From an optimization exercise on the open Yosys and OpenROAD flow, aimed at small area; shortcuts taken in it are not production practice. Where RTL was checked, it was by simulation tests only, not by an equivalence proof against the original. The series may have gaps, and a smaller design here may also do less where the tests do not look. No functional check of the RTL was part of runs 9 and 10. In runs 4 to 10 the design's own scripts or RTL, not TritonCTS, make the clock network. The clock input has no modelled driver; a real chip could not lean on it and would need a root buffer or a full tree.

==> flow/design.v <==
`timescale 1ns/1ps
module ascii_to_morse_code
    (
        input wire [7:0] ascii_i,  
        output reg [6:0] code_o    
    );
    always @* begin
        casez (ascii_i)
            8'b01?00001: code_o = 7'b0000101;  
            8'b01?00010: code_o = 7'b0011110;  
            8'b01?00011: code_o = 7'b0011010;  
            8'b01?00100: code_o = 7'b0001110;  
            8'b01?00101: code_o = 7'b0000011;  
            8'b01?00110: code_o = 7'b0011011;  
            8'b01?00111: code_o = 7'b0001100;  
            8'b01?01000: code_o = 7'b0011111;  
            8'b01?01001: code_o = 7'b0000111;  
            8'b01?01010: code_o = 7'b0010001;  
            8'b01?01011: code_o = 7'b0001010;  
            8'b01?01100: code_o = 7'b0011101;  
            8'b01?01101: code_o = 7'b0000100;  
            8'b01?01110: code_o = 7'b0000110;  
            8'b01?01111: code_o = 7'b0001000;  
            8'b01?10000: code_o = 7'b0011001;  
            8'b01?10001: code_o = 7'b0010100;  
            8'b01?10010: code_o = 7'b0001101;  
            8'b01?10011: code_o = 7'b0001111;  
            8'b01?10100: code_o = 7'b0000010;  
            8'b01?10101: code_o = 7'b0001011;  
            8'b01?10110: code_o = 7'b0010111;  
            8'b01?10111: code_o = 7'b0001001;  
            8'b01?11000: code_o = 7'b0010110;  
            8'b01?11001: code_o = 7'b0010010;  
            8'b01?11010: code_o = 7'b0011100;  
            8'b00110000: code_o = 7'b0100000;  
            8'b00110001: code_o = 7'b0100001;  
            8'b00110010: code_o = 7'b0100011;  
            8'b00110011: code_o = 7'b0100111;  
            8'b00110100: code_o = 7'b0101111;  
            8'b00110101: code_o = 7'b0111111;  
            8'b00110110: code_o = 7'b0111110;  
            8'b00110111: code_o = 7'b0111100;  
            8'b00111000: code_o = 7'b0111000;  
            8'b00111001: code_o = 7'b0110000;  
            8'b00101110: code_o = 7'b1010101;  
            8'b00101100: code_o = 7'b1001100;  
            8'b00111111: code_o = 7'b1110011;  
            8'b00100111: code_o = 7'b1100001;  
            8'b00101111: code_o = 7'b0110110;  
            8'b00101000: code_o = 7'b0110010;  
            8'b00101001: code_o = 7'b1010010;  
            8'b00111010: code_o = 7'b1111000;  
            8'b00111101: code_o = 7'b0101110;  
            8'b00101011: code_o = 7'b0110101;  
            8'b00101101: code_o = 7'b1011110;  
            8'b00100010: code_o = 7'b1101101;  
            8'b01000000: code_o = 7'b1101001;  
            default:      code_o = 7'b0000000;  
        endcase
    end
endmodule
`timescale 1ns/1ps
module morse_generator
    (
        input wire clk_i,          
        input wire reset_i,        
        input wire [7:0] ascii_i,  
        input wire en_i,           
        output wire morse_o        
    );
    localparam [15:0] SEED = 16'h300c;
    localparam [15:0] T1 = 16'h66ec;  
    localparam [15:0] T3 = 16'hee4c;  
    localparam [15:0] T7 = 16'hee6c;  
    localparam [1:0] IDLE = 2'b00, ON = 2'b01, OFF = 2'b10, DONE = 2'b11;
    reg [1:0] state;
    reg [6:0] m;
    reg [15:0] cnt;
    wire [6:0] code;
    ascii_to_morse_code ascii_to_morse (.ascii_i(ascii_i), .code_o(code));
    wire word = ~(|m);           
    wire last = ~(|m[6:1]);      
    wire finish = (state == ON)  ? (m[0] ? (cnt == T1) : (cnt == T3)) :
                  (state == OFF) ? (word ? (cnt == T7) : (cnt == T1)) : 1'b0;
    assign morse_o = (state == ON);
    always @(posedge clk_i) begin
        if (state == IDLE || state == DONE || finish) cnt <= SEED;
        else cnt <= {cnt[14:0], cnt[15] ^ cnt[6]};
        if (state == IDLE) m <= (ascii_i == 8'h20) ? 7'd0 : code;
        else if (state == ON && finish) m <= {1'b0, m[6:1]};
    end
    always @(posedge clk_i or posedge reset_i) begin
        if (reset_i) begin
            state <= IDLE;
        end else begin
            case (state)
                IDLE: if (en_i) begin
                    if (ascii_i == 8'h20) state <= OFF;
                    else if (|code) state <= ON;
                end
                ON:   if (finish) state <= OFF;
                OFF:  if (finish) state <= last ? DONE : ON;
                DONE: if (!en_i) state <= IDLE;
            endcase
        end
    end
endmodule
`timescale 1ns/1ps
module baud_generator
    (
        input wire clk_i,    
        input wire reset_i,  
        output wire tick_o   
    );
    localparam [9:0] SEED = 10'h3e6;  
    localparam [9:0] LAST = 10'h1f3;  
    reg [9:0] s;
    assign tick_o = (s == LAST);
    always @(posedge clk_i, posedge reset_i) begin
        if (reset_i) s <= SEED;
        else         s <= {s[8:0], s[9] ^ s[6] ^ tick_o};
    end
endmodule
`timescale 1ns/1ps
module fifo
    (
        input wire clk_i,            
        input wire reset_i,          
        input wire read_i,           
        input wire write_i,          
        input wire [7:0] wdata_i,    
        input wire [2:0] rbit_i,     
        output wire rbit_o,          
        output reg empty_o,          
        output reg full_o            
    );
    reg [7:0] buffer [0:7];
    reg [2:0] wptr, rptr;
    wire [7:0] head = buffer[rptr];
    assign rbit_o = head[rbit_i];
    wire [2:0] wptr_next = wptr + 3'd1;
    wire [2:0] rptr_next = rptr + 3'd1;
    always @(posedge clk_i) begin
        if (write_i) buffer[wptr] <= wdata_i;
    end
    always @(posedge clk_i, posedge reset_i) begin
        if (reset_i) begin
            wptr <= 3'd0;
            rptr <= 3'd0;
            full_o <= 1'b0;
            empty_o <= 1'b1;
        end else begin
            if (write_i) wptr <= wptr_next;
            if (read_i)  rptr <= rptr_next;
            if (write_i & ~read_i) begin
                empty_o <= 1'b0;
                full_o <= (wptr_next == rptr);
            end else if (read_i & ~write_i) begin
                full_o <= 1'b0;
                empty_o <= (rptr_next == wptr);
            end
        end
    end
endmodule
`timescale 1ns/1ps
module uart_receiver
    (
        input wire clk_i,         
        input wire reset_i,       
        input wire rx_i,          
        input wire baud_i,        
        output wire rx_done_o,    
        output reg [7:0] data_o   
    );
    reg [7:0] c;
    wire idle = c[7] & c[5];                     
    wire last = baud_i & (&c[3:0]);              
    wire data_slot = (~c[7] & (|c[6:4])) | (c[7] & ~c[4]);  
    assign rx_done_o = last & c[7] & c[4];       
    always @(posedge clk_i, posedge reset_i) begin
        if (reset_i) begin
            c <= 8'ha0;
            data_o <= 8'h00;
        end else begin
            if (idle) begin
                if (~rx_i) c <= 8'h08;
            end else if (baud_i) begin
                c <= c + 8'd1;
            end
            if (last & data_slot)
                data_o <= {rx_i, data_o[7:1]};
        end
    end
endmodule
`timescale 1ns/1ps
module uart_transmitter
    (
        input wire clk_i,           
        input wire reset_i,         
        input wire tx_start_i,      
        input wire baud_i,          
        output wire [2:0] bit_o,    
        input wire bit_i,           
        output wire tx_done_o,      
        output reg tx_o             
    );
    reg [7:0] c;
    wire idle = c[7] & c[5];                     
    wire start = ~(|c[7:4]);                     
    wire stop = c[7] & c[4];                     
    assign bit_o = c[6:4] - 3'd1;                
    assign tx_done_o = baud_i & stop & (&c[3:0]);
    always @(posedge clk_i, posedge reset_i) begin
        if (reset_i) begin
            c <= 8'ha0;
            tx_o <= 1'b0;
        end else begin
            if (idle) begin
                if (tx_start_i) c <= 8'h00;
            end else if (baud_i) begin
                c <= c + 8'd1;
            end
            tx_o <= (idle | stop) ? 1'b1 : (start ? 1'b0 : bit_i);
        end
    end
endmodule
`timescale 1ns/1ps
module uart_echo
    (
        input wire clk_i,              
        input wire reset_i,            
        input wire rx_i,               
        output wire tx_o,              
        output wire [7:0] rx_data_o,   
        output wire rx_done_o          
    );
    wire baud, tx_done, empty, full, rbit;
    wire [2:0] rbit_sel;
    reg tx_start;
    wire fifo_write = rx_done_o & ~full;
    wire fifo_read = tx_done & ~empty;
    baud_generator baud_gen (
        .clk_i(clk_i), .reset_i(reset_i), .tick_o(baud)
    );
    uart_receiver uart_rx (
        .clk_i(clk_i), .reset_i(reset_i), .rx_i(rx_i), .baud_i(baud),
        .rx_done_o(rx_done_o), .data_o(rx_data_o)
    );
    fifo fifo_rx (
        .clk_i(clk_i), .reset_i(reset_i), .read_i(fifo_read), .write_i(fifo_write),
        .wdata_i(rx_data_o), .rbit_i(rbit_sel), .rbit_o(rbit),
        .empty_o(empty), .full_o(full)
    );
    uart_transmitter uart_tx (
        .clk_i(clk_i), .reset_i(reset_i), .tx_start_i(tx_start), .baud_i(baud),
        .bit_o(rbit_sel), .bit_i(rbit), .tx_done_o(tx_done), .tx_o(tx_o)
    );
    always @(posedge clk_i, posedge reset_i) begin
        if (reset_i)         tx_start <= 1'b0;
        else if (fifo_write) tx_start <= 1'b1;
        else if (tx_done)    tx_start <= 1'b0;
    end
endmodule
`timescale 1ns/1ps
module seven_seg_controller
    (
        input wire clk_i,          
        input wire reset_i,        
        input wire [7:0] data_i,   
        output reg [6:0] segs_o,   
        output reg [3:0] anodes_o  
    );
    localparam [14:0] LAST = 15'h46c5;  
    reg [14:0] s;
    reg [3:0] digit_val;
    wire step = (s == LAST);
    wire [3:0] anodes_next = step ? {anodes_o[2:0], anodes_o[3] & ~(&anodes_o[2:0])} : anodes_o;
    always @(posedge clk_i or posedge reset_i) begin
        if (reset_i) begin
            s <= LAST;
            anodes_o <= 4'b1111;
            digit_val <= 4'h0;
        end else begin
            s <= {s[13:0], s[14] ^ s[13] ^ step};
            anodes_o <= anodes_next;
            digit_val <= ~anodes_next[0] ? data_i[3:0] :
                         ~anodes_next[1] ? data_i[7:4] : 4'h0;
        end
    end
    always @* begin
        case (digit_val)
            4'h0:    segs_o = 7'b1000000;
            4'h1:    segs_o = 7'b1111001;
            4'h2:    segs_o = 7'b0100100;
            4'h3:    segs_o = 7'b0110000;
            4'h4:    segs_o = 7'b0011001;
            4'h5:    segs_o = 7'b0010010;
            4'h6:    segs_o = 7'b0000010;
            4'h7:    segs_o = 7'b1111000;
            4'h8:    segs_o = 7'b0000000;
            4'h9:    segs_o = 7'b0010000;
            4'hA:    segs_o = 7'b0001000;
            4'hB:    segs_o = 7'b0000011;
            4'hC:    segs_o = 7'b1000110;
            4'hD:    segs_o = 7'b0100001;
            4'hE:    segs_o = 7'b0000110;
            4'hF:    segs_o = 7'b0001110;
        endcase
    end
endmodule
`timescale 1ns/1ps
module top
    (
        input wire clk_i,                     
        input wire reset_i,                   
        input wire rx_i,                      
        output wire tx_o,                     
        output wire [6:0] sev_seg_encoded_o,  
        output wire [3:0] sev_seg_anodes_o,   
        output wire morse_o                   
    );
    wire [7:0] rx_data;
    wire rx_done;
    uart_echo uart (
        .clk_i(clk_i),
        .reset_i(reset_i),
        .rx_i(rx_i),
        .tx_o(tx_o),
        .rx_data_o(rx_data),
        .rx_done_o(rx_done)
    );
    seven_seg_controller display (
        .clk_i(clk_i),
        .reset_i(reset_i),
        .data_i(rx_data),
        .segs_o(sev_seg_encoded_o),
        .anodes_o(sev_seg_anodes_o)
    );
    morse_generator morse (
        .clk_i(clk_i),
        .reset_i(reset_i),
        .ascii_i(rx_data),
        .en_i(rx_done),
        .morse_o(morse_o)
    );
endmodule
==> flow/run.sh <==
#!/bin/bash
# synth_recipe.tcl (not shown) runs the flow's synth.tcl, then flattens the netlist and writes it again
# the make line also repeats each setting of config.mk as NAME=value (left out here)
make -C /OpenROAD-flow-scripts/flow DESIGN_CONFIG=/design/flow/config.mk WORK_HOME=/design/flow/orfs CLKGATE_MAP_FILE= SYNTH_SCRIPT=/design/flow/synth_recipe.tcl finish
==> flow/config.mk <==
export PLATFORM = sky130hd
export DESIGN_NAME = top
export DESIGN_NICKNAME = top
export VERILOG_FILES = /design/flow/design.v
export SDC_FILE = /design/flow/constraint.sdc
export NUM_CORES = 4
export LEC_CHECK = 0
export CAP_MARGIN = 20
export CORE_MARGIN = 2
export CORE_UTILIZATION = 40
export SLEW_MARGIN = 20
==> flow/constraint.sdc <==
create_clock -name core_clock -period 10.0 [get_ports {clk_i}]
set_input_delay 2.0000 -clock core_clock [delete_from_list [all_inputs] [get_ports {clk_i}]]
set_output_delay 2.0000 -clock core_clock [all_outputs]
set_load 0.01 [all_outputs]
### Wiring by layer, run 1

(3 px per µm) Only two layers are drawn.
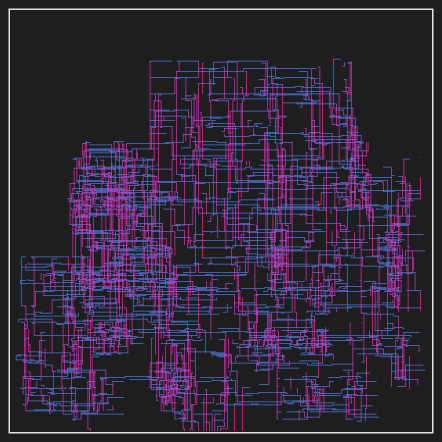
- met2: magenta (wire length 7220 µm)
- met1: blue (wire length 6920 µm)
Via Count: 4850
Tot GR Track Use: 15.7%
Routed WL per cell: 16.9 µm
DRT Wirelength: 14700 µm

### Floorplan with the power grid, run 1

(3 px per µm) Pins as bars on the die edge. Tap cells in gray.
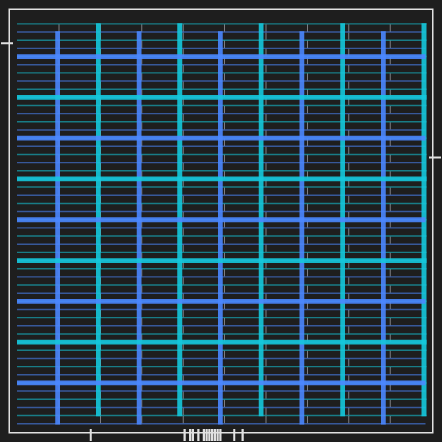
- VDD: cyan
- VSS: blue
- met5 straps: 9
- met4 straps: 10
- rows: 49
- met1 rails: 50
- tap cells: 229

### Critical path on the layout, run 1

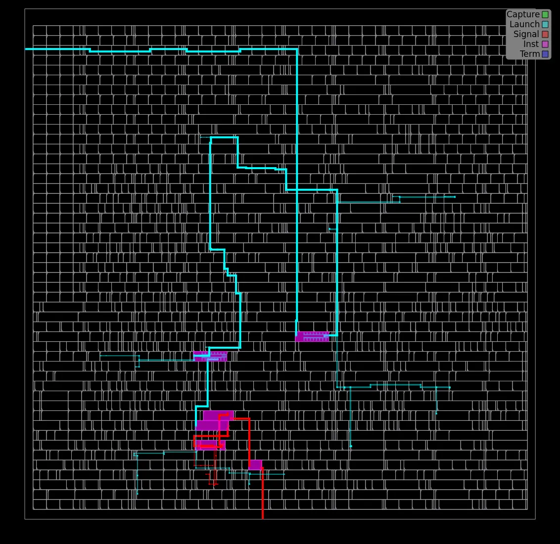
Final Util: 46.4%
setup ws final: 5.71 ns
min Tclk post-route: 4.29 ns

==> flow_summary.yaml, run 1 <==
outcome:
  outcome: "timing/DRC/antenna clean"
global_route:
  use_met3_pct: 3.16
  grt_overflow: 0
  gr-usage-met1_pct: 21.0
  grt_first_pass_wirelength_um: 24700
  grt_pass1_vias: 4798
logic_synthesis:
  synth_mux_area_share_pct: 7.76
  synth_edf_count: 71
  ys_types: 71
  synth-seq-cells: 156
  yosys.area.top_type: "edfxtp_1"
  synth_top_area_share_pct: 28.6
  synth_top_family_by_area: "simple AND/OR/NAND/NOR gates"
  synth_most_common_cell: "edfxtp_1"
  synth_compound_area_share_pct: 10.5
  synth.top_cells.by_area: "edfxtp_1 (29%), dfrtp_1 (15%), dfstp_2 (8.1%), dfxtp_1 (4.3%), mux4_2 (3.9%)"
  avgSynthCellArea_um2: 12.0
  syn_inst: 621
  synth_fa_ha_area_share_pct: 3.02
  async_flop_share_pct: 44.2
layout:
  final_cell_mix: "edfxtp_1 (71), dfrtp_1 (46), nand2_1 (41)"
  inverters: 22
  final-seq-area_mm2: 0.00421
  multi_input_area_share_pct: 35.8
  nNonClkBuffers: 25
  nonClkBufAreaFrac_pct: 2.68
  clockNetworkAreaShare_pct: 7.09
  reg_top3: "uart.fifo_rx.buffer (64), morse.cnt (16), display.s (15)"
  area_growth_pct: 12.7
  nMultiInputCombCells: 410
  largest_reg_flops: 64
  seq_cells: 156
critical_path:
  start_kind: "flip-flop"
  cp_cell_sequence: "inv_1 -> ha_1 -> inv_1 -> mux4_2 -> clkdlybuf4s50_1"
  critPathCaptureType: "primary output"
  crit_slowest_cell: "clkdlybuf4s50_1"
  reg2reg_depth: 8
  r2r_slack_ns: 6.86
  crit_path_frequent_cell: "inv_1"
  critical_path_depth: 5
place:
  dp_cells: 842
  pre_cts_slack_ns: 6.15
  gp_congestion: 0.851
  portBuffers: 15
worst_hold_path:
  hp-start: "display.s[6]$_DFF_PP1_"
floorplanning:
  start_util_pct: 41.1
  dieArea_mm2: 0.0198
  coreArea_mm2: 0.0181
  num_rows: 49
timing:
  finalSetupViolCount: 0
  worst_pin_slew_ns: 1.07
  drv_slew: 0
  fmax_mhz: 233
  finalHoldViolCount: 0
  finalCritPeriodShare_pct: 42.9
clocking:
  clk-insertion-delay-late_ns: 0.43
  root_buffer: "clkbuf_16"
  clkSinkCount: 156
  cts_resized: 0
  numCtsBuffers: 17
  clock_path_buffers: 2
  htree_levels: 4
run:
  maxCapViolations: 0
detailed_routing:
  drc: 0
--- run 2 (diff from run 1) ---
--- a/flow/design.v
+++ b/flow/design.v
@@ -131,19 +131,27 @@
         input wire [7:0] wdata_i,    
         input wire [2:0] rbit_i,     
-        output wire rbit_o,          
+        output reg rbit_o,           
         output reg empty_o,          
         output reg full_o            
     );
-    reg [7:0] buffer [0:7];
+    reg [7:0] ring [0:7];
+    reg [2:0] k;
     reg [2:0] wptr, rptr;
-    wire [7:0] head = buffer[rptr];
-    assign rbit_o = head[rbit_i];
+    reg pend;                        
+    wire store = pend & (k == wptr);
     wire [2:0] wptr_next = wptr + 3'd1;
     wire [2:0] rptr_next = rptr + 3'd1;
+    wire [7:0] out = ring[7];
+    integer i;
     always @(posedge clk_i) begin
-        if (write_i) buffer[wptr] <= wdata_i;
+        ring[0] <= ring[7];
+        for (i = 1; i < 7; i = i + 1) ring[i] <= ring[i-1];
+        ring[7] <= store ? wdata_i : ring[6];
+        if (k == rptr) rbit_o <= out[rbit_i];
     end
     always @(posedge clk_i, posedge reset_i) begin
         if (reset_i) begin
+            k <= 3'd0;
+            pend <= 1'b0;
             wptr <= 3'd0;
             rptr <= 3'd0;
@@ -151,4 +159,7 @@
             empty_o <= 1'b1;
         end else begin
+            k <= k - 3'd1;
+            if (write_i) pend <= 1'b1;
+            else if (store) pend <= 1'b0;
             if (write_i) wptr <= wptr_next;
             if (read_i)  rptr <= rptr_next;
@@ -206,9 +217,14 @@
     );
     reg [7:0] c;
+    reg cur;
     wire idle = c[7] & c[5];                     
     wire start = ~(|c[7:4]);                     
     wire stop = c[7] & c[4];                     
-    assign bit_o = c[6:4] - 3'd1;                
-    assign tx_done_o = baud_i & stop & (&c[3:0]);
+    wire last = baud_i & (&c[3:0]);              
+    assign bit_o = c[6:4];
+    assign tx_done_o = last & stop;
+    always @(posedge clk_i) begin
+        if (last & ~c[7]) cur <= bit_i;          
+    end
     always @(posedge clk_i, posedge reset_i) begin
         if (reset_i) begin
@@ -221,5 +237,5 @@
                 c <= c + 8'd1;
             end
-            tx_o <= (idle | stop) ? 1'b1 : (start ? 1'b0 : bit_i);
+            tx_o <= (idle | stop) ? 1'b1 : (start ? 1'b0 : cur);
         end
     end
### Clock network drawn from the DEF, run 2

(4 px per µm)
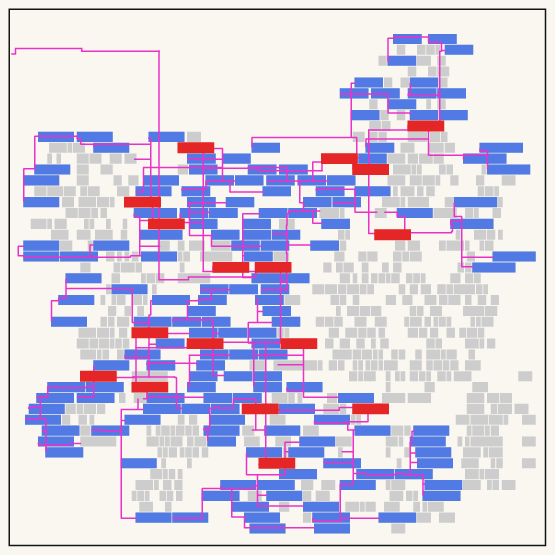
- cells driving clock nets: red (count 17)
- clock wires: magenta (length 1750 µm)
- flip-flops: blue (count 162)
- routed clock nets: 18
Clock Skews: 0.0115 ns
clock latency on the worst-skew pair: 0.42 ns

### Critical path on the layout, run 2

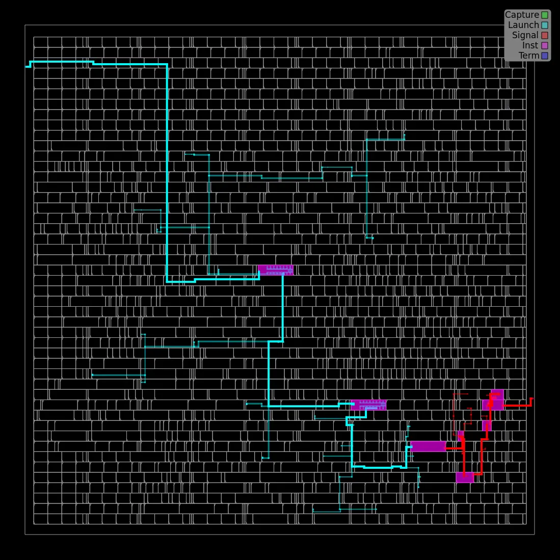
Final Util: 46.0%
setup ws final: 5.61 ns
Setup TNS: 0 ns
Layout Cells excl Fill: 850

### Wiring by layer, run 2

(3 px per µm) Only two layers are drawn.
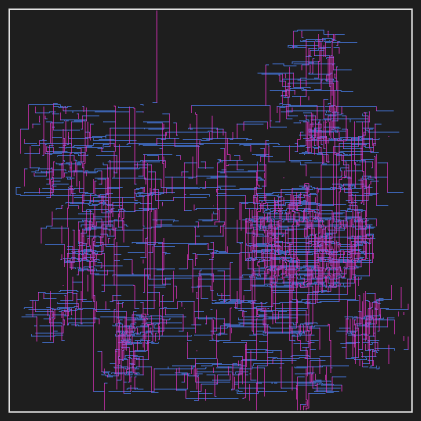
- met1: blue (wire length 5870 µm)
- met2: magenta (wire length 5440 µm)

### Floorplan with the power grid, run 2

(3 px per µm) Pins as bars on the die edge. Tap cells in gray.
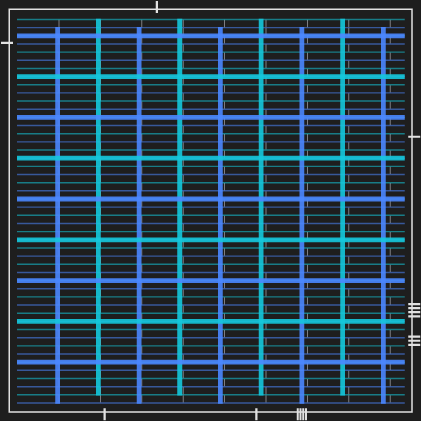
Chip Height: 134 µm
Die Width: 134 µm
core area: 0.0165 mm²

==> run 2 against run 1 <==
  * Clock skew down 0.0045 ns
  * Synthesized area is 9.9% lower
  * Hold slack worse by 0.038 ns
  * Die area down 9.6%
  * Count of clock-buffer cells in the layout is 6 higher
  * Routed wire length decreased by 17%
  * Utilization down 0.37 points
  * Via count decreased by 7.2%
  * Cell count decreased by 2.7%
  * Final area fell by 9.7%
  * Sequential cell count grew 6
  * Still clean on timing, DRC and antenna
  * First-iteration DRC count up 79%
==> flow_summary.yaml, run 2 <==
clocking:
  clock_path_buffers: 2
  numCtsBuffers: 17
  clkSinkCount: 162
  post_cts_buffers: 0
  root_buffer: "clkbuf_16"
  path_clk_slew_ns: 0.07
  htree_levels: 4
  cts_resized: 0
logic_synthesis:
  ys_seq_area_share_pct: 55.4
  netlist_area_mm2: 0.00673
  synth-seq-cells: 162
  synth_top_family_by_area: "simple AND/OR/NAND/NOR gates"
  synth_compound_area_share_pct: 11.6
  synth_mux_area_share_pct: 5.30
  synthTopCellsByCount: "dfxtp_1 (80), dfrtp_1 (50), nand2_1 (44), o21ai_0 (38), nor2_1 (36)"
  syn_inst: 612
  avgSynthCellArea_um2: 11.0
  synth_top_area_share_pct: 23.8
  async_flop_share_pct: 45.1
  synth_most_common_cell: "dfxtp_1"
  yosys.area.top_type: "dfxtp_1"
  synth_edf_count: 9
  synth_ff_type: "dfxtp_1"
  synth.top_cells.by_area: "dfxtp_1 (24%), dfrtp_1 (19%), dfstp_2 (9.0%), edfxtp_1 (4.0%), mux2_2 (3.2%)"
  synth_fa_ha_area_share_pct: 2.97
  ys_types: 79
place:
  gp_congestion: 0.873
  portBuffers: 15
  dp_cells: 818
  pre_cts_slack_ns: 6.04
  place_area_mm2: 0.00699
global_route:
  use_met3_pct: 4.38
  top_usage_layer: "met2"
  grt_pass1_vias: 4194
  grt_first_pass_wirelength_um: 20700
  grt_overflow: 0
  gr-usage-met1_pct: 19.5
  grt_max_degree: 74
  groute.layer.met2.usage_pct: 21.5
  grt_util_all_layers_pct: 14.4
timing:
  finalHoldViolCount: 0
  drv_slew: 0
  fmax_mhz: 228
  finalSetupViolCount: 0
  finalCritPeriodShare_pct: 43.9
  worst_pin_slew_ns: 1.01
  max-slew-margin-rel_pct: 32.5
  fin_crit_ns: 4.39
layout:
  largestClassByArea: "flip-flops and latches"
  clockNetworkAreaShare_pct: 8.08
  multi_input_area_share_pct: 35.8
  n_antenna_cell: 0
  seq_cells: 162
  regMostFlops: "uart.fifo_rx.ring"
  inverters: 23
  area_growth_pct: 12.9
  nNonClkBuffers: 18
  reg_top3: "uart.fifo_rx.ring (64), morse.cnt (16), display.s (15)"
  nMultiInputCombCells: 395
  n_fill_cell: 1486
  largest_reg_flops: 64
  nonClkBufAreaFrac_pct: 2.27
  finish.instance_area_mm2: 0.00760
  final-seq-area_mm2: 0.00373
  final_cell_mix: "dfxtp_1 (80), dfrtp_1 (50), nand2_1 (44)"
critical_path:
  reg2reg_depth: 7
  cp.arrival_ns: 2.39
  crit_slowest_cell: "clkdlybuf4s50_1"
  cp.buffers_inverters: 2
  r2r_slack_ns: 6.62
  start_kind: "flip-flop"
  cp.required_ns: 8.00
  cp_cell_sequence: "inv_1 -> ha_1 -> nor2b_1 -> or3b_2 -> o21ai_0 -> clkdlybuf4s50_1"
  crit_end: "sev_seg_encoded_o[0]"
  critical_path_depth: 6
  r2r-end: "morse.state[0]$_DFFE_PP0P_"
  timing.critical_path.from: "display.digit_val[1]$_DFF_PP0_"
  timing.rr.start: "uart.uart_rx.data_o[1]$_DFFE_PP0P_"
  critPathCaptureType: "primary output"
  crit_type: "reg -> out"
detailed_routing:
  first_iter_violations: 507
  antenna_left: 0
  num_vias: 4503
  wire_per_inst_um: 14.4
  wirelength_um: 12200
  dr_wl_met3_um: 654
  wl_met1_um: 5870
  wl_met2_um: 5440
  drc: 0
outcome:
  outcome: "timing/DRC/antenna clean"
run:
  maxCapViolations: 0
floorplanning:
  dieArea_mm2: 0.0179
  num_rows: 47
  start_util_pct: 40.7
worst_hold_path:
  hp-start: "uart.fifo_rx.ring[2][0]$_DFF_P_"
--- run 3 (changed files replaced; the others as in run 2) ---
==> flow/design.v <==
`timescale 1ns/1ps
module ascii_to_morse_code
    (
        input wire [7:0] ascii_i,  
        output wire [6:0] code_o,  
        output wire valid_o        
    );
    wire [7:0] a = ascii_i;
    wire [6:0] L, B;               
    assign L[0] = (~a[0] & a[1] & a[2] & ~a[3]) | (~a[1] & ~a[2] & ~a[4]) | (~a[0] & ~a[2] & a[3] & ~a[4]) | (a[1] & ~a[3] & a[4]) | (a[0] & ~a[1] & a[2] & ~a[3]) | (~a[0] & ~a[1] & a[3] & ~a[4]) | (~a[0] & ~a[2] & ~a[3] & a[4]);
    assign L[1] = (~a[1] & a[2] & ~a[3]) | (~a[1] & ~a[2] & a[3]) | (~a[0] & a[1] & a[2]) | (a[0] & a[1] & ~a[2]) | (~a[0] & a[1] & ~a[3] & ~a[4]);
    assign L[2] = (~a[0] & a[1] & ~a[2] & ~a[3]) | (~a[0] & ~a[1] & a[2] & ~a[4]) | (a[0] & a[1] & a[2] & ~a[3] & ~a[4]) | (~a[0] & a[2] & a[3]) | (~a[0] & a[1] & a[4]) | (~a[1] & a[3] & ~a[4]) | (a[0] & ~a[2] & ~a[3] & a[4]) | (~a[0] & a[3] & a[4]) | (a[0] & ~a[1] & ~a[2] & ~a[4]);
    assign L[3] = (~a[0] & ~a[1] & ~a[4]) | (a[0] & a[1]) | (~a[0] & ~a[2] & ~a[3]) | (a[0] & a[2] & a[4]) | (a[1] & ~a[2] & a[4]) | (~a[0] & ~a[3] & ~a[4]);
    assign L[4] = (a[1] & ~a[2] & ~a[3] & ~a[4]) | (~a[0] & ~a[1] & a[3]) | (~a[1] & ~a[2] & a[4]) | (~a[0] & ~a[2] & a[3]) | (~a[0] & a[1] & a[2] & ~a[3]);
    assign L[5] = (~a[0] & ~a[1] & ~a[2] & ~a[3] & ~a[4]);
    assign L[6] = (~a[0] & ~a[1] & ~a[2] & ~a[3] & ~a[4]);
    assign B[0] = (~a[3] & ~a[4]) | (a[1] & ~a[2] & ~a[3]) | (a[0] & ~a[1] & ~a[3]) | (a[1] & ~a[2] & ~a[4]) | (~a[1] & a[2] & ~a[3]) | (~a[0] & a[1] & ~a[4]) | (a[1] & a[2] & a[3] & a[4]);
    assign B[1] = (a[0] & a[2] & a[3]) | (~a[0] & a[2] & a[4]) | (~a[1] & ~a[2] & a[3] & ~a[4]) | (a[1] & ~a[2] & ~a[3] & a[4]) | (~a[1] & a[2] & ~a[3]);
    assign B[2] = (~a[1] & a[2]) | (a[1] & a[3] & ~a[4]) | (a[2] & ~a[3] & a[4]) | (a[1] & ~a[2] & ~a[4]) | (a[0] & a[1] & ~a[2]);
    assign B[3] = (~a[1] & a[2]) | (a[2] & ~a[3] & a[4]) | (~a[0] & a[3] & a[4]) | (~a[0] & a[1] & ~a[3] & ~a[4]);
    assign B[4] = (~a[2] & a[3]) | (a[1] & a[3]) | (a[1] & a[2] & a[4]) | (a[0] & a[3] & ~a[4]) | (a[0] & ~a[1] & a[2] & ~a[3]);
    assign B[5] = (~a[0] & ~a[2] & a[3]) | (a[0] & a[1]) | (a[4]) | (a[1] & ~a[2]);
    assign B[6] = (a[0] & ~a[1] & ~a[4]) | (a[1] & a[3] & a[4]) | (~a[0] & a[2] & a[3]) | (a[1] & ~a[3] & ~a[4]);
    assign code_o = a[6] ? L : B;
    assign valid_o = (a[0] & a[3] & ~a[4] & a[5] & ~a[7]) | (a[2] & a[3] & ~a[4] & a[5] & ~a[7]) | (~a[3] & a[4] & a[5] & ~a[7]) | (~a[0] & ~a[2] & a[4] & a[5] & ~a[7]) | (~a[4] & ~a[5] & a[6] & ~a[7]) | (a[0] & ~a[3] & a[6] & ~a[7]) | (a[1] & ~a[3] & a[6] & ~a[7]) | (~a[1] & ~a[2] & a[3] & a[6] & ~a[7]) | (a[2] & ~a[3] & a[6] & ~a[7]) | (~a[1] & ~a[2] & a[3] & a[5] & ~a[7]) | (~a[0] & ~a[2] & a[3] & a[6] & ~a[7]) | (a[0] & a[2] & a[4] & a[5] & ~a[6] & ~a[7]) | (~a[0] & ~a[2] & ~a[3] & a[5] & ~a[6] & ~a[7]) | (~a[3] & ~a[5] & a[6] & ~a[7]) | (a[0] & a[1] & a[2] & ~a[3] & a[5] & ~a[7]);
endmodule
`timescale 1ns/1ps
module morse_generator
    (
        input wire clk_i,          
        input wire reset_i,        
        input wire [7:0] ascii_i,  
        input wire en_i,           
        output wire morse_o        
    );
    localparam [15:0] SEED = 16'h300c;
    localparam [15:0] T1 = 16'h66ec;  
    localparam [15:0] T3 = 16'hee4c;  
    localparam [15:0] T7 = 16'hee6c;  
    localparam [1:0] IDLE = 2'b00, ON = 2'b01, OFF = 2'b10, DONE = 2'b11;
    reg [1:0] state;
    reg [6:0] m;
    reg [15:0] cnt;
    wire [6:0] code;
    wire valid;
    ascii_to_morse_code ascii_to_morse (.ascii_i(ascii_i), .code_o(code), .valid_o(valid));
    wire last = ~(|m[6:2]);      
    wire word = last & ~m[1];    
    wire finish = (state == ON)  ? (m[0] ? (cnt == T1) : (cnt == T3)) :
                  (state == OFF) ? (word ? (cnt == T7) : (cnt == T1)) : 1'b0;
    assign morse_o = (state == ON);
    always @(posedge clk_i) begin
        if (state == IDLE || state == DONE || finish) cnt <= SEED;
        else cnt <= {cnt[14:0], cnt[15] ^ cnt[6]};
        if (state == IDLE) m <= code;
        else if (state == OFF && finish) m <= {1'b0, m[6:1]};
    end
    always @(posedge clk_i or posedge reset_i) begin
        if (reset_i) begin
            state <= IDLE;
        end else begin
            case (state)
                IDLE: if (en_i & valid) state <= (|code[6:1]) ? ON : OFF;
                ON:   if (finish) state <= OFF;
                OFF:  if (finish) state <= last ? DONE : ON;
                DONE: if (!en_i) state <= IDLE;
            endcase
        end
    end
endmodule
`timescale 1ns/1ps
module baud_generator
    (
        input wire clk_i,    
        input wire reset_i,  
        output wire tick_o   
    );
    localparam [9:0] SEED = 10'h3e6;  
    localparam [9:0] LAST = 10'h1f3;  
    reg [9:0] s;
    assign tick_o = (s == LAST);
    always @(posedge clk_i, posedge reset_i) begin
        if (reset_i) s <= SEED;
        else         s <= {s[8:0], s[9] ^ s[6] ^ tick_o};
    end
endmodule
`timescale 1ns/1ps
module fifo
    (
        input wire clk_i,            
        input wire reset_i,          
        input wire read_i,           
        input wire write_i,          
        input wire [7:0] wdata_i,    
        input wire [2:0] rbit_i,     
        output reg rbit_o,           
        output wire empty_o,         
        output wire full_o           
    );
    reg [7:0] ring [0:7];
    reg [2:0] k;
    reg [2:0] wptr, rptr;
    reg pend;                        
    reg lastw;                       
    assign full_o = (wptr == rptr) & lastw;
    assign empty_o = (wptr == rptr) & ~lastw;
    wire store = pend & (k == wptr);
    wire [7:0] out = ring[7];
    integer i;
    always @(posedge clk_i) begin
        ring[0] <= ring[7];
        for (i = 1; i < 7; i = i + 1) ring[i] <= ring[i-1];
        ring[7] <= store ? wdata_i : ring[6];
        if (k == rptr) rbit_o <= out[rbit_i];
    end
    always @(posedge clk_i, posedge reset_i) begin
        if (reset_i) begin
            k <= 3'd0;
            pend <= 1'b0;
            wptr <= 3'd0;
            rptr <= 3'd0;
            lastw <= 1'b0;
        end else begin
            k <= k - 3'd1;
            if (write_i) pend <= 1'b1;
            else if (store) pend <= 1'b0;
            if (write_i) wptr <= wptr + 3'd1;
            if (read_i)  rptr <= rptr + 3'd1;
            if (write_i ^ read_i) lastw <= write_i;
        end
    end
endmodule
`timescale 1ns/1ps
module uart_receiver
    (
        input wire clk_i,         
        input wire reset_i,       
        input wire rx_i,          
        input wire baud_i,        
        output wire rx_done_o,    
        output reg [7:0] data_o   
    );
    reg [7:0] c;
    reg rx_q, baud_q;
    wire idle = c[7] & c[5];                     
    wire last = baud_q & (&c[3:0]);              
    wire data_slot = (~c[7] & (|c[6:4])) | (c[7] & ~c[4]);  
    assign rx_done_o = baud_i & c[7] & c[4] & (&c[3:0]);
    always @(posedge clk_i, posedge reset_i) begin
        if (reset_i) begin
            rx_q <= 1'b1;
            baud_q <= 1'b0;
            c <= 8'ha0;
            data_o <= 8'h00;
        end else begin
            rx_q <= rx_i;
            baud_q <= baud_i;
            if (idle) begin
                if (~rx_q) c <= 8'h08;
            end else if (baud_q) begin
                c <= c + 8'd1;
            end
            if (last & data_slot)
                data_o <= {rx_q, data_o[7:1]};
        end
    end
endmodule
`timescale 1ns/1ps
module uart_transmitter
    (
        input wire clk_i,           
        input wire reset_i,         
        input wire tx_start_i,      
        input wire baud_i,          
        output wire [2:0] bit_o,    
        input wire bit_i,           
        output wire tx_done_o,      
        output reg tx_o             
    );
    reg [7:0] c;
    reg cur;
    wire idle = c[7] & c[5];                     
    wire start = ~(|c[7:4]);                     
    wire stop = c[7] & c[4];                     
    wire last = baud_i & (&c[3:0]);              
    assign bit_o = c[6:4];
    assign tx_done_o = last & stop;
    always @(posedge clk_i) begin
        if (last & ~c[7]) cur <= bit_i;          
    end
    always @(posedge clk_i, posedge reset_i) begin
        if (reset_i) begin
            c <= 8'ha0;
            tx_o <= 1'b0;
        end else begin
            if (idle) begin
                if (tx_start_i) c <= 8'h00;
            end else if (baud_i) begin
                c <= c + 8'd1;
            end
            tx_o <= (idle | stop) ? 1'b1 : (start ? 1'b0 : cur);
        end
    end
endmodule
`timescale 1ns/1ps
module uart_echo
    (
        input wire clk_i,              
        input wire reset_i,            
        input wire rx_i,               
        output wire tx_o,              
        output wire [7:0] rx_data_o,   
        output wire rx_done_o          
    );
    wire baud, tx_done, empty, full, rbit;
    wire [2:0] rbit_sel;
    reg tx_start;
    wire fifo_write = rx_done_o & ~full;
    wire fifo_read = tx_done & ~empty;
    baud_generator baud_gen (
        .clk_i(clk_i), .reset_i(reset_i), .tick_o(baud)
    );
    uart_receiver uart_rx (
        .clk_i(clk_i), .reset_i(reset_i), .rx_i(rx_i), .baud_i(baud),
        .rx_done_o(rx_done_o), .data_o(rx_data_o)
    );
    fifo fifo_rx (
        .clk_i(clk_i), .reset_i(reset_i), .read_i(fifo_read), .write_i(fifo_write),
        .wdata_i(rx_data_o), .rbit_i(rbit_sel), .rbit_o(rbit),
        .empty_o(empty), .full_o(full)
    );
    uart_transmitter uart_tx (
        .clk_i(clk_i), .reset_i(reset_i), .tx_start_i(tx_start), .baud_i(baud),
        .bit_o(rbit_sel), .bit_i(rbit), .tx_done_o(tx_done), .tx_o(tx_o)
    );
    always @(posedge clk_i, posedge reset_i) begin
        if (reset_i)         tx_start <= 1'b0;
        else if (fifo_write) tx_start <= 1'b1;
        else if (tx_done)    tx_start <= 1'b0;
    end
endmodule
`timescale 1ns/1ps
module seven_seg_controller
    (
        input wire clk_i,          
        input wire reset_i,        
        input wire [7:0] data_i,   
        output reg [6:0] segs_o,   
        output reg [3:0] anodes_o  
    );
    localparam [14:0] LAST = 15'h46c5;  
    reg [14:0] s;
    wire step = (s == LAST);
    wire [3:0] anodes_next = step ? {anodes_o[2:0], anodes_o[3] & ~(&anodes_o[2:0])} : anodes_o;
    always @(posedge clk_i or posedge reset_i) begin
        if (reset_i) begin
            s <= LAST;
            anodes_o <= 4'b1111;
        end else begin
            s <= {s[13:0], s[14] ^ s[13] ^ step};
            anodes_o <= anodes_next;
        end
    end
    wire [3:0] digit_val = ~anodes_o[0] ? data_i[3:0] :
                           ~anodes_o[1] ? data_i[7:4] : 4'h0;
    always @* begin
        case (digit_val)
            4'h0:    segs_o = 7'b1000000;
            4'h1:    segs_o = 7'b1111001;
            4'h2:    segs_o = 7'b0100100;
            4'h3:    segs_o = 7'b0110000;
            4'h4:    segs_o = 7'b0011001;
            4'h5:    segs_o = 7'b0010010;
            4'h6:    segs_o = 7'b0000010;
            4'h7:    segs_o = 7'b1111000;
            4'h8:    segs_o = 7'b0000000;
            4'h9:    segs_o = 7'b0010000;
            4'hA:    segs_o = 7'b0001000;
            4'hB:    segs_o = 7'b0000011;
            4'hC:    segs_o = 7'b1000110;
            4'hD:    segs_o = 7'b0100001;
            4'hE:    segs_o = 7'b0000110;
            4'hF:    segs_o = 7'b0001110;
        endcase
    end
endmodule
`timescale 1ns/1ps
module top
    (
        input wire clk_i,                     
        input wire reset_i,                   
        input wire rx_i,                      
        output wire tx_o,                     
        output wire [6:0] sev_seg_encoded_o,  
        output wire [3:0] sev_seg_anodes_o,   
        output wire morse_o                   
    );
    wire [7:0] rx_data;
    wire rx_done;
    uart_echo uart (
        .clk_i(clk_i),
        .reset_i(reset_i),
        .rx_i(rx_i),
        .tx_o(tx_o),
        .rx_data_o(rx_data),
        .rx_done_o(rx_done)
    );
    seven_seg_controller display (
        .clk_i(clk_i),
        .reset_i(reset_i),
        .data_i(rx_data),
        .segs_o(sev_seg_encoded_o),
        .anodes_o(sev_seg_anodes_o)
    );
    morse_generator morse (
        .clk_i(clk_i),
        .reset_i(reset_i),
        .ascii_i(rx_data),
        .en_i(rx_done),
        .morse_o(morse_o)
    );
endmodule
==> flow/config.mk <==
export PLATFORM = sky130hd
export DESIGN_NAME = top
export DESIGN_NICKNAME = top
export VERILOG_FILES = /design/flow/design.v
export SDC_FILE = /design/flow/constraint.sdc
export NUM_CORES = 4
export LEC_CHECK = 0
export CAP_MARGIN = 20
export CORE_MARGIN = 2
export CORE_UTILIZATION = 70
export CTS_BUF_LIST = sky130_fd_sc_hd__clkbuf_8
export SLEW_MARGIN = 20
### Clock network drawn from the DEF, run 3

(4 px per µm)
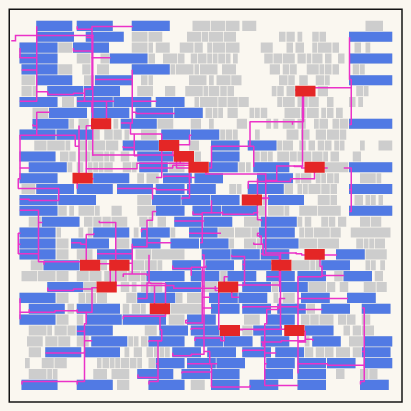
- flip-flops: blue (count 159)
- clock wires: magenta (length 1510 µm)
- cells driving clock nets: red (count 17)
- flops lie: spread over the die
clock latency on the worst-skew pair: 0.44 ns
Clock Skews: 0.0147 ns

### Floorplan with the power grid, run 3

(4 px per µm) Pins as bars on the die edge. Tap cells in gray.
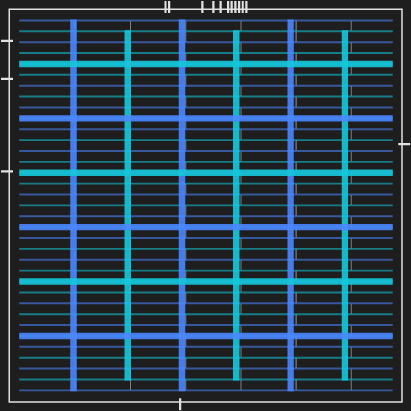
- VDD: cyan
- VSS: blue
- signal pins: 16
- met5 straps: 6
- tap cells: 108

### Wiring by layer, run 3

(4 px per µm) Only two layers are drawn.
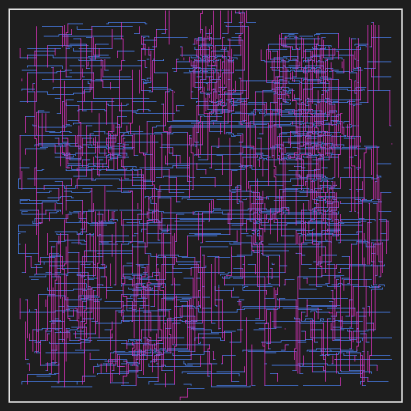
- met2: magenta (wire length 5420 µm)
- met1: blue (wire length 4900 µm)

### Placement by cell class, run 3

(6 px per µm) Fill, decap, tap and diode cells in gray.
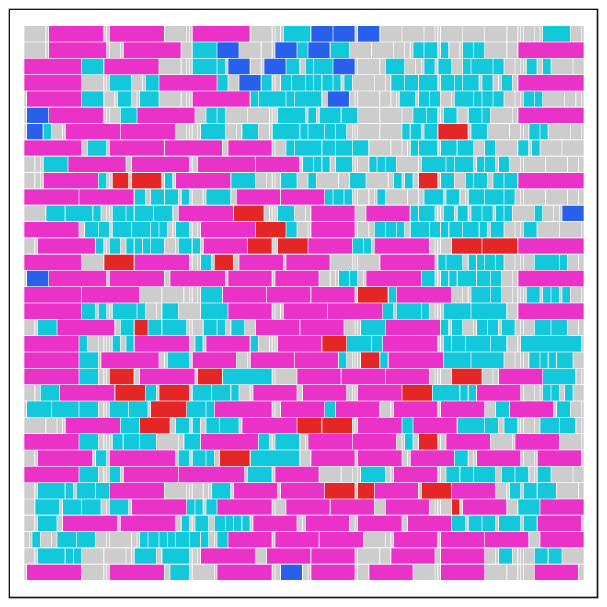
- all other logic: cyan (cells 365; share of their area 36%)
- flip-flops: magenta (cells 159; share of their area 55%)
- clock drivers and dummy loads: red (cells 32; share of their area 5.8%)
- other buffers and delay cells: blue (cells 16; share of their area 2.4%)
row count: 34
Seq/total area: 54.3%

==> run 3 against run 2 <==
  * Setup slack got worse by 0.71 ns
  * Synthesized cell count decreased by 10%
  * Die area decreased by 46%
  * Global-route usage increased by 10 points
  * Still clean on timing, DRC and antenna
  * Critical path depth increased by 1
  * Critical path type unchanged
  * Critical endpoint is now sev_seg_encoded_o[3]
==> flow_summary.yaml, run 3 <==
layout:
  regMostFlops: "uart.fifo_rx.ring"
  n_fill_cell: 538
  final_cells: 680
  final_util_pct: 77.8
  largest_reg_flops: 64
  final_cell_mix: "dfxtp_1 (80), nor2_1 (48), dfrtp_1 (47)"
  seq_cells: 159
  inverters: 21
  multi_input_area_share_pct: 34.4
  finish.instance_area_mm2: 0.00672
  largestClassByArea: "flip-flops and latches"
  reg_top3: "uart.fifo_rx.ring (64), morse.cnt (16), display.s (15)"
  nNonClkBuffers: 16
  nonClkBufAreaFrac_pct: 2.35
  area_growth_pct: 9.14
  clockNetworkAreaShare_pct: 5.70
  nMultiInputCombCells: 344
  n_antenna_cell: 0
critical_path:
  cp_cell_sequence: "inv_1 -> o21a_1 -> ha_1 -> a21oi_1 -> nor2_1 -> a31oi_1 -> clkdlybuf4s50_1"
  crit_type: "reg -> out"
  r2r_slack_ns: 7.42
  timing.critical_path.from: "uart.uart_rx.data_o[1]$_DFFE_PP0P_"
  critPathCaptureType: "primary output"
  critical_path_depth: 7
  cp.buffers_inverters: 2
  cp.required_ns: 8.00
  cp.arrival_ns: 3.10
  r2r-end: "morse.state[1]$_DFFE_PP0P_"
  timing.rr.start: "uart.uart_rx.data_o[3]$_DFFE_PP0P_"
  reg2reg_depth: 6
  crit_slowest_cell: "dfrtp_1"
  start_kind: "flip-flop"
  crit_end: "sev_seg_encoded_o[3]"
global_route:
  grt_max_degree: 71
  grt_pass1_vias: 3915
  grt_overflow: 0
  top_usage_layer: "met2"
  groute.layer.met2.usage_pct: 40.1
  gr-usage-met1_pct: 32.4
  grt_util_all_layers_pct: 24.4
  use_met3_pct: 5.87
  grt_first_pass_wirelength_um: 18600
logic_synthesis:
  syn_inst: 550
  netlist_area_mm2: 0.00616
  async_flop_share_pct: 44.0
  avgSynthCellArea_um2: 11.2
  synth_fa_ha_area_share_pct: 3.05
  synth-seq-cells: 159
  synth_compound_area_share_pct: 11.8
  ys_types: 69
  synthTopCellsByCount: "dfxtp_1 (80), nor2_1 (48), dfrtp_1 (47), nand2_1 (39), o21ai_0 (26)"
  synth_ff_type: "dfxtp_1"
  synth.top_cells.by_area: "dfxtp_1 (26%), dfrtp_1 (19%), dfstp_2 (9.8%), edfxtp_1 (4.4%), ha_1 (3.0%)"
  synth_top_family_by_area: "simple AND/OR/NAND/NOR gates"
  ys_seq_area_share_pct: 59.3
  synth_top_area_share_pct: 26.0
  synth_most_common_cell: "dfxtp_1"
  yosys.area.top_type: "dfxtp_1"
  synth_mux_area_share_pct: 4.23
  synthSimpleGateAreaFrac_pct: 14.7
clocking:
  numCtsBuffers: 17
  cts_resized: 0
  clkSinkCount: 159
  clock_path_buffers: 2
  post_cts_buffers: 0
  htree_levels: 4
  path_clk_slew_ns: 0.10
  root_buffer: "clkbuf_8"
outcome:
  outcome: "timing/DRC/antenna clean"
place:
  place_area_mm2: 0.00634
  gp_congestion: 0.838
  portBuffers: 15
  pre_cts_slack_ns: 5.42
  dp_cells: 648
detailed_routing:
  wirelength_um: 10900
  drc: 0
  wl_met2_um: 5420
  dr_wl_met3_um: 374
  num_vias: 4054
  wire_per_inst_um: 16.0
  wl_met1_um: 4900
  first_iter_violations: 201
  antenna_left: 0
timing:
  fin_crit_ns: 5.10
  max-slew-margin-rel_pct: 45.0
  worst_pin_slew_ns: 0.825
  setup_ws_ns: 4.90
  tns_ns: 0
  fmax_mhz: 196
  finalSetupViolCount: 0
  finalHoldViolCount: 0
  drv_slew: 0
floorplanning:
  dieHeight_um: 97.8
  start_util_pct: 71.3
  coreArea_mm2: 0.00864
  fp.dieW_um: 97.8
run:
  maxCapViolations: 0
--- run 4 (diff from run 3) ---
--- a/flow/design.v
+++ b/flow/design.v
@@ -95,5 +95,4 @@
         input wire [2:0] rbit_i,     
         output reg rbit_o,           
-        output wire empty_o,         
         output wire full_o           
     );
@@ -104,5 +103,4 @@
     reg lastw;                       
     assign full_o = (wptr == rptr) & lastw;
-    assign empty_o = (wptr == rptr) & ~lastw;
     wire store = pend & (k == wptr);
     wire [7:0] out = ring[7];
@@ -139,8 +137,9 @@
         input wire baud_i,        
         output wire rx_done_o,    
+        output reg baud_q,        
         output reg [7:0] data_o   
     );
     reg [7:0] c;
-    reg rx_q, baud_q;
+    reg rx_q;
     wire idle = c[7] & c[5];                     
     wire last = baud_q & (&c[3:0]);              
@@ -173,4 +172,5 @@
         input wire tx_start_i,      
         input wire baud_i,          
+        input wire baud_q_i,        
         output wire [2:0] bit_o,    
         input wire bit_i,           
@@ -179,14 +179,10 @@
     );
     reg [7:0] c;
-    reg cur;
     wire idle = c[7] & c[5];                     
     wire start = ~(|c[7:4]);                     
     wire stop = c[7] & c[4];                     
-    wire last = baud_i & (&c[3:0]);              
+    wire first = baud_q_i & ~(|c[3:0]);          
     assign bit_o = c[6:4];
-    assign tx_done_o = last & stop;
-    always @(posedge clk_i) begin
-        if (last & ~c[7]) cur <= bit_i;          
-    end
+    assign tx_done_o = baud_i & stop & (&c[3:0]);
     always @(posedge clk_i, posedge reset_i) begin
         if (reset_i) begin
@@ -199,5 +195,7 @@
                 c <= c + 8'd1;
             end
-            tx_o <= (idle | stop) ? 1'b1 : (start ? 1'b0 : cur);
+            if (idle | stop) tx_o <= 1'b1;
+            else if (start) tx_o <= 1'b0;
+            else if (first) tx_o <= bit_i;
         end
     end
@@ -213,9 +211,9 @@
         output wire rx_done_o          
     );
-    wire baud, tx_done, empty, full, rbit;
+    wire baud, baud_q, tx_done, full, rbit;
     wire [2:0] rbit_sel;
     reg tx_start;
     wire fifo_write = rx_done_o & ~full;
-    wire fifo_read = tx_done & ~empty;
+    wire fifo_read = tx_done;
     baud_generator baud_gen (
         .clk_i(clk_i), .reset_i(reset_i), .tick_o(baud)
@@ -223,19 +221,17 @@
     uart_receiver uart_rx (
         .clk_i(clk_i), .reset_i(reset_i), .rx_i(rx_i), .baud_i(baud),
-        .rx_done_o(rx_done_o), .data_o(rx_data_o)
+        .rx_done_o(rx_done_o), .baud_q(baud_q), .data_o(rx_data_o)
     );
     fifo fifo_rx (
         .clk_i(clk_i), .reset_i(reset_i), .read_i(fifo_read), .write_i(fifo_write),
-        .wdata_i(rx_data_o), .rbit_i(rbit_sel), .rbit_o(rbit),
-        .empty_o(empty), .full_o(full)
+        .wdata_i(rx_data_o), .rbit_i(rbit_sel), .rbit_o(rbit), .full_o(full)
     );
     uart_transmitter uart_tx (
         .clk_i(clk_i), .reset_i(reset_i), .tx_start_i(tx_start), .baud_i(baud),
-        .bit_o(rbit_sel), .bit_i(rbit), .tx_done_o(tx_done), .tx_o(tx_o)
+        .baud_q_i(baud_q), .bit_o(rbit_sel), .bit_i(rbit), .tx_done_o(tx_done), .tx_o(tx_o)
     );
     always @(posedge clk_i, posedge reset_i) begin
-        if (reset_i)         tx_start <= 1'b0;
-        else if (fifo_write) tx_start <= 1'b1;
-        else if (tx_done)    tx_start <= 1'b0;
+        if (reset_i) tx_start <= 1'b0;
+        else         tx_start <= fifo_write;
     end
 endmodule
==> flow/flow/run.sh (new file) <==
#!/bin/bash
# Own layout flow: the standard ORFS flow (standard.sh) run with a copy of the
# ORFS scripts in which
#  - synthesis maps the logic with an area-oriented ABC script (abc_area.script);
#    the flip-flops are mapped before ABC runs, so they are the standard ones;
#  - clock tree synthesis builds a small balanced buffer tree (manual_tree.tcl:
#    a clkbuf_16 root driving 16 clkbuf_4 leaves, each leaf upsized to clkbuf_8
#    if its estimated slew is over 110 ps) instead of running TritonCTS.
# Each tool's output goes to the ORFS logs under orfs/logs; make's output to standard.log.
set -euo pipefail
HERE=$PWD
rm -rf myscripts
cp -r "$FLOW_HOME/scripts" myscripts
cp flow/abc_area.script myscripts/abc_speed.script
python3 - "$HERE" <<'PY'
import sys
here = sys.argv[1]
p = 'myscripts/cts.tcl'
s = open(p).read()
old = 'log_cmd clock_tree_synthesis {*}$cts_args'
assert old in s
s = s.replace(old, 'source %s/flow/manual_tree.tcl\nmanual_clock_tree clk_i 4 sky130_fd_sc_hd__clkbuf_4 sky130_fd_sc_hd__clkbuf_16\nset_propagated_clock [all_clocks]\nmanual_clock_tree_upsize 0.110 sky130_fd_sc_hd__clkbuf_8' % here)
open(p, 'w').write(s)
PY
SCRIPTS_DIR=$HERE/myscripts bash standard.sh > standard.log 2>&1
==> flow/flow/abc_area.script (new file) <==
strash
&get -n
&deepsyn -T 90
&put
dch -f
map -a
amap
topo
==> flow/flow/manual_tree.tcl (new file) <==
proc mct_split {sinks levels axis} {
  if {$levels == 0} { return [list $sinks] }
  set s [lsort -integer -index $axis $sinks]
  set h [expr {[llength $s] / 2}]
  set a [lrange $s 0 [expr {$h - 1}]]
  set b [lrange $s $h end]
  set nx [expr {1 - $axis}]
  return [concat [mct_split $a [expr {$levels - 1}] $nx] [mct_split $b [expr {$levels - 1}] $nx]]
}
proc mct_connect_buf {buf innet outnet} {
  foreach it [$buf getITerms] {
    set mt [$it getMTerm]
    if {[$mt getSigType] != "SIGNAL"} { continue }
    if {[$mt getIoType] == "INPUT"} { $it connect $innet }
    if {[$mt getIoType] == "OUTPUT"} { $it connect $outnet }
  }
}
proc manual_clock_tree {clk_port levels leaf_master root_master} {
  set block [ord::get_db_block]
  set db [ord::get_db]
  set lm [$db findMaster $leaf_master]
  set rm [$db findMaster $root_master]
  set clknet [$block findNet $clk_port]
  set sinks {}
  foreach it [$clknet getITerms] {
    set inst [$it getInst]
    lassign [$inst getLocation] x y
    lappend sinks [list $x $y $it]
  }
  set clusters [mct_split $sinks $levels 0]
  set nleaf [llength $clusters]
  set src $clknet
  if {$nleaf > 4} {
    set src [odb::dbNet_create $block "clknet_root"]
    $src setSigType CLOCK
    set root [odb::dbInst_create $block $rm "clkbuf_root"]
    mct_connect_buf $root $clknet $src
  }
  set b 0; set rx 0; set ry 0
  foreach grp $clusters {
    set net [odb::dbNet_create $block "clknet_leaf_$b"]
    $net setSigType CLOCK
    set buf [odb::dbInst_create $block $lm "clkbuf_leaf_$b"]
    set sx 0; set sy 0
    foreach s $grp {
      lassign $s x y it
      $it disconnect
      $it connect $net
      set sx [expr {$sx + $x}]; set sy [expr {$sy + $y}]
    }
    set cnt [llength $grp]
    set bx [expr {$sx / $cnt}]; set by [expr {$sy / $cnt}]
    $buf setLocation $bx $by
    $buf setPlacementStatus PLACED
    mct_connect_buf $buf $src $net
    set rx [expr {$rx + $bx}]; set ry [expr {$ry + $by}]
    incr b
  }
  if {$nleaf > 4} {
    $root setLocation [expr {$rx / $nleaf}] [expr {$ry / $nleaf}]
    $root setPlacementStatus PLACED
  }
}

# Upsize leaf buffers whose clock pins' estimated slew (placement parasitics)
# is above limit_ns to big_master.
proc manual_clock_tree_upsize {limit_ns big_master} {
  set db [ord::get_db]
  set block [ord::get_db_block]
  set bm [$db findMaster $big_master]
  estimate_parasitics -placement
  set changed 0
  foreach inst [$block getInsts] {
    if {![string match "clkbuf_leaf_*" [$inst getName]]} { continue }
    set name [$inst getName]
    set w [get_property [get_pins $name/X] slew_max]
    if {$w > $limit_ns} {
      $inst swapMaster $bm
      incr changed
    }
  }
  puts "manual_clock_tree_upsize: $changed leaf buffers upsized"
}
==> flow/standard.sh (new file) <==
#!/bin/bash
# synth_recipe.tcl (not shown) runs the flow's synth.tcl, then flattens the netlist and writes it again
# the make line also repeats each setting of config.mk as NAME=value (left out here)
make -C /OpenROAD-flow-scripts/flow DESIGN_CONFIG=/design/flow/config.mk WORK_HOME=/design/flow/orfs CLKGATE_MAP_FILE= SYNTH_SCRIPT=/design/flow/synth_recipe.tcl "${@:-finish}"
--- a/flow/config.mk
+++ b/flow/config.mk
@@ -9,4 +9,3 @@
 export CORE_MARGIN = 2
 export CORE_UTILIZATION = 70
-export CTS_BUF_LIST = sky130_fd_sc_hd__clkbuf_8
 export SLEW_MARGIN = 20
removed: flow/run.sh
### Wiring by layer, run 4

(4 px per µm) Only two layers are drawn.
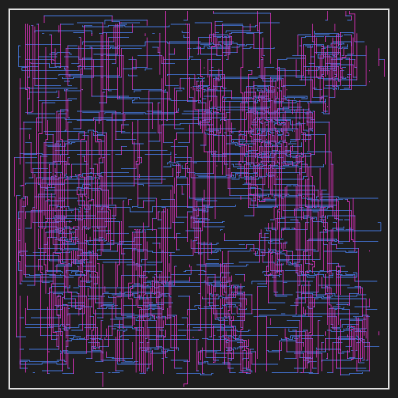
- met2: magenta (wire length 5890 µm)
- met1: blue (wire length 4710 µm)
Routed WL per cell: 17.1 µm
DRT Wirelength: 11600 µm
Via Count: 4139

### Critical path on the layout, run 4

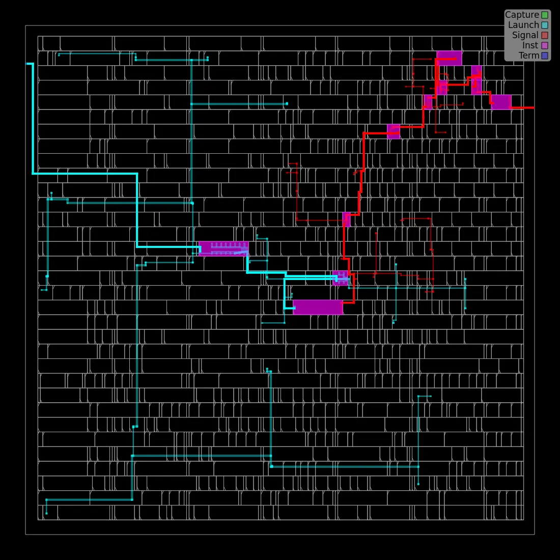
Final Util: 76.3%
Layout Cells excl Fill: 678

### Clock network drawn from the DEF, run 4

(4 px per µm)
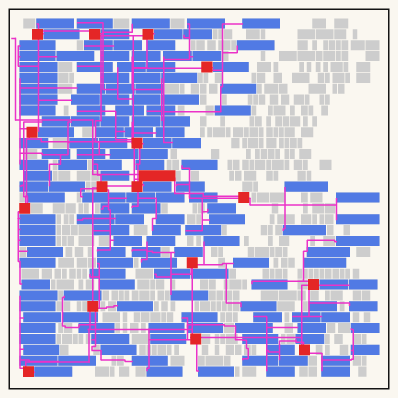
- cells driving clock nets: red (count 17)
- flip-flops: blue (count 158)
- clock wires: magenta (length 1390 µm)
- routed clock nets: 18
clock latency on the worst-skew pair: 0.37 ns
Clock Skews: 0.0201 ns

### Floorplan with the power grid, run 4

(4 px per µm) Pins as bars on the die edge. Tap cells in gray.
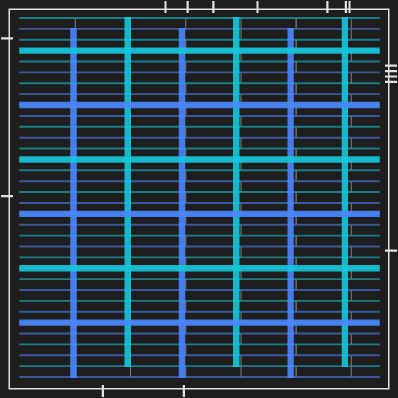
Chip Height: 94.5 µm
core area: 0.00809 mm²

==> run 4 against run 3 <==
  * Global-route usage increased by 2.3 points
  * Clock skew increased by 0.0054 ns
  * Critical path depth increased by 1
  * Setup slack got worse by 0.082 ns
  * Cell count decreased by 0.29%
  * Sequential share of layout area increased by 4.4 points
==> flow_summary.yaml, run 4 <==
critical_path:
  timing.rr.start: "uart.uart_rx.data_o[2]$_DFFE_PP0P_"
  r2r-end: "morse.state[1]$_DFFE_PP0P_"
  cp.arrival_ns: 3.18
  cp.required_ns: 8.00
  critical_path_depth: 8
  reg2reg_depth: 12
  start_kind: "flip-flop"
  cp_cell_sequence: "clkinv_1 -> o22ai_1 -> clkinv_1 -> ha_1 -> nand3_1 -> o21ai_0 -> nor3_1 -> clkdlybuf4s50_1"
  crit_slowest_cell: "clkdlybuf4s50_1"
  crit_end: "sev_seg_encoded_o[3]"
  r2r_slack_ns: 6.75
  crit_type: "reg -> out"
  cp.buffers_inverters: 3
  timing.critical_path.from: "uart.uart_rx.data_o[1]$_DFFE_PP0P_"
global_route:
  groute.layer.met2.usage_pct: 48.1
  grt_util_all_layers_pct: 26.7
  top_usage_layer: "met2"
  grt_first_pass_wirelength_um: 19200
  grt_pass1_vias: 4066
layout:
  seq_share_pct: 58.7
  inverters: 72
  regMostFlops: "uart.fifo_rx.ring"
  area_growth_pct: 7.71
  largestClassByArea: "flip-flops and latches"
  finish.instance_area_mm2: 0.00617
  n_antenna_cell: 0
  largest_reg_flops: 64
  seq_cells: 158
  n_fill_cell: 519
  nMultiInputCombCells: 309
logic_synthesis:
  synthSimpleGateAreaFrac_pct: 13.3
  syn_inst: 539
  synth.top_cells.by_area: "dfxtp_1 (28%), dfrtp_1 (21%), dfstp_2 (11%), clkinv_1 (4.7%), edfxtp_1 (4.2%)"
  synth_top_area_share_pct: 27.9
  async_flop_share_pct: 44.3
  avgSynthCellArea_um2: 10.6
  synthTopCellsByCount: "dfxtp_1 (80), clkinv_1 (72), nor2_1 (62), dfrtp_1 (47), nand2_1 (35)"
  synth_fa_ha_area_share_pct: 3.49
  netlist_area_mm2: 0.00573
  synth_most_common_cell: "dfxtp_1"
  synth-seq-cells: 158
  synth_compound_area_share_pct: 15.1
  ys_seq_area_share_pct: 63.2
  ys_types: 42
  synth_top_family_by_area: "compound AO/OA/AOI/OAI gates"
timing:
  max-slew-margin-rel_pct: 36.1
  fmax_mhz: 193
  drv_slew: 0
  fin_crit_ns: 5.18
  finalSetupViolCount: 0
clocking:
  post_cts_buffers: 0
  cts_resized: 0
floorplanning:
  fp.dieW_um: 94.5
  num_rows: 33
  start_util_pct: 70.8
detailed_routing:
  dr_wl_met3_um: 629
  wl_met1_um: 4710
place:
  dp_cells: 661
  portBuffers: 15
  pre_cts_slack_ns: 5.26
  place_area_mm2: 0.00603
run:
  maxCapViolations: 0
outcome:
  outcome: "timing/DRC/antenna clean"
--- run 5 (diff from run 4) ---
--- a/flow/design.v
+++ b/flow/design.v
@@ -98,10 +98,9 @@
     );
     reg [7:0] ring [0:7];
-    reg [2:0] k;
-    reg [2:0] wptr, rptr;
+    reg [2:0] dw, dr;
     reg pend;                        
     reg lastw;                       
-    assign full_o = (wptr == rptr) & lastw;
-    wire store = pend & (k == wptr);
+    assign full_o = (dw == dr) & lastw;
+    wire store = pend & (dw == 3'd0);
     wire [7:0] out = ring[7];
     integer i;
@@ -110,19 +109,17 @@
         for (i = 1; i < 7; i = i + 1) ring[i] <= ring[i-1];
         ring[7] <= store ? wdata_i : ring[6];
-        if (k == rptr) rbit_o <= out[rbit_i];
+        if (dr == 3'd0) rbit_o <= out[rbit_i];
     end
     always @(posedge clk_i, posedge reset_i) begin
         if (reset_i) begin
-            k <= 3'd0;
+            dw <= 3'd0;
+            dr <= 3'd0;
             pend <= 1'b0;
-            wptr <= 3'd0;
-            rptr <= 3'd0;
             lastw <= 1'b0;
         end else begin
-            k <= k - 3'd1;
+            dw <= dw + {1'b0, write_i, ~write_i};
+            dr <= dr + {1'b0, read_i, ~read_i};
             if (write_i) pend <= 1'b1;
             else if (store) pend <= 1'b0;
-            if (write_i) wptr <= wptr + 3'd1;
-            if (read_i)  rptr <= rptr + 3'd1;
             if (write_i ^ read_i) lastw <= write_i;
         end
@@ -140,15 +137,22 @@
         output reg [7:0] data_o   
     );
-    reg [7:0] c;
+    reg [7:4] slot;
+    reg [3:0] tick;
+    wire [7:0] c = {slot, tick};
+    wire [7:0] c_inc = c + 8'd1;
     reg rx_q;
     wire idle = c[7] & c[5];                     
     wire last = baud_q & (&c[3:0]);              
-    wire data_slot = (~c[7] & (|c[6:4])) | (c[7] & ~c[4]);  
+    wire data_slot = (~c[7] & (|c[6:4])) | (c[7] & ~c[5] & ~c[4]);  
     assign rx_done_o = baud_i & c[7] & c[4] & (&c[3:0]);
+    always @(posedge clk_i) begin
+        if (idle) tick <= 4'h8;
+        else if (baud_q) tick <= c_inc[3:0];
+    end
     always @(posedge clk_i, posedge reset_i) begin
         if (reset_i) begin
             rx_q <= 1'b1;
             baud_q <= 1'b0;
-            c <= 8'ha0;
+            slot <= 4'ha;
             data_o <= 8'h00;
         end else begin
@@ -156,7 +160,7 @@
             baud_q <= baud_i;
             if (idle) begin
-                if (~rx_q) c <= 8'h08;
+                if (~rx_q) slot <= 4'h0;
             end else if (baud_q) begin
-                c <= c + 8'd1;
+                slot <= c_inc[7:4];
             end
             if (last & data_slot)
@@ -178,5 +182,8 @@
         output reg tx_o             
     );
-    reg [7:0] c;
+    reg [7:4] slot;
+    reg [3:0] tick;
+    wire [7:0] c = {slot, tick};
+    wire [7:0] c_inc = c + 8'd1;
     wire idle = c[7] & c[5];                     
     wire start = ~(|c[7:4]);                     
@@ -185,13 +192,17 @@
     assign bit_o = c[6:4];
     assign tx_done_o = baud_i & stop & (&c[3:0]);
+    always @(posedge clk_i) begin
+        if (idle) tick <= 4'h0;
+        else if (baud_i) tick <= c_inc[3:0];
+    end
     always @(posedge clk_i, posedge reset_i) begin
         if (reset_i) begin
-            c <= 8'ha0;
+            slot <= 4'ha;
             tx_o <= 1'b0;
         end else begin
             if (idle) begin
-                if (tx_start_i) c <= 8'h00;
+                if (tx_start_i) slot <= 4'h0;
             end else if (baud_i) begin
-                c <= c + 8'd1;
+                slot <= c_inc[7:4];
             end
             if (idle | stop) tx_o <= 1'b1;
@@ -243,21 +254,27 @@
         input wire [7:0] data_i,   
         output reg [6:0] segs_o,   
-        output reg [3:0] anodes_o  
+        output wire [3:0] anodes_o  
     );
     localparam [14:0] LAST = 15'h46c5;  
     reg [14:0] s;
+    reg blank;                          
+    reg [1:0] sel;                      
     wire step = (s == LAST);
-    wire [3:0] anodes_next = step ? {anodes_o[2:0], anodes_o[3] & ~(&anodes_o[2:0])} : anodes_o;
+    assign anodes_o = {blank | ~(sel == 2'd3), blank | ~(sel == 2'd2),
+                       blank | ~(sel == 2'd1), blank | ~(sel == 2'd0)};
     always @(posedge clk_i or posedge reset_i) begin
         if (reset_i) begin
             s <= LAST;
-            anodes_o <= 4'b1111;
+            blank <= 1'b1;
+            sel <= 2'd0;
         end else begin
             s <= {s[13:0], s[14] ^ s[13] ^ step};
-            anodes_o <= anodes_next;
+            if (step) begin
+                blank <= 1'b0;
+                if (!blank) sel <= sel + 2'd1;
+            end
         end
     end
-    wire [3:0] digit_val = ~anodes_o[0] ? data_i[3:0] :
-                           ~anodes_o[1] ? data_i[7:4] : 4'h0;
+    wire [3:0] digit_val = (blank | sel[1]) ? 4'h0 : (sel[0] ? data_i[7:4] : data_i[3:0]);
     always @* begin
         case (digit_val)
--- a/flow/flow/run.sh
+++ b/flow/flow/run.sh
@@ -7,4 +7,5 @@
 #    a clkbuf_16 root driving 16 clkbuf_4 leaves, each leaf upsized to clkbuf_8
 #    if its estimated slew is over 110 ps) instead of running TritonCTS.
+#  - the ports are buffered with buf_1 (the standard flow picks clkdlybuf4s50_1).
 # Each tool's output goes to the ORFS logs under orfs/logs; make's output to standard.log.
 set -euo pipefail
@@ -23,3 +24,4 @@
 open(p, 'w').write(s)
 PY
+export BUFFER_PORTS_ARGS="-buffer_cell sky130_fd_sc_hd__buf_1"
 SCRIPTS_DIR=$HERE/myscripts bash standard.sh > standard.log 2>&1
### Placement by cell class, run 5

(6 px per µm) Fill, decap, tap and diode cells in gray.
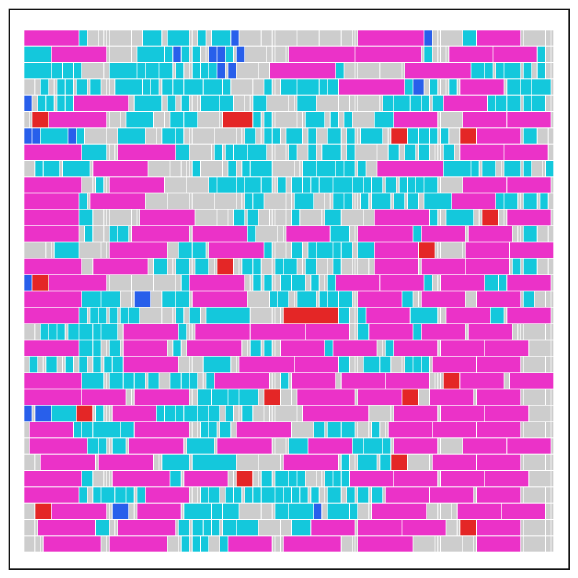
- all other logic: cyan (cells 372; share of their area 36%)
- other buffers and delay cells: blue (cells 19; share of their area 1.4%)
- cells driving clock nets: red (cells 17; share of their area 2.6%)
- flip-flops: magenta (cells 154; share of their area 60%)
Seq/total area: 58.8%
post-route cell area: 0.00592 mm²

### Wiring by layer, run 5

(4 px per µm) Only two layers are drawn.
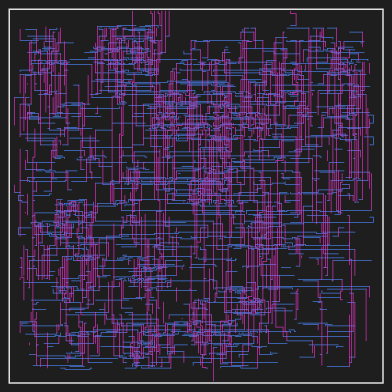
- met1: blue (wire length 4690 µm)
- met2: magenta (wire length 5270 µm)
Routed WL per cell: 16.0 µm
Via Count: 3873

### Critical path on the layout, run 5

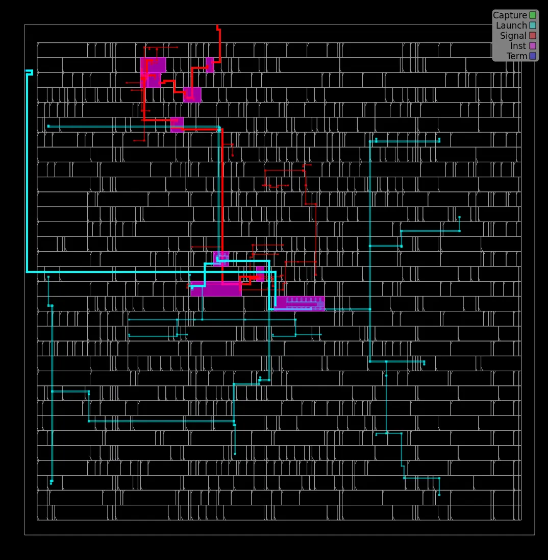
setup ws final: 5.01 ns
Layout Cells excl Fill: 664
min Tclk post-route: 4.99 ns
Final Util: 77.0%

### Floorplan with the power grid, run 5

(4 px per µm) Pins as bars on the die edge. Tap cells in gray.
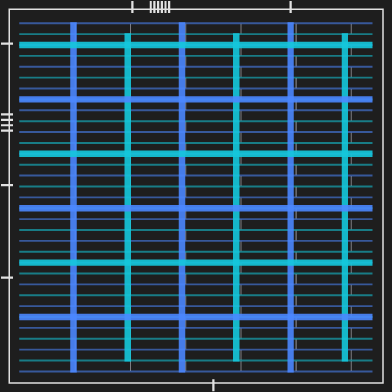
core area: 0.00769 mm²
Die Width: 93.1 µm
Chip Height: 93.1 µm

==> run 5 against run 4 <==
  * Final area down 4.1%
  * Cell count down 2.1%
  * Via count down 6.4%
  * Largest cell class unchanged
  * Still clean on timing, DRC and antenna
  * Sequential cell count down 4
  * Utilization up 0.70 points
==> flow_summary.yaml, run 5 <==
outcome:
  outcome: "timing/DRC/antenna clean"
critical_path:
  cp_cell_sequence: "clkinv_1 -> o22ai_1 -> clkinv_1 -> ha_1 -> and3_1 -> a2111oi_0 -> buf_1"
  slowest_delay_ns: 0.56
  crit_slowest_cell: "dfrtp_1"
  cp.required_ns: 8.00
  reg2reg_depth: 12
  timing.critical_path.from: "uart.uart_rx.data_o[4]$_DFFE_PP0P_"
  critPathTopFamily: "buffers and inverters"
  start_kind: "flip-flop"
  critPathCaptureType: "primary output"
  crit_fanout: 11
  crit_type: "reg -> out"
  critical_path_depth: 7
  r2r-end: "uart.fifo_rx.dw[2]$_DFF_PP0_"
  crit_end: "sev_seg_encoded_o[3]"
  cp.buffers_inverters: 3
  r2r_slack_ns: 6.64
  crit_path_frequent_cell: "clkinv_1"
  timing.rr.start: "uart.baud_gen.s[6]$_DFF_PP1_"
  cp.arrival_ns: 2.99
logic_synthesis:
  synth_top_area_share_pct: 31.7
  synth_ff_type: "dfxtp_1"
  ys.warnings.count: 8
  yosys.area.top_type: "dfxtp_1"
  synthTopCellsByCount: "dfxtp_1 (88), clkinv_1 (72), nor2_1 (56), nand2_1 (43), dfrtp_1 (38)"
  synthSimpleGateAreaFrac_pct: 13.6
  synth_mux_area_share_pct: 0
  synth_most_common_cell: "dfxtp_1"
  syn_nets: 550
  synth.top_cells.by_area: "dfxtp_1 (32%), dfrtp_1 (17%), dfstp_2 (9.5%), clkinv_1 (4.9%), edfxtp_1 (4.3%)"
  synth_fa_ha_area_share_pct: 5.00
  ys_seq_area_share_pct: 62.6
  synth_edf_count: 8
  syn_inst: 526
  synth-seq-cells: 154
  netlist_area_mm2: 0.00555
  async_flop_share_pct: 37.7
  ys_types: 42
  synth_top_family_by_area: "compound AO/OA/AOI/OAI gates"
  synthXorXnorAreaFrac_pct: 0.158
  synth_compound_area_share_pct: 13.8
  avgSynthCellArea_um2: 10.6
global_route:
  antenna_found_initial: 0
  gr-usage-met1_pct: 35.5
  grt_overflow: 0
  grt_first_pass_wirelength_um: 18000
  grt_max_degree: 59
  grt_pass1_vias: 3817
  grt_util_all_layers_pct: 25.4
  use_met3_pct: 2.82
  groute.layer.met2.usage_pct: 44.0
  top_usage_layer: "met2"
layout:
  regMostFlops: "uart.fifo_rx.ring"
  fin_nets: 588
  seq_cells: 154
  multi_input_area_share_pct: 30.5
  final_common_cell: "dfxtp_1"
  n_fill_cell: 517
  largestClassByArea: "flip-flops and latches"
  area_growth_pct: 6.53
  reg_top3: "uart.fifo_rx.ring (64), morse.cnt (16), display.s (15)"
  final-seq-area_mm2: 0.00348
  n_antenna_cell: 0
  multi_input_area_mm2: 0.00181
  layout-drive-gt1-share_pct: 7.47
  final_cell_mix: "dfxtp_1 (88), clkinv_1 (71), nor2_1 (56)"
  largest_reg_flops: 64
  inverters: 72
  nMultiInputCombCells: 300
clocking:
  cts-hold-fix-buffers: 0
  post_cts_buffers: 0
  clk-insertion-delay-late_ns: 0.37
  cts_resized: 0
  path_clk_slew_ns: 0.10
detailed_routing:
  antenna_left: 0
  wirelength_um: 10600
  firstDrtPassIters: 5
  dr_wl_met3_um: 434
  drc: 0
  first_iter_violations: 270
  wl_met1_um: 4690
  routed.top_layer: "met4"
  avgViaCountPerCell: 5.83
  wl_met2_um: 5270
floorplanning:
  pin_count: 16
  taps: 102
  num_rows: 32
  start_util_pct: 72.2
  dieArea_mm2: 0.00866
worst_hold_path:
  min_to: "uart.fifo_rx.ring[4][1]$_DFF_P_"
  hp-start: "uart.fifo_rx.ring[3][1]$_DFF_P_"
  hp-class: "reg -> reg"
  worstHoldPathCells: 0
timing:
  finalSetupViolCount: 0
  hold_ws_ns: 0.322
  tns_ns: 0
  fin_skew_ns: 0.0237
  worst_pin_slew_ns: 0.716
  fmax_mhz: 200
  rsz0062_at_grt: "false"
  finalCritPeriodShare_pct: 49.9
  max-slew-margin-rel_pct: 51.8
  drv_slew: 0
  finalHoldViolCount: 0
run:
  maxCapViolations: 0
place:
  dp_hpwl_um: 7680
  portBuffers: 15
  gp_congestion: 0.912
  dp_cells: 646
  pre_cts_slack_ns: 5.47
  place_area_mm2: 0.00576
--- run 6 (diff from run 5) ---
--- a/flow/flow/run.sh
+++ b/flow/flow/run.sh
@@ -4,4 +4,6 @@
 #  - synthesis maps the logic with an area-oriented ABC script (abc_area.script);
 #    the flip-flops are mapped before ABC runs, so they are the standard ones;
+#    adders are not extracted into ha/fa cells first (ADDER_MAP_FILE empty), so
+#    ABC optimises all of the logic; this does not touch the flip-flops;
 #  - clock tree synthesis builds a small balanced buffer tree (manual_tree.tcl:
 #    a clkbuf_16 root driving 16 clkbuf_4 leaves, each leaf upsized to clkbuf_8
@@ -24,4 +26,5 @@
 open(p, 'w').write(s)
 PY
+export ADDER_MAP_FILE=
 export BUFFER_PORTS_ARGS="-buffer_cell sky130_fd_sc_hd__buf_1"
 SCRIPTS_DIR=$HERE/myscripts bash standard.sh > standard.log 2>&1
### Clock network drawn from the DEF, run 6

(4 px per µm)
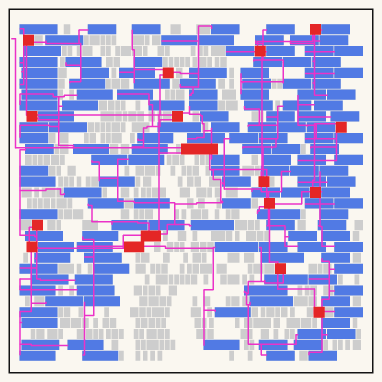
clock latency on the worst-skew pair: 0.36 ns
Clock Skews: 0.0261 ns

### Critical path on the layout, run 6

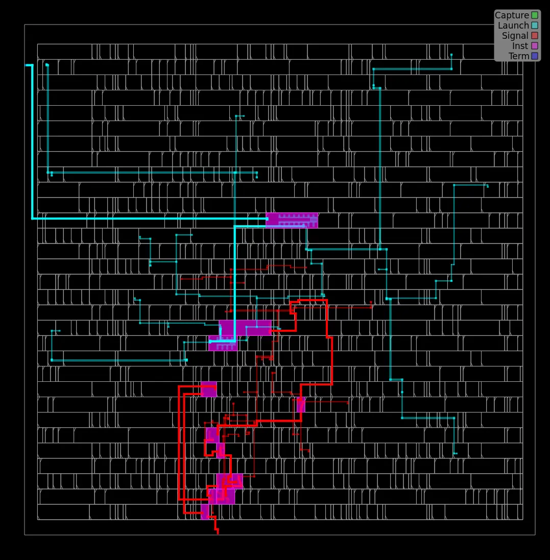
Final Util: 77.3%
setup ws final: 4.98 ns
min Tclk post-route: 5.02 ns
Layout Cells excl Fill: 634

### Floorplan with the power grid, run 6

(4 px per µm) Pins as bars on the die edge. Tap cells in gray.
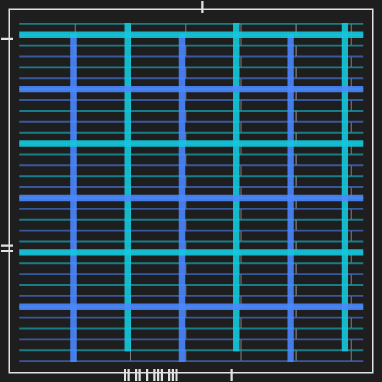
Die Width: 90.5 µm
core area: 0.00725 mm²

### Placement by cell class, run 6

(6 px per µm) Fill, decap, tap and diode cells in gray.
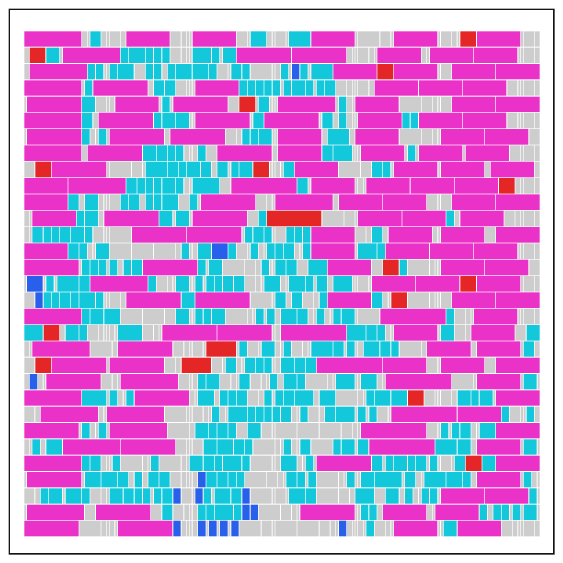
- other buffers and delay cells: blue (cells 17; share of their area 1.3%)
- cells driving clock nets: red (cells 17; share of their area 2.9%)
- all other logic: cyan (cells 347; share of their area 32%)
- flip-flops: magenta (cells 154; share of their area 63%)
Seq/total area: 62.1%
row count: 31
post-route cell area: 0.00560 mm²

==> run 6 against run 5 <==
  * Synthesized cell count fell by 4.8%
  * Critical path type unchanged
  * Sequential share of layout area grew 3.3 points
  * Utilization grew 0.29 points
  * Still clean on timing, DRC and antenna
==> flow_summary.yaml, run 6 <==
layout:
  largestClassByArea: "flip-flops and latches"
  inverters: 75
  regMostFlops: "uart.fifo_rx.ring"
  fin_nets: 540
  multi_input_area_mm2: 0.00149
  n_fill_cell: 504
  n_antenna_cell: 0
  largest_reg_flops: 64
  final_common_cell: "dfxtp_1"
  layout-drive-gt1-share_pct: 7.85
  area_growth_pct: 6.97
  reg_top3: "uart.fifo_rx.ring (64), morse.cnt (16), display.s (15)"
  nMultiInputCombCells: 272
  final-seq-area_mm2: 0.00348
  seq_cells: 154
  final_cell_mix: "dfxtp_1 (88), nor2_1 (77), clkinv_1 (74)"
  multi_input_area_share_pct: 26.6
logic_synthesis:
  synth_most_common_cell: "dfxtp_1"
  synthTopCellsByCount: "dfxtp_1 (88), nor2_1 (77), clkinv_1 (75), dfrtp_1 (38), a21oi_1 (26)"
  yosys.area.top_type: "dfxtp_1"
  ys.warnings.count: 8
  avgSynthCellArea_um2: 10.5
  synth_ff_type: "dfxtp_1"
  synth_mux_area_share_pct: 0
  ys_types: 41
  synth_edf_count: 8
  synthSimpleGateAreaFrac_pct: 13.4
  synth_fa_ha_area_share_pct: 0
  synth_top_family_by_area: "compound AO/OA/AOI/OAI gates"
  synth-seq-cells: 154
  synth_compound_area_share_pct: 14.8
  synth.top_cells.by_area: "dfxtp_1 (34%), dfrtp_1 (18%), dfstp_2 (10%), nor2_1 (5.5%), clkinv_1 (5.4%)"
  synth_top_area_share_pct: 33.6
  async_flop_share_pct: 37.7
  syn_nets: 504
  synthXorXnorAreaFrac_pct: 0
  syn_inst: 501
  netlist_area_mm2: 0.00524
  ys_seq_area_share_pct: 66.4
timing:
  tns_ns: 0
  max-slew-margin-rel_pct: 39.2
  worst_pin_slew_ns: 0.906
  finalCritPeriodShare_pct: 50.2
  hold_ws_ns: 0.326
  rsz0062_at_grt: "false"
  drv_slew: 0
  fmax_mhz: 199
  finalSetupViolCount: 0
  finalHoldViolCount: 0
global_route:
  groute.layer.met2.usage_pct: 44.5
  grt_util_all_layers_pct: 25.6
  grt_first_pass_wirelength_um: 17400
  grt_pass1_vias: 3686
  use_met3_pct: 2.67
  grt_overflow: 0
  antenna_found_initial: 0
  grt_max_degree: 59
  gr-usage-met1_pct: 35.1
  top_usage_layer: "met2"
place:
  portBuffers: 15
  gp_congestion: 0.949
  pre_cts_slack_ns: 5.51
  place_area_mm2: 0.00545
  dp_hpwl_um: 7160
  dp_cells: 617
detailed_routing:
  wire_per_inst_um: 16.1
  wl_met1_um: 4270
  first_iter_violations: 350
  wirelength_um: 10200
  drc: 0
  dr_wl_met3_um: 596
  wl_met2_um: 5080
  avgViaCountPerCell: 5.90
  antenna_left: 0
  firstDrtPassIters: 8
  num_vias: 3738
  routed.top_layer: "met4"
clocking:
  cts_resized: 0
  cts-hold-fix-buffers: 0
  post_cts_buffers: 0
  path_clk_slew_ns: 0.10
worst_hold_path:
  min_to: "uart.fifo_rx.ring[2][6]$_DFF_P_"
  hp-class: "reg -> reg"
  worstHoldPathCells: 0
  hp-start: "uart.fifo_rx.ring[1][6]$_DFF_P_"
critical_path:
  reg2reg_depth: 10
  r2r_slack_ns: 6.55
  crit_end: "sev_seg_encoded_o[2]"
  slowest_delay_ns: 0.48
  crit_slowest_cell: "dfrtp_1"
  r2r-end: "morse.state[1]$_DFFE_PP0P_"
  cp.buffers_inverters: 3
  timing.critical_path.from: "uart.uart_rx.data_o[1]$_DFFE_PP0P_"
  timing.rr.start: "uart.baud_gen.s[6]$_DFF_PP1_"
  cp.arrival_ns: 3.02
  critical_path_depth: 9
  crit_type: "reg -> out"
  crit_fanout: 13
  critPathTopFamily: "compound AO/OA/AOI/OAI gates"
  start_kind: "flip-flop"
  cp_cell_sequence: "clkinv_1 -> o22ai_1 -> clkinv_1 -> o21ai_0 -> o221ai_1 -> o21a_1 -> nor2_1 -> o21a_1 -> buf_1"
  critPathCaptureType: "primary output"
  cp.required_ns: 8.00
floorplanning:
  dieArea_mm2: 0.00819
  taps: 99
  pin_count: 16
  start_util_pct: 72.2
run:
  maxCapViolations: 0
outcome:
  outcome: "timing/DRC/antenna clean"
--- run 7 (diff from run 6) ---
--- a/flow/design.v
+++ b/flow/design.v
@@ -34,12 +34,9 @@
         output wire morse_o        
     );
-    localparam [15:0] SEED = 16'h300c;
-    localparam [15:0] T1 = 16'h66ec;  
-    localparam [15:0] T3 = 16'hee4c;  
-    localparam [15:0] T7 = 16'hee6c;  
     localparam [1:0] IDLE = 2'b00, ON = 2'b01, OFF = 2'b10, DONE = 2'b11;
     reg [1:0] state;
     reg [6:0] m;
-    reg [15:0] cnt;
+    reg [12:0] p;
+    reg [2:0] u;
     wire [6:0] code;
     wire valid;
@@ -47,10 +44,18 @@
     wire last = ~(|m[6:2]);      
     wire word = last & ~m[1];    
-    wire finish = (state == ON)  ? (m[0] ? (cnt == T1) : (cnt == T3)) :
-                  (state == OFF) ? (word ? (cnt == T7) : (cnt == T1)) : 1'b0;
+    wire active = (state == ON) | (state == OFF);
+    wire start = (state == IDLE) & en_i & valid;
+    wire last_unit = (state == ON) ? (m[0] ? (u == 3'd0) : (u == 3'd2)) :
+                                     (word ? (u == 3'd6) : (u == 3'd0));
+    wire at_j = (p == 13'h0fff);
+    wire at_e = (p == 13'h1000);
+    wire finish = active & at_e & last_unit;
+    wire to_done = (state == OFF) & last;
+    wire fb = active ? (p[12] ^ p[2] ^ (at_j & ~last_unit) ^ (at_e & last_unit & to_done)) : start;
     assign morse_o = (state == ON);
     always @(posedge clk_i) begin
-        if (state == IDLE || state == DONE || finish) cnt <= SEED;
-        else cnt <= {cnt[14:0], cnt[15] ^ cnt[6]};
+        p <= {p[11:0], fb};
+        if (!active) u <= 3'd0;
+        else if (at_e) u <= last_unit ? 3'd0 : u + 3'd1;
         if (state == IDLE) m <= code;
         else if (state == OFF && finish) m <= {1'b0, m[6:1]};
@@ -61,5 +66,5 @@
         end else begin
             case (state)
-                IDLE: if (en_i & valid) state <= (|code[6:1]) ? ON : OFF;
+                IDLE: if (start) state <= (|code[6:1]) ? ON : OFF;
                 ON:   if (finish) state <= OFF;
                 OFF:  if (finish) state <= last ? DONE : ON;
--- a/flow/flow/run.sh
+++ b/flow/flow/run.sh
@@ -4,6 +4,4 @@
 #  - synthesis maps the logic with an area-oriented ABC script (abc_area.script);
 #    the flip-flops are mapped before ABC runs, so they are the standard ones;
-#    adders are not extracted into ha/fa cells first (ADDER_MAP_FILE empty), so
-#    ABC optimises all of the logic; this does not touch the flip-flops;
 #  - clock tree synthesis builds a small balanced buffer tree (manual_tree.tcl:
 #    a clkbuf_16 root driving 16 clkbuf_4 leaves, each leaf upsized to clkbuf_8
@@ -26,5 +24,4 @@
 open(p, 'w').write(s)
 PY
-export ADDER_MAP_FILE=
 export BUFFER_PORTS_ARGS="-buffer_cell sky130_fd_sc_hd__buf_1"
 SCRIPTS_DIR=$HERE/myscripts bash standard.sh > standard.log 2>&1
### Wiring by layer, run 7

(4 px per µm) Only two layers are drawn.
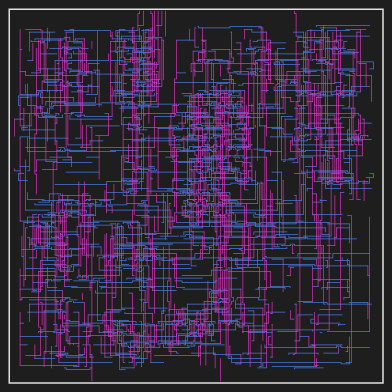
Routed WL per cell: 16.8 µm
Via Count: 3955

### Clock network drawn from the DEF, run 7

(4 px per µm)
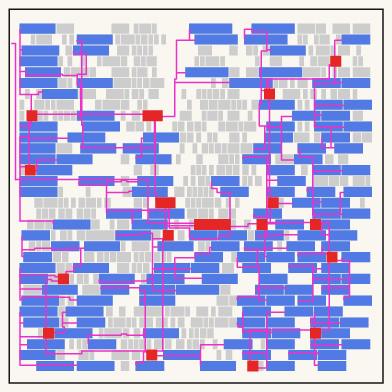
- cells driving clock nets: red (count 17)
- flip-flops: blue (count 154)
- clock wires: magenta (length 1460 µm)
- routed clock nets: 18
- flops lie: spread over the die
clock latency on the worst-skew pair: 0.37 ns
Clock Skews: 0.0301 ns

### Critical path on the layout, run 7

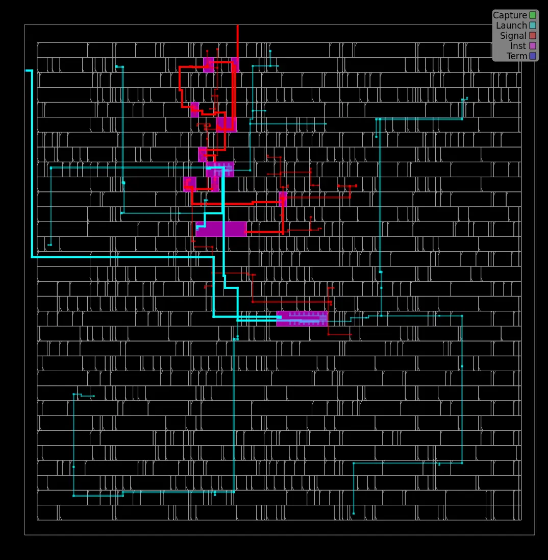
Final Util: 76.8%
setup ws final: 5.10 ns
Layout Cells excl Fill: 651
min Tclk post-route: 4.90 ns

### Floorplan with the power grid, run 7

(4 px per µm) Pins as bars on the die edge. Tap cells in gray.
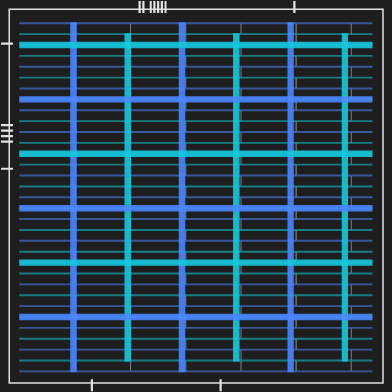
- VSS: blue
- VDD: cyan
- signal pins: 16
- met5 straps: 6
- tap cells: 102
Die Width: 93.1 µm
core area: 0.00769 mm²

==> run 7 against run 6 <==
  * Die area is 5.7% higher
  * Hold slack lost 0.00095 ns
  * Critical endpoint is now sev_seg_encoded_o[3]
  * Highest routed layer unchanged
  * Sequential cell count did not move
  * Via count grew 5.8%
  * Utilization down 0.49 points
  * Critical path depth shrank 1
  * Final area grew 5.3%
  * Routed wire length up 7.6%
==> flow_summary.yaml, run 7 <==
outcome:
  outcome: "timing/DRC/antenna clean"
logic_synthesis:
  synthTopCellsByCount: "dfxtp_1 (88), clkinv_1 (68), nor2_1 (62), dfrtp_1 (38), nand2_1 (35)"
  synth_top_family_by_area: "compound AO/OA/AOI/OAI gates"
  synth_fa_ha_area_share_pct: 5.68
  synth_top_area_share_pct: 31.7
  avgSynthCellArea_um2: 10.8
  syn_inst: 516
  async_flop_share_pct: 37.7
  synth_most_common_cell: "dfxtp_1"
  synth_edf_count: 8
  ys.warnings.count: 8
  netlist_area_mm2: 0.00555
  synthSimpleGateAreaFrac_pct: 12.1
  yosys.area.top_type: "dfxtp_1"
  ys_types: 44
  syn_nets: 543
  synth_compound_area_share_pct: 14.8
  synthXorXnorAreaFrac_pct: 0.158
  synth.top_cells.by_area: "dfxtp_1 (32%), dfrtp_1 (17%), dfstp_2 (9.5%), ha_1 (5.0%), clkinv_1 (4.6%)"
  synth_mux_area_share_pct: 0
  ys_seq_area_share_pct: 62.6
detailed_routing:
  antenna_left: 0
  routed.top_layer: "met4"
  drc: 0
  avgViaCountPerCell: 6.08
  wirelength_um: 11000
  firstDrtPassIters: 5
  wl_met1_um: 4740
  wl_met2_um: 5430
global_route:
  grt_max_degree: 59
  grt_pass1_vias: 3945
  grt_util_all_layers_pct: 26.1
  antenna_found_initial: 0
  grt_first_pass_wirelength_um: 18500
  grt_overflow: 0
  gr-usage-met1_pct: 34.3
  top_usage_layer: "met2"
critical_path:
  slowest_delay_ns: 0.53
  cp_cell_sequence: "clkinv_1 -> o22ai_1 -> clkinv_1 -> nor2_1 -> clkinv_1 -> o21ai_0 -> a221o_1 -> buf_1"
  critPathTopFamily: "buffers and inverters"
  crit_slowest_cell: "dfrtp_1"
  critical_path_depth: 8
  crit_fanout: 11
  crit_end: "sev_seg_encoded_o[3]"
  cp.buffers_inverters: 4
  timing.rr.start: "uart.baud_gen.s[6]$_DFF_PP1_"
  timing.critical_path.from: "uart.uart_rx.data_o[6]$_DFFE_PP0P_"
  r2r_slack_ns: 6.11
  cp.required_ns: 8.00
  critPathCaptureType: "primary output"
  r2r-end: "uart.fifo_rx.dw[2]$_DFF_PP0_"
  reg2reg_depth: 9
  start_kind: "flip-flop"
layout:
  largest_reg_flops: 64
  inverters: 68
  seq_share_pct: 58.9
  finish.instance_area_mm2: 0.00590
  regMostFlops: "uart.fifo_rx.ring"
  final-seq-area_mm2: 0.00348
  fin_nets: 578
  nMultiInputCombCells: 294
  multi_input_area_share_pct: 30.8
  area_growth_pct: 6.29
  n_fill_cell: 505
  n_antenna_cell: 0
  final_cell_mix: "dfxtp_1 (88), clkinv_1 (67), nor2_1 (62)"
  final_common_cell: "dfxtp_1"
  reg_top3: "uart.fifo_rx.ring (64), display.s (15), morse.p (13)"
  largestClassByArea: "flip-flops and latches"
  layout-drive-gt1-share_pct: 7.10
  seq_cells: 154
  multi_input_area_mm2: 0.00182
floorplanning:
  pin_count: 16
  start_util_pct: 72.2
  num_rows: 32
  taps: 102
  dieArea_mm2: 0.00866
timing:
  max-slew-margin-rel_pct: 31.7
  tns_ns: 0
  drv_slew: 0
  worst_pin_slew_ns: 1.02
  finalSetupViolCount: 0
  hold_ws_ns: 0.325
  fmax_mhz: 204
  finalCritPeriodShare_pct: 49.0
  finalHoldViolCount: 0
  rsz0062_at_grt: "false"
worst_hold_path:
  hp-start: "uart.fifo_rx.ring[0][7]$_DFF_P_"
  min_to: "uart.fifo_rx.ring[1][7]$_DFF_P_"
  worstHoldPathCells: 0
  hp-class: "reg -> reg"
place:
  portBuffers: 15
  pre_cts_slack_ns: 5.59
  dp_hpwl_um: 7850
  dp_cells: 634
  place_area_mm2: 0.00574
clocking:
  post_cts_buffers: 0
  path_clk_slew_ns: 0.09
  cts_resized: 0
--- run 8 (diff from run 7) ---
--- a/flow/flow/run.sh
+++ b/flow/flow/run.sh
@@ -4,4 +4,6 @@
 #  - synthesis maps the logic with an area-oriented ABC script (abc_area.script);
 #    the flip-flops are mapped before ABC runs, so they are the standard ones;
+#    adders are not extracted into ha/fa cells first (ADDER_MAP_FILE empty), so
+#    ABC optimises all of the logic; this does not touch the flip-flops;
 #  - clock tree synthesis builds a small balanced buffer tree (manual_tree.tcl:
 #    a clkbuf_16 root driving 16 clkbuf_4 leaves, each leaf upsized to clkbuf_8
@@ -24,4 +26,5 @@
 open(p, 'w').write(s)
 PY
+export ADDER_MAP_FILE=
 export BUFFER_PORTS_ARGS="-buffer_cell sky130_fd_sc_hd__buf_1"
 SCRIPTS_DIR=$HERE/myscripts bash standard.sh > standard.log 2>&1
### Placement by cell class, run 8

(6 px per µm) Fill, decap, tap and diode cells in gray.
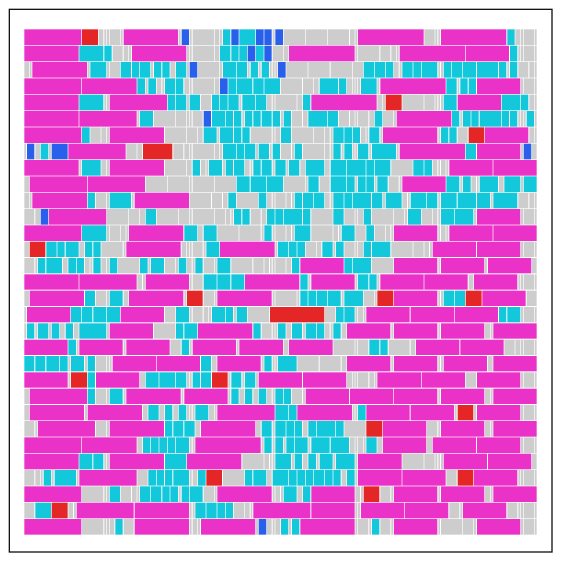
- other buffers and delay cells: blue (cells 16; share of their area 1.2%)
- cells driving clock nets: red (cells 17; share of their area 2.8%)
- flip-flops: magenta (cells 154; share of their area 64%)
- all other logic: cyan (cells 337; share of their area 32%)
Final Util: 76.9%
core area: 0.00721 mm²
Seq/total area: 62.7%
post-route cell area: 0.00555 mm²

### Wiring by layer, run 8

(4 px per µm) Only two layers are drawn.
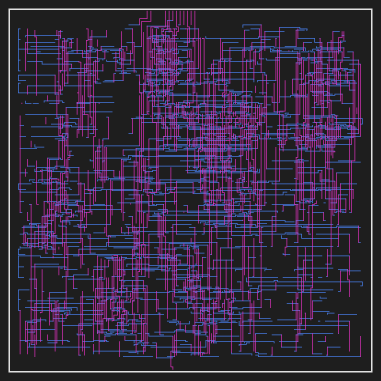
- met1: blue (wire length 4380 µm)
- met2: magenta (wire length 4780 µm)

### Critical path on the layout, run 8

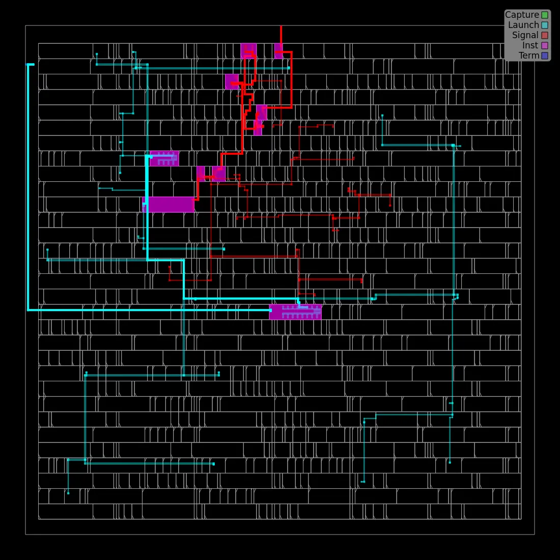
setup ws final: 5.27 ns
min Tclk post-route: 4.73 ns
Layout Cells excl Fill: 623

### Floorplan with the power grid, run 8

(4 px per µm) Pins as bars on the die edge. Tap cells in gray.
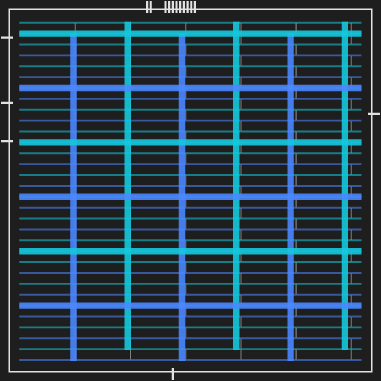
Die Width: 90.2 µm
Chip Height: 90.2 µm

==> run 8 against run 7 <==
  * Still clean
  * Synthesized area shrank 6.3%
  * Routed wire length shrank 8.8%
  * Setup slack gained 0.17 ns
  * Via count shrank 6.4%
  * First-iteration DRC count shrank 53%
  * Critical path type unchanged
  * Critical endpoint unchanged
  * Highest routed layer unchanged
==> flow_summary.yaml, run 8 <==
global_route:
  grt_first_pass_wirelength_um: 16800
  groute.layer.met2.usage_pct: 42.4
  antenna_found_initial: 0
  top_usage_layer: "met2"
  grt_pass1_vias: 3609
  grt_max_degree: 59
  grt_util_all_layers_pct: 24.8
  gr-usage-met1_pct: 34.4
  grt_overflow: 0
  use_met3_pct: 2.60
critical_path:
  crit_type: "reg -> out"
  start_kind: "flip-flop"
  slowest_delay_ns: 0.51
  cp_cell_sequence: "clkinv_1 -> o22ai_1 -> nor2b_1 -> o31ai_1 -> clkinv_1 -> o21ai_0 -> buf_1"
  cp.arrival_ns: 2.73
  critPathTopFamily: "compound AO/OA/AOI/OAI gates"
  critPathCaptureType: "primary output"
  r2r-end: "uart.fifo_rx.lastw$_DFFE_PP0P_"
  reg2reg_depth: 8
  crit_end: "sev_seg_encoded_o[3]"
  timing.critical_path.from: "uart.uart_rx.data_o[6]$_DFFE_PP0P_"
  r2r_slack_ns: 6.67
  crit_path_frequent_cell: "clkinv_1"
  cp.buffers_inverters: 3
  timing.rr.start: "uart.baud_gen.s[6]$_DFF_PP1_"
  crit_slowest_cell: "dfrtp_1"
  cp.required_ns: 8.00
  crit_fanout: 11
  critical_path_depth: 7
logic_synthesis:
  synth_top_family_by_area: "simple AND/OR/NAND/NOR gates"
  ys_types: 43
  synth_top_area_share_pct: 33.9
  synth-seq-cells: 154
  synth_edf_count: 8
  synth_mux_area_share_pct: 0
  avgSynthCellArea_um2: 10.6
  synthTopCellsByCount: "dfxtp_1 (88), nor2_1 (73), clkinv_1 (57), dfrtp_1 (38), nand2_1 (33)"
  netlist_area_mm2: 0.00520
  synth_fa_ha_area_share_pct: 0
  synthSimpleGateAreaFrac_pct: 15.4
  synth_compound_area_share_pct: 13.7
  synth_ff_type: "dfxtp_1"
  yosys.area.top_type: "dfxtp_1"
  syn_inst: 491
  synth_most_common_cell: "dfxtp_1"
  syn_nets: 494
  synth.top_cells.by_area: "dfxtp_1 (34%), dfrtp_1 (18%), dfstp_2 (10%), nor2_1 (5.3%), edfxtp_1 (4.6%)"
  ys.warnings.count: 8
  synthXorXnorAreaFrac_pct: 0
  async_flop_share_pct: 37.7
  ys_seq_area_share_pct: 66.8
detailed_routing:
  antenna_left: 0
  dr_wl_met3_um: 539
  routed.top_layer: "met4"
  avgViaCountPerCell: 5.94
  firstDrtPassIters: 5
  wire_per_inst_um: 16.0
  drc: 0
  wirelength_um: 9990
  wl_met2_um: 4780
  first_iter_violations: 210
  num_vias: 3700
  wl_met1_um: 4380
worst_hold_path:
  hp-start: "uart.fifo_rx.ring[2][2]$_DFF_P_"
  worstHoldPathCells: 0
  min_to: "uart.fifo_rx.ring[3][2]$_DFF_P_"
  hp-class: "reg -> reg"
layout:
  reg_top3: "uart.fifo_rx.ring (64), display.s (15), morse.p (13)"
  fin_nets: 529
  area_growth_pct: 6.64
  largestClassByArea: "flip-flops and latches"
  multi_input_area_share_pct: 27.4
  n_fill_cell: 502
  multi_input_area_mm2: 0.00152
  largest_reg_flops: 64
  regMostFlops: "uart.fifo_rx.ring"
  final_cell_mix: "dfxtp_1 (88), nor2_1 (73), clkinv_1 (56)"
  layout-drive-gt1-share_pct: 7.63
  n_antenna_cell: 0
  seq_cells: 154
  inverters: 57
  nMultiInputCombCells: 280
  final-seq-area_mm2: 0.00348
  final_common_cell: "dfxtp_1"
floorplanning:
  taps: 99
  pin_count: 16
  dieArea_mm2: 0.00814
  start_util_pct: 72.1
  num_rows: 31
clocking:
  cts-hold-fix-buffers: 0
  clk-insertion-delay-late_ns: 0.37
  path_clk_slew_ns: 0.10
  cts_resized: 0
  post_cts_buffers: 0
timing:
  worst_pin_slew_ns: 0.751
  hold_ws_ns: 0.324
  finalCritPeriodShare_pct: 47.3
  rsz0062_at_grt: "false"
  tns_ns: 0
  max-slew-margin-rel_pct: 49.6
  fmax_mhz: 212
  fin_skew_ns: 0.0271
  drv_slew: 0
  finalSetupViolCount: 0
  finalHoldViolCount: 0
place:
  pre_cts_slack_ns: 5.76
  place_area_mm2: 0.00539
  portBuffers: 15
  dp_hpwl_um: 7000
  dp_cells: 606
run:
  maxCapViolations: 0
outcome:
  outcome: "timing/DRC/antenna clean"
--- run 9 (diff from run 8) ---
--- a/flow/design.v
+++ b/flow/design.v
@@ -262,21 +262,19 @@
     );
     localparam [14:0] LAST = 15'h46c5;  
+    localparam [14:0] PRE = 15'h06c5;   
     reg [14:0] s;
-    reg blank;                          
     reg [1:0] sel;                      
-    wire step = (s == LAST);
+    wire low = (s[13:0] == LAST[13:0]);
+    wire step = low & s[14];            
+    wire blank = low & ~s[14];          
     assign anodes_o = {blank | ~(sel == 2'd3), blank | ~(sel == 2'd2),
                        blank | ~(sel == 2'd1), blank | ~(sel == 2'd0)};
     always @(posedge clk_i or posedge reset_i) begin
         if (reset_i) begin
-            s <= LAST;
-            blank <= 1'b1;
+            s <= PRE;
             sel <= 2'd0;
         end else begin
             s <= {s[13:0], s[14] ^ s[13] ^ step};
-            if (step) begin
-                blank <= 1'b0;
-                if (!blank) sel <= sel + 2'd1;
-            end
+            if (step) sel <= sel + 2'd1;
         end
     end
### Critical path on the layout, run 9

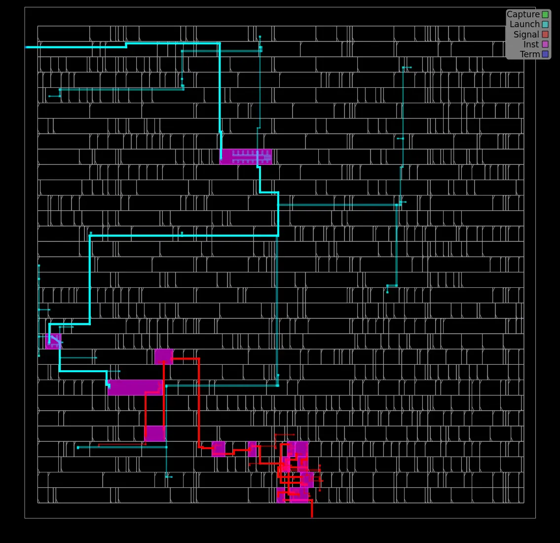
setup ws final: 4.79 ns
Final Util: 76.9%

### Floorplan with the power grid, run 9

(4 px per µm) Pins as bars on the die edge. Tap cells in gray.
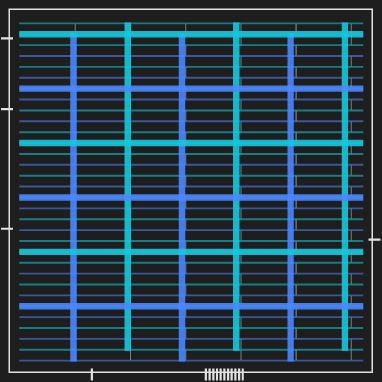
Die Width: 90.4 µm
Chip Height: 90.4 µm

### Wiring by layer, run 9

(4 px per µm) Only two layers are drawn.
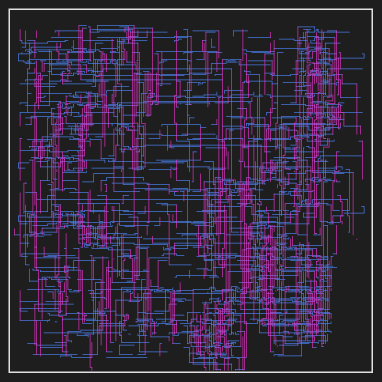
- met1: blue (wire length 4320 µm)
- met2: magenta (wire length 4790 µm)

### Placement by cell class, run 9

(6 px per µm) Fill, decap, tap and diode cells in gray.
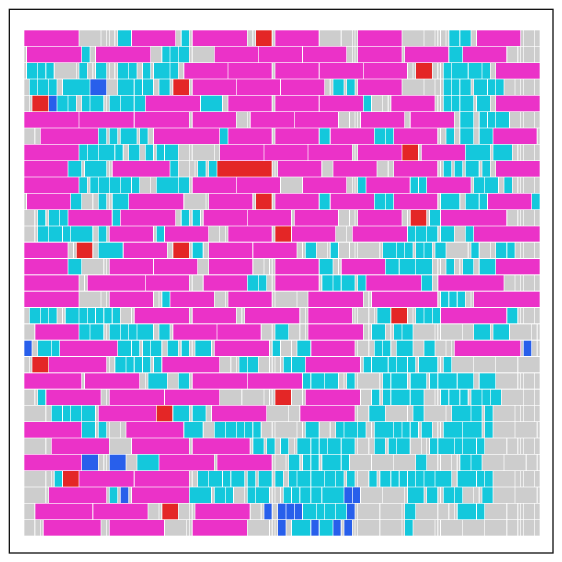
- cells driving clock nets: red (cells 17; share of their area 2.7%)
- other buffers and delay cells: blue (cells 18; share of their area 1.4%)
- flip-flops: magenta (cells 153; share of their area 63%)
- all other logic: cyan (cells 349; share of their area 33%)

==> run 9 against run 8 <==
  * Utilization is essentially flat
  * Highest routed layer unchanged
  * Via count grew 2.4%
  * Cell count grew 2.1%
  * Critical path type unchanged
  * Sequential cell count shrank 1
  * Maximum frequency shrank 9.3%
==> flow_summary.yaml, run 9 <==
outcome:
  outcome: "timing/DRC/antenna clean"
clocking:
  post_cts_buffers: 0
  cts-hold-fix-buffers: 0
  cts_resized: 0
  path_clk_slew_ns: 0.09
  clk-insertion-delay-late_ns: 0.35
worst_hold_path:
  min_to: "uart.fifo_rx.ring[3][4]$_DFF_P_"
  worstHoldPathCells: 0
  hp-class: "reg -> reg"
  hp-start: "uart.fifo_rx.ring[2][4]$_DFF_P_"
timing:
  rsz0062_at_grt: "false"
  hold_ws_ns: 0.326
  tns_ns: 0
  fmax_mhz: 192
  finalHoldViolCount: 0
  finalCritPeriodShare_pct: 52.1
  drv_slew: 0
  worst_pin_slew_ns: 0.976
  max-slew-margin-rel_pct: 34.6
  fin_skew_ns: 0.0133
  fin_crit_ns: 5.21
  finalSetupViolCount: 0
detailed_routing:
  dr_wl_met3_um: 499
  wl_met1_um: 4320
  routed.top_layer: "met4"
  antenna_left: 0
  wirelength_um: 9770
  drc: 0
  num_vias: 3789
  wl_met2_um: 4790
  avgViaCountPerCell: 5.96
  first_iter_violations: 218
  wire_per_inst_um: 15.4
  firstDrtPassIters: 5
floorplanning:
  num_rows: 31
  pin_count: 16
  taps: 99
  coreArea_mm2: 0.00725
  dieArea_mm2: 0.00817
  start_util_pct: 72.0
logic_synthesis:
  ys_seq_area_share_pct: 66.1
  synth_top_family_by_area: "simple AND/OR/NAND/NOR gates"
  yosys.area.top_type: "dfxtp_1"
  synth_ff_type: "dfxtp_1"
  synthTopCellsByCount: "dfxtp_1 (88), nor2_1 (78), clkinv_1 (57), dfrtp_1 (39)"
  synth_mux_area_share_pct: 0
  synthXorXnorAreaFrac_pct: 0
  netlist_area_mm2: 0.00522
  synth.top_cells.by_area: "dfxtp_1 (34%), dfrtp_1 (19%), dfstp_2 (9.1%), nor2_1 (5.6%), edfxtp_1 (4.6%)"
  syn_nets: 505
  synth_most_common_cell: "dfxtp_1"
  async_flop_share_pct: 37.3
  synth_edf_count: 8
  synthSimpleGateAreaFrac_pct: 15.8
  ys_types: 40
  synth_top_area_share_pct: 33.7
  synth_compound_area_share_pct: 14.1
  ys.warnings.count: 8
  syn_inst: 502
  synth_fa_ha_area_share_pct: 0
  avgSynthCellArea_um2: 10.4
  synth-seq-cells: 153
layout:
  seq_share_pct: 61.9
  inverters: 57
  multi_input_area_mm2: 0.00157
  largest_reg_flops: 64
  multi_input_area_share_pct: 28.1
  finish.instance_area_mm2: 0.00558
  regMostFlops: "uart.fifo_rx.ring"
  n_antenna_cell: 0
  final_common_cell: "dfxtp_1"
  largestClassByArea: "flip-flops and latches"
  n_fill_cell: 484
  seq_cells: 153
  area_growth_pct: 6.78
  layout-drive-gt1-share_pct: 7.45
  final_cells: 636
  final-seq-area_mm2: 0.00345
  final_cell_mix: "dfxtp_1 (88), nor2_1 (78), clkinv_1 (56)"
  nMultiInputCombCells: 292
  fin_nets: 542
  reg_top3: "uart.fifo_rx.ring (64), display.s (15), morse.p (13)"
global_route:
  grt_pass1_vias: 3704
  use_met3_pct: 2.92
  grt_first_pass_wirelength_um: 16600
  top_usage_layer: "met2"
  gr-usage-met1_pct: 33.1
  grt_overflow: 0
  antenna_found_initial: 0
  groute.layer.met2.usage_pct: 41.9
  grt_util_all_layers_pct: 24.4
  grt_max_degree: 58
critical_path:
  critPathCaptureType: "primary output"
  r2r-end: "morse.state[1]$_DFFE_PP0P_"
  slowest_delay_ns: 0.54
  start_kind: "flip-flop"
  critPathTopFamily: "simple AND/OR/NAND/NOR gates"
  reg2reg_depth: 12
  cp_cell_sequence: "or4b_1 -> or3b_1 -> nor4_1 -> nor2_1 -> clkinv_1 -> or3_1 -> o21ai_0 -> o22ai_1 -> clkinv_1 -> o32ai_1 -> buf_1"
  crit_end: "sev_seg_encoded_o[2]"
  crit_fanout: 5
  timing.rr.start: "uart.uart_rx.data_o[2]$_DFFE_PP0P_"
  cp.buffers_inverters: 3
  cp.arrival_ns: 3.21
  crit_path_frequent_cell: "clkinv_1"
  timing.critical_path.from: "display.s[2]$_DFF_PP1_"
  crit_slowest_cell: "dfstp_2"
  r2r_slack_ns: 6.93
  crit_type: "reg -> out"
  cp.required_ns: 8.00
  critical_path_depth: 11
place:
  dp_hpwl_um: 6980
  portBuffers: 15
  place_area_mm2: 0.00543
  pre_cts_slack_ns: 5.22
  gp_congestion: 0.943
  dp_cells: 619
run:
  maxCapViolations: 0
--- run 10 (diff from run 9) ---
--- a/flow/config.mk
+++ b/flow/config.mk
@@ -8,4 +8,4 @@
 export CAP_MARGIN = 20
 export CORE_MARGIN = 2
-export CORE_UTILIZATION = 70
+export CORE_UTILIZATION = 80
 export SLEW_MARGIN = 20
### Floorplan with the power grid, run 10

(4 px per µm) Pins as bars on the die edge. Tap cells in gray.
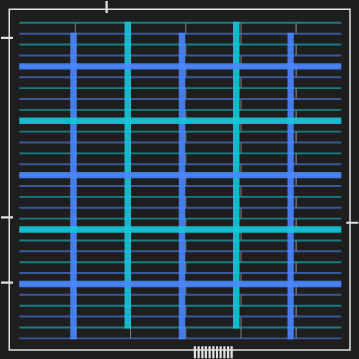
Chip Height: 84.8 µm
core area: 0.00635 mm²
Die Width: 84.8 µm

### Critical path on the layout, run 10

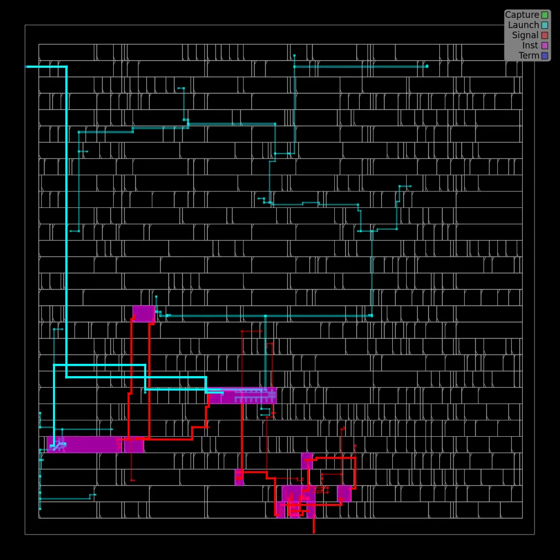
Layout Cells excl Fill: 613
Final Util: 87.3%
setup ws final: 4.57 ns
min Tclk post-route: 5.43 ns

### Placement by cell class, run 10

(6 px per µm) Fill, decap, tap and diode cells in gray.
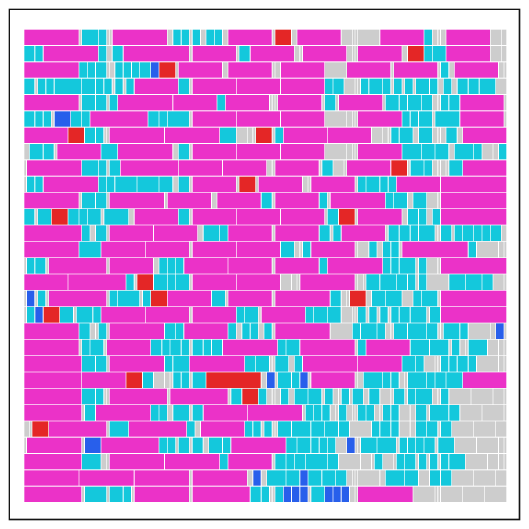
Seq/total area: 62.2%
post-route cell area: 0.00555 mm²

### Wiring by layer, run 10

(4 px per µm) Only two layers are drawn.
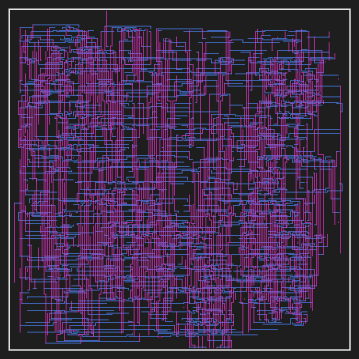
Via Count: 4207
DRT Wirelength: 13400 µm

==> run 10 against run 9 <==
  * Cell count shrank 3.6%
  * Maximum frequency decreased by 4.1%
  * Final area down 0.58%
  * Synthesized area unchanged
  * Register-to-register slack worse by 0.03 ns
  * Largest cell class unchanged
==> flow_summary.yaml, run 10 <==
floorplanning:
  start_util_pct: 82.3
  taps: 77
  dieArea_mm2: 0.00719
  num_rows: 29
  pin_count: 16
layout:
  final-seq-area_mm2: 0.00345
  multi_input_area_share_pct: 28.2
  n_fill_cell: 275
  final_common_cell: "dfxtp_1"
  n_antenna_cell: 0
  inverters: 57
  largestClassByArea: "flip-flops and latches"
  fin_nets: 541
  area_growth_pct: 6.16
  reg_top3: "uart.fifo_rx.ring (64), display.s (15), morse.p (13)"
  multi_input_area_mm2: 0.00157
  seq_cells: 153
  regMostFlops: "uart.fifo_rx.ring"
  final_cell_mix: "dfxtp_1 (88), nor2_1 (78), clkinv_1 (56)"
  layout-drive-gt1-share_pct: 7.28
  nMultiInputCombCells: 292
  largest_reg_flops: 64
critical_path:
  critPathTopFamily: "simple AND/OR/NAND/NOR gates"
  critPathCaptureType: "primary output"
  cp.arrival_ns: 3.43
  start_kind: "flip-flop"
  cp.buffers_inverters: 3
  crit_path_frequent_cell: "clkinv_1"
  timing.rr.start: "uart.baud_gen.s[6]$_DFF_PP1_"
  critical_path_depth: 11
  crit_type: "reg -> out"
  crit_fanout: 5
  crit_end: "sev_seg_encoded_o[2]"
  cp_cell_sequence: "or4b_1 -> or3b_1 -> nor4_1 -> nor2_1 -> clkinv_1 -> or3_1 -> o21ai_0 -> o22ai_1 -> clkinv_1 -> o32ai_1 -> buf_1"
  r2r-end: "uart.uart_tx.slot[7]$_DFFE_PP1P_"
  cp.required_ns: 8.00
  crit_slowest_cell: "dfstp_2"
  r2r_slack_ns: 6.90
  reg2reg_depth: 11
  slowest_delay_ns: 0.54
  timing.critical_path.from: "display.s[2]$_DFF_PP1_"
run:
  maxCapViolations: 0
logic_synthesis:
  syn_nets: 505
  synth_most_common_cell: "dfxtp_1"
  synth_top_family_by_area: "simple AND/OR/NAND/NOR gates"
  synth_ff_type: "dfxtp_1"
  synth_top_area_share_pct: 33.7
  synth_fa_ha_area_share_pct: 0
  synth_mux_area_share_pct: 0
  ys_seq_area_share_pct: 66.1
  synthXorXnorAreaFrac_pct: 0
  avgSynthCellArea_um2: 10.4
  yosys.area.top_type: "dfxtp_1"
  netlist_area_mm2: 0.00522
  synthSimpleGateAreaFrac_pct: 15.8
  synthTopCellsByCount: "dfxtp_1 (88), nor2_1 (78), clkinv_1 (57), dfrtp_1 (39)"
  ys_types: 40
  async_flop_share_pct: 37.3
  synth_edf_count: 8
  synth.top_cells.by_area: "dfxtp_1 (34%), dfrtp_1 (19%), dfstp_2 (9.1%), nor2_1 (5.6%), edfxtp_1 (4.6%)"
  ys.warnings.count: 8
  synth-seq-cells: 153
  synth_compound_area_share_pct: 14.1
  syn_inst: 502
timing:
  finalHoldViolCount: 0
  fmax_mhz: 184
  finalCritPeriodShare_pct: 54.3
  max-slew-margin-rel_pct: 29.8
  drv_slew: 0
  worst_pin_slew_ns: 1.05
  hold_ws_ns: 0.330
  fin_skew_ns: 0.0203
  rsz0062_at_grt: "false"
  tns_ns: 0
  finalSetupViolCount: 0
worst_hold_path:
  hp-start: "uart.fifo_rx.ring[1][7]$_DFF_P_"
  worstHoldPathCells: 0
  hp-class: "reg -> reg"
  min_to: "uart.fifo_rx.ring[2][7]$_DFF_P_"
place:
  dp_cells: 596
  dp_hpwl_um: 8270
  pre_cts_slack_ns: 5.11
  place_area_mm2: 0.00540
  gp_congestion: 0.923
  portBuffers: 15
clocking:
  path_clk_slew_ns: 0.10
  post_cts_buffers: 0
  clk-insertion-delay-late_ns: 0.36
  cts-hold-fix-buffers: 0
  cts_resized: 0
outcome:
  outcome: "timing/DRC/antenna clean"
detailed_routing:
  dr_wl_met3_um: 956
  antenna_left: 0
  routed.top_layer: "met4"
  first_iter_violations: 488
  firstDrtPassIters: 5
  avgViaCountPerCell: 6.86
  wl_met1_um: 5030
  wire_per_inst_um: 21.8
  drc: 0
  wl_met2_um: 6720
global_route:
  grt_max_degree: 58
  use_met3_pct: 5.51
  grt_util_all_layers_pct: 38.1
  gr-usage-met1_pct: 46.6
  top_usage_layer: "met2"
  grt_overflow: 0
  groute.layer.met2.usage_pct: 67.2
  antenna_found_initial: 0
  grt_pass1_vias: 4251
  grt_first_pass_wirelength_um: 21400

==> port drivers added, routing unchanged <==
No port has a modelled driver above. Below, the same layouts with a new extraction and two added sets of constraints. Step 1: set_driving_cell puts a clkbuf_16 on clk_i and a buf_2 on each other input, an assumption about the parent block. Step 2 adds t to the input delays and takes it off the output delays; t is the mean of the earliest and latest rising clock arrival at the registers after step 1. Input paths then give back, and output paths get back, about the clock's delay inside the block. a / b / c = ideal / step 1 / step 2; a / b = the first two.
run | t, ns | setup slack, ns | worst setup path at the end | worst data-port slew with drivers (ns)
run 1 | 0.469 | 5.711 / 5.664 / 6.133 | register to output | 0.03
run 2 | 0.450 | 5.608 / 5.568 / 6.017 | register to output | 0.03
run 3 | 0.462 | 4.901 / 4.870 / 5.332 | register to output | 0.03
run 4 | 0.392 | 4.819 / 4.785 / 5.177 | register to output | 0.03
run 5 | 0.391 | 5.007 / 4.972 / 5.363 | register to output | 0.03
run 6 | 0.380 | 4.981 / 4.949 / 5.328 | register to output | 0.03
run 7 | 0.391 | 5.100 / 5.063 / 5.454 | register to output | 0.03
run 8 | 0.390 | 5.273 / 5.237 / 5.627 | register to output | 0.03
run 9 | 0.378 | 4.789 / 4.756 / 5.134 | register to output | 0.03
run 10 | 0.395 | 4.568 / 4.528 / 4.923 | register to output | 0.03
After both steps every run listed still meets setup and hold.
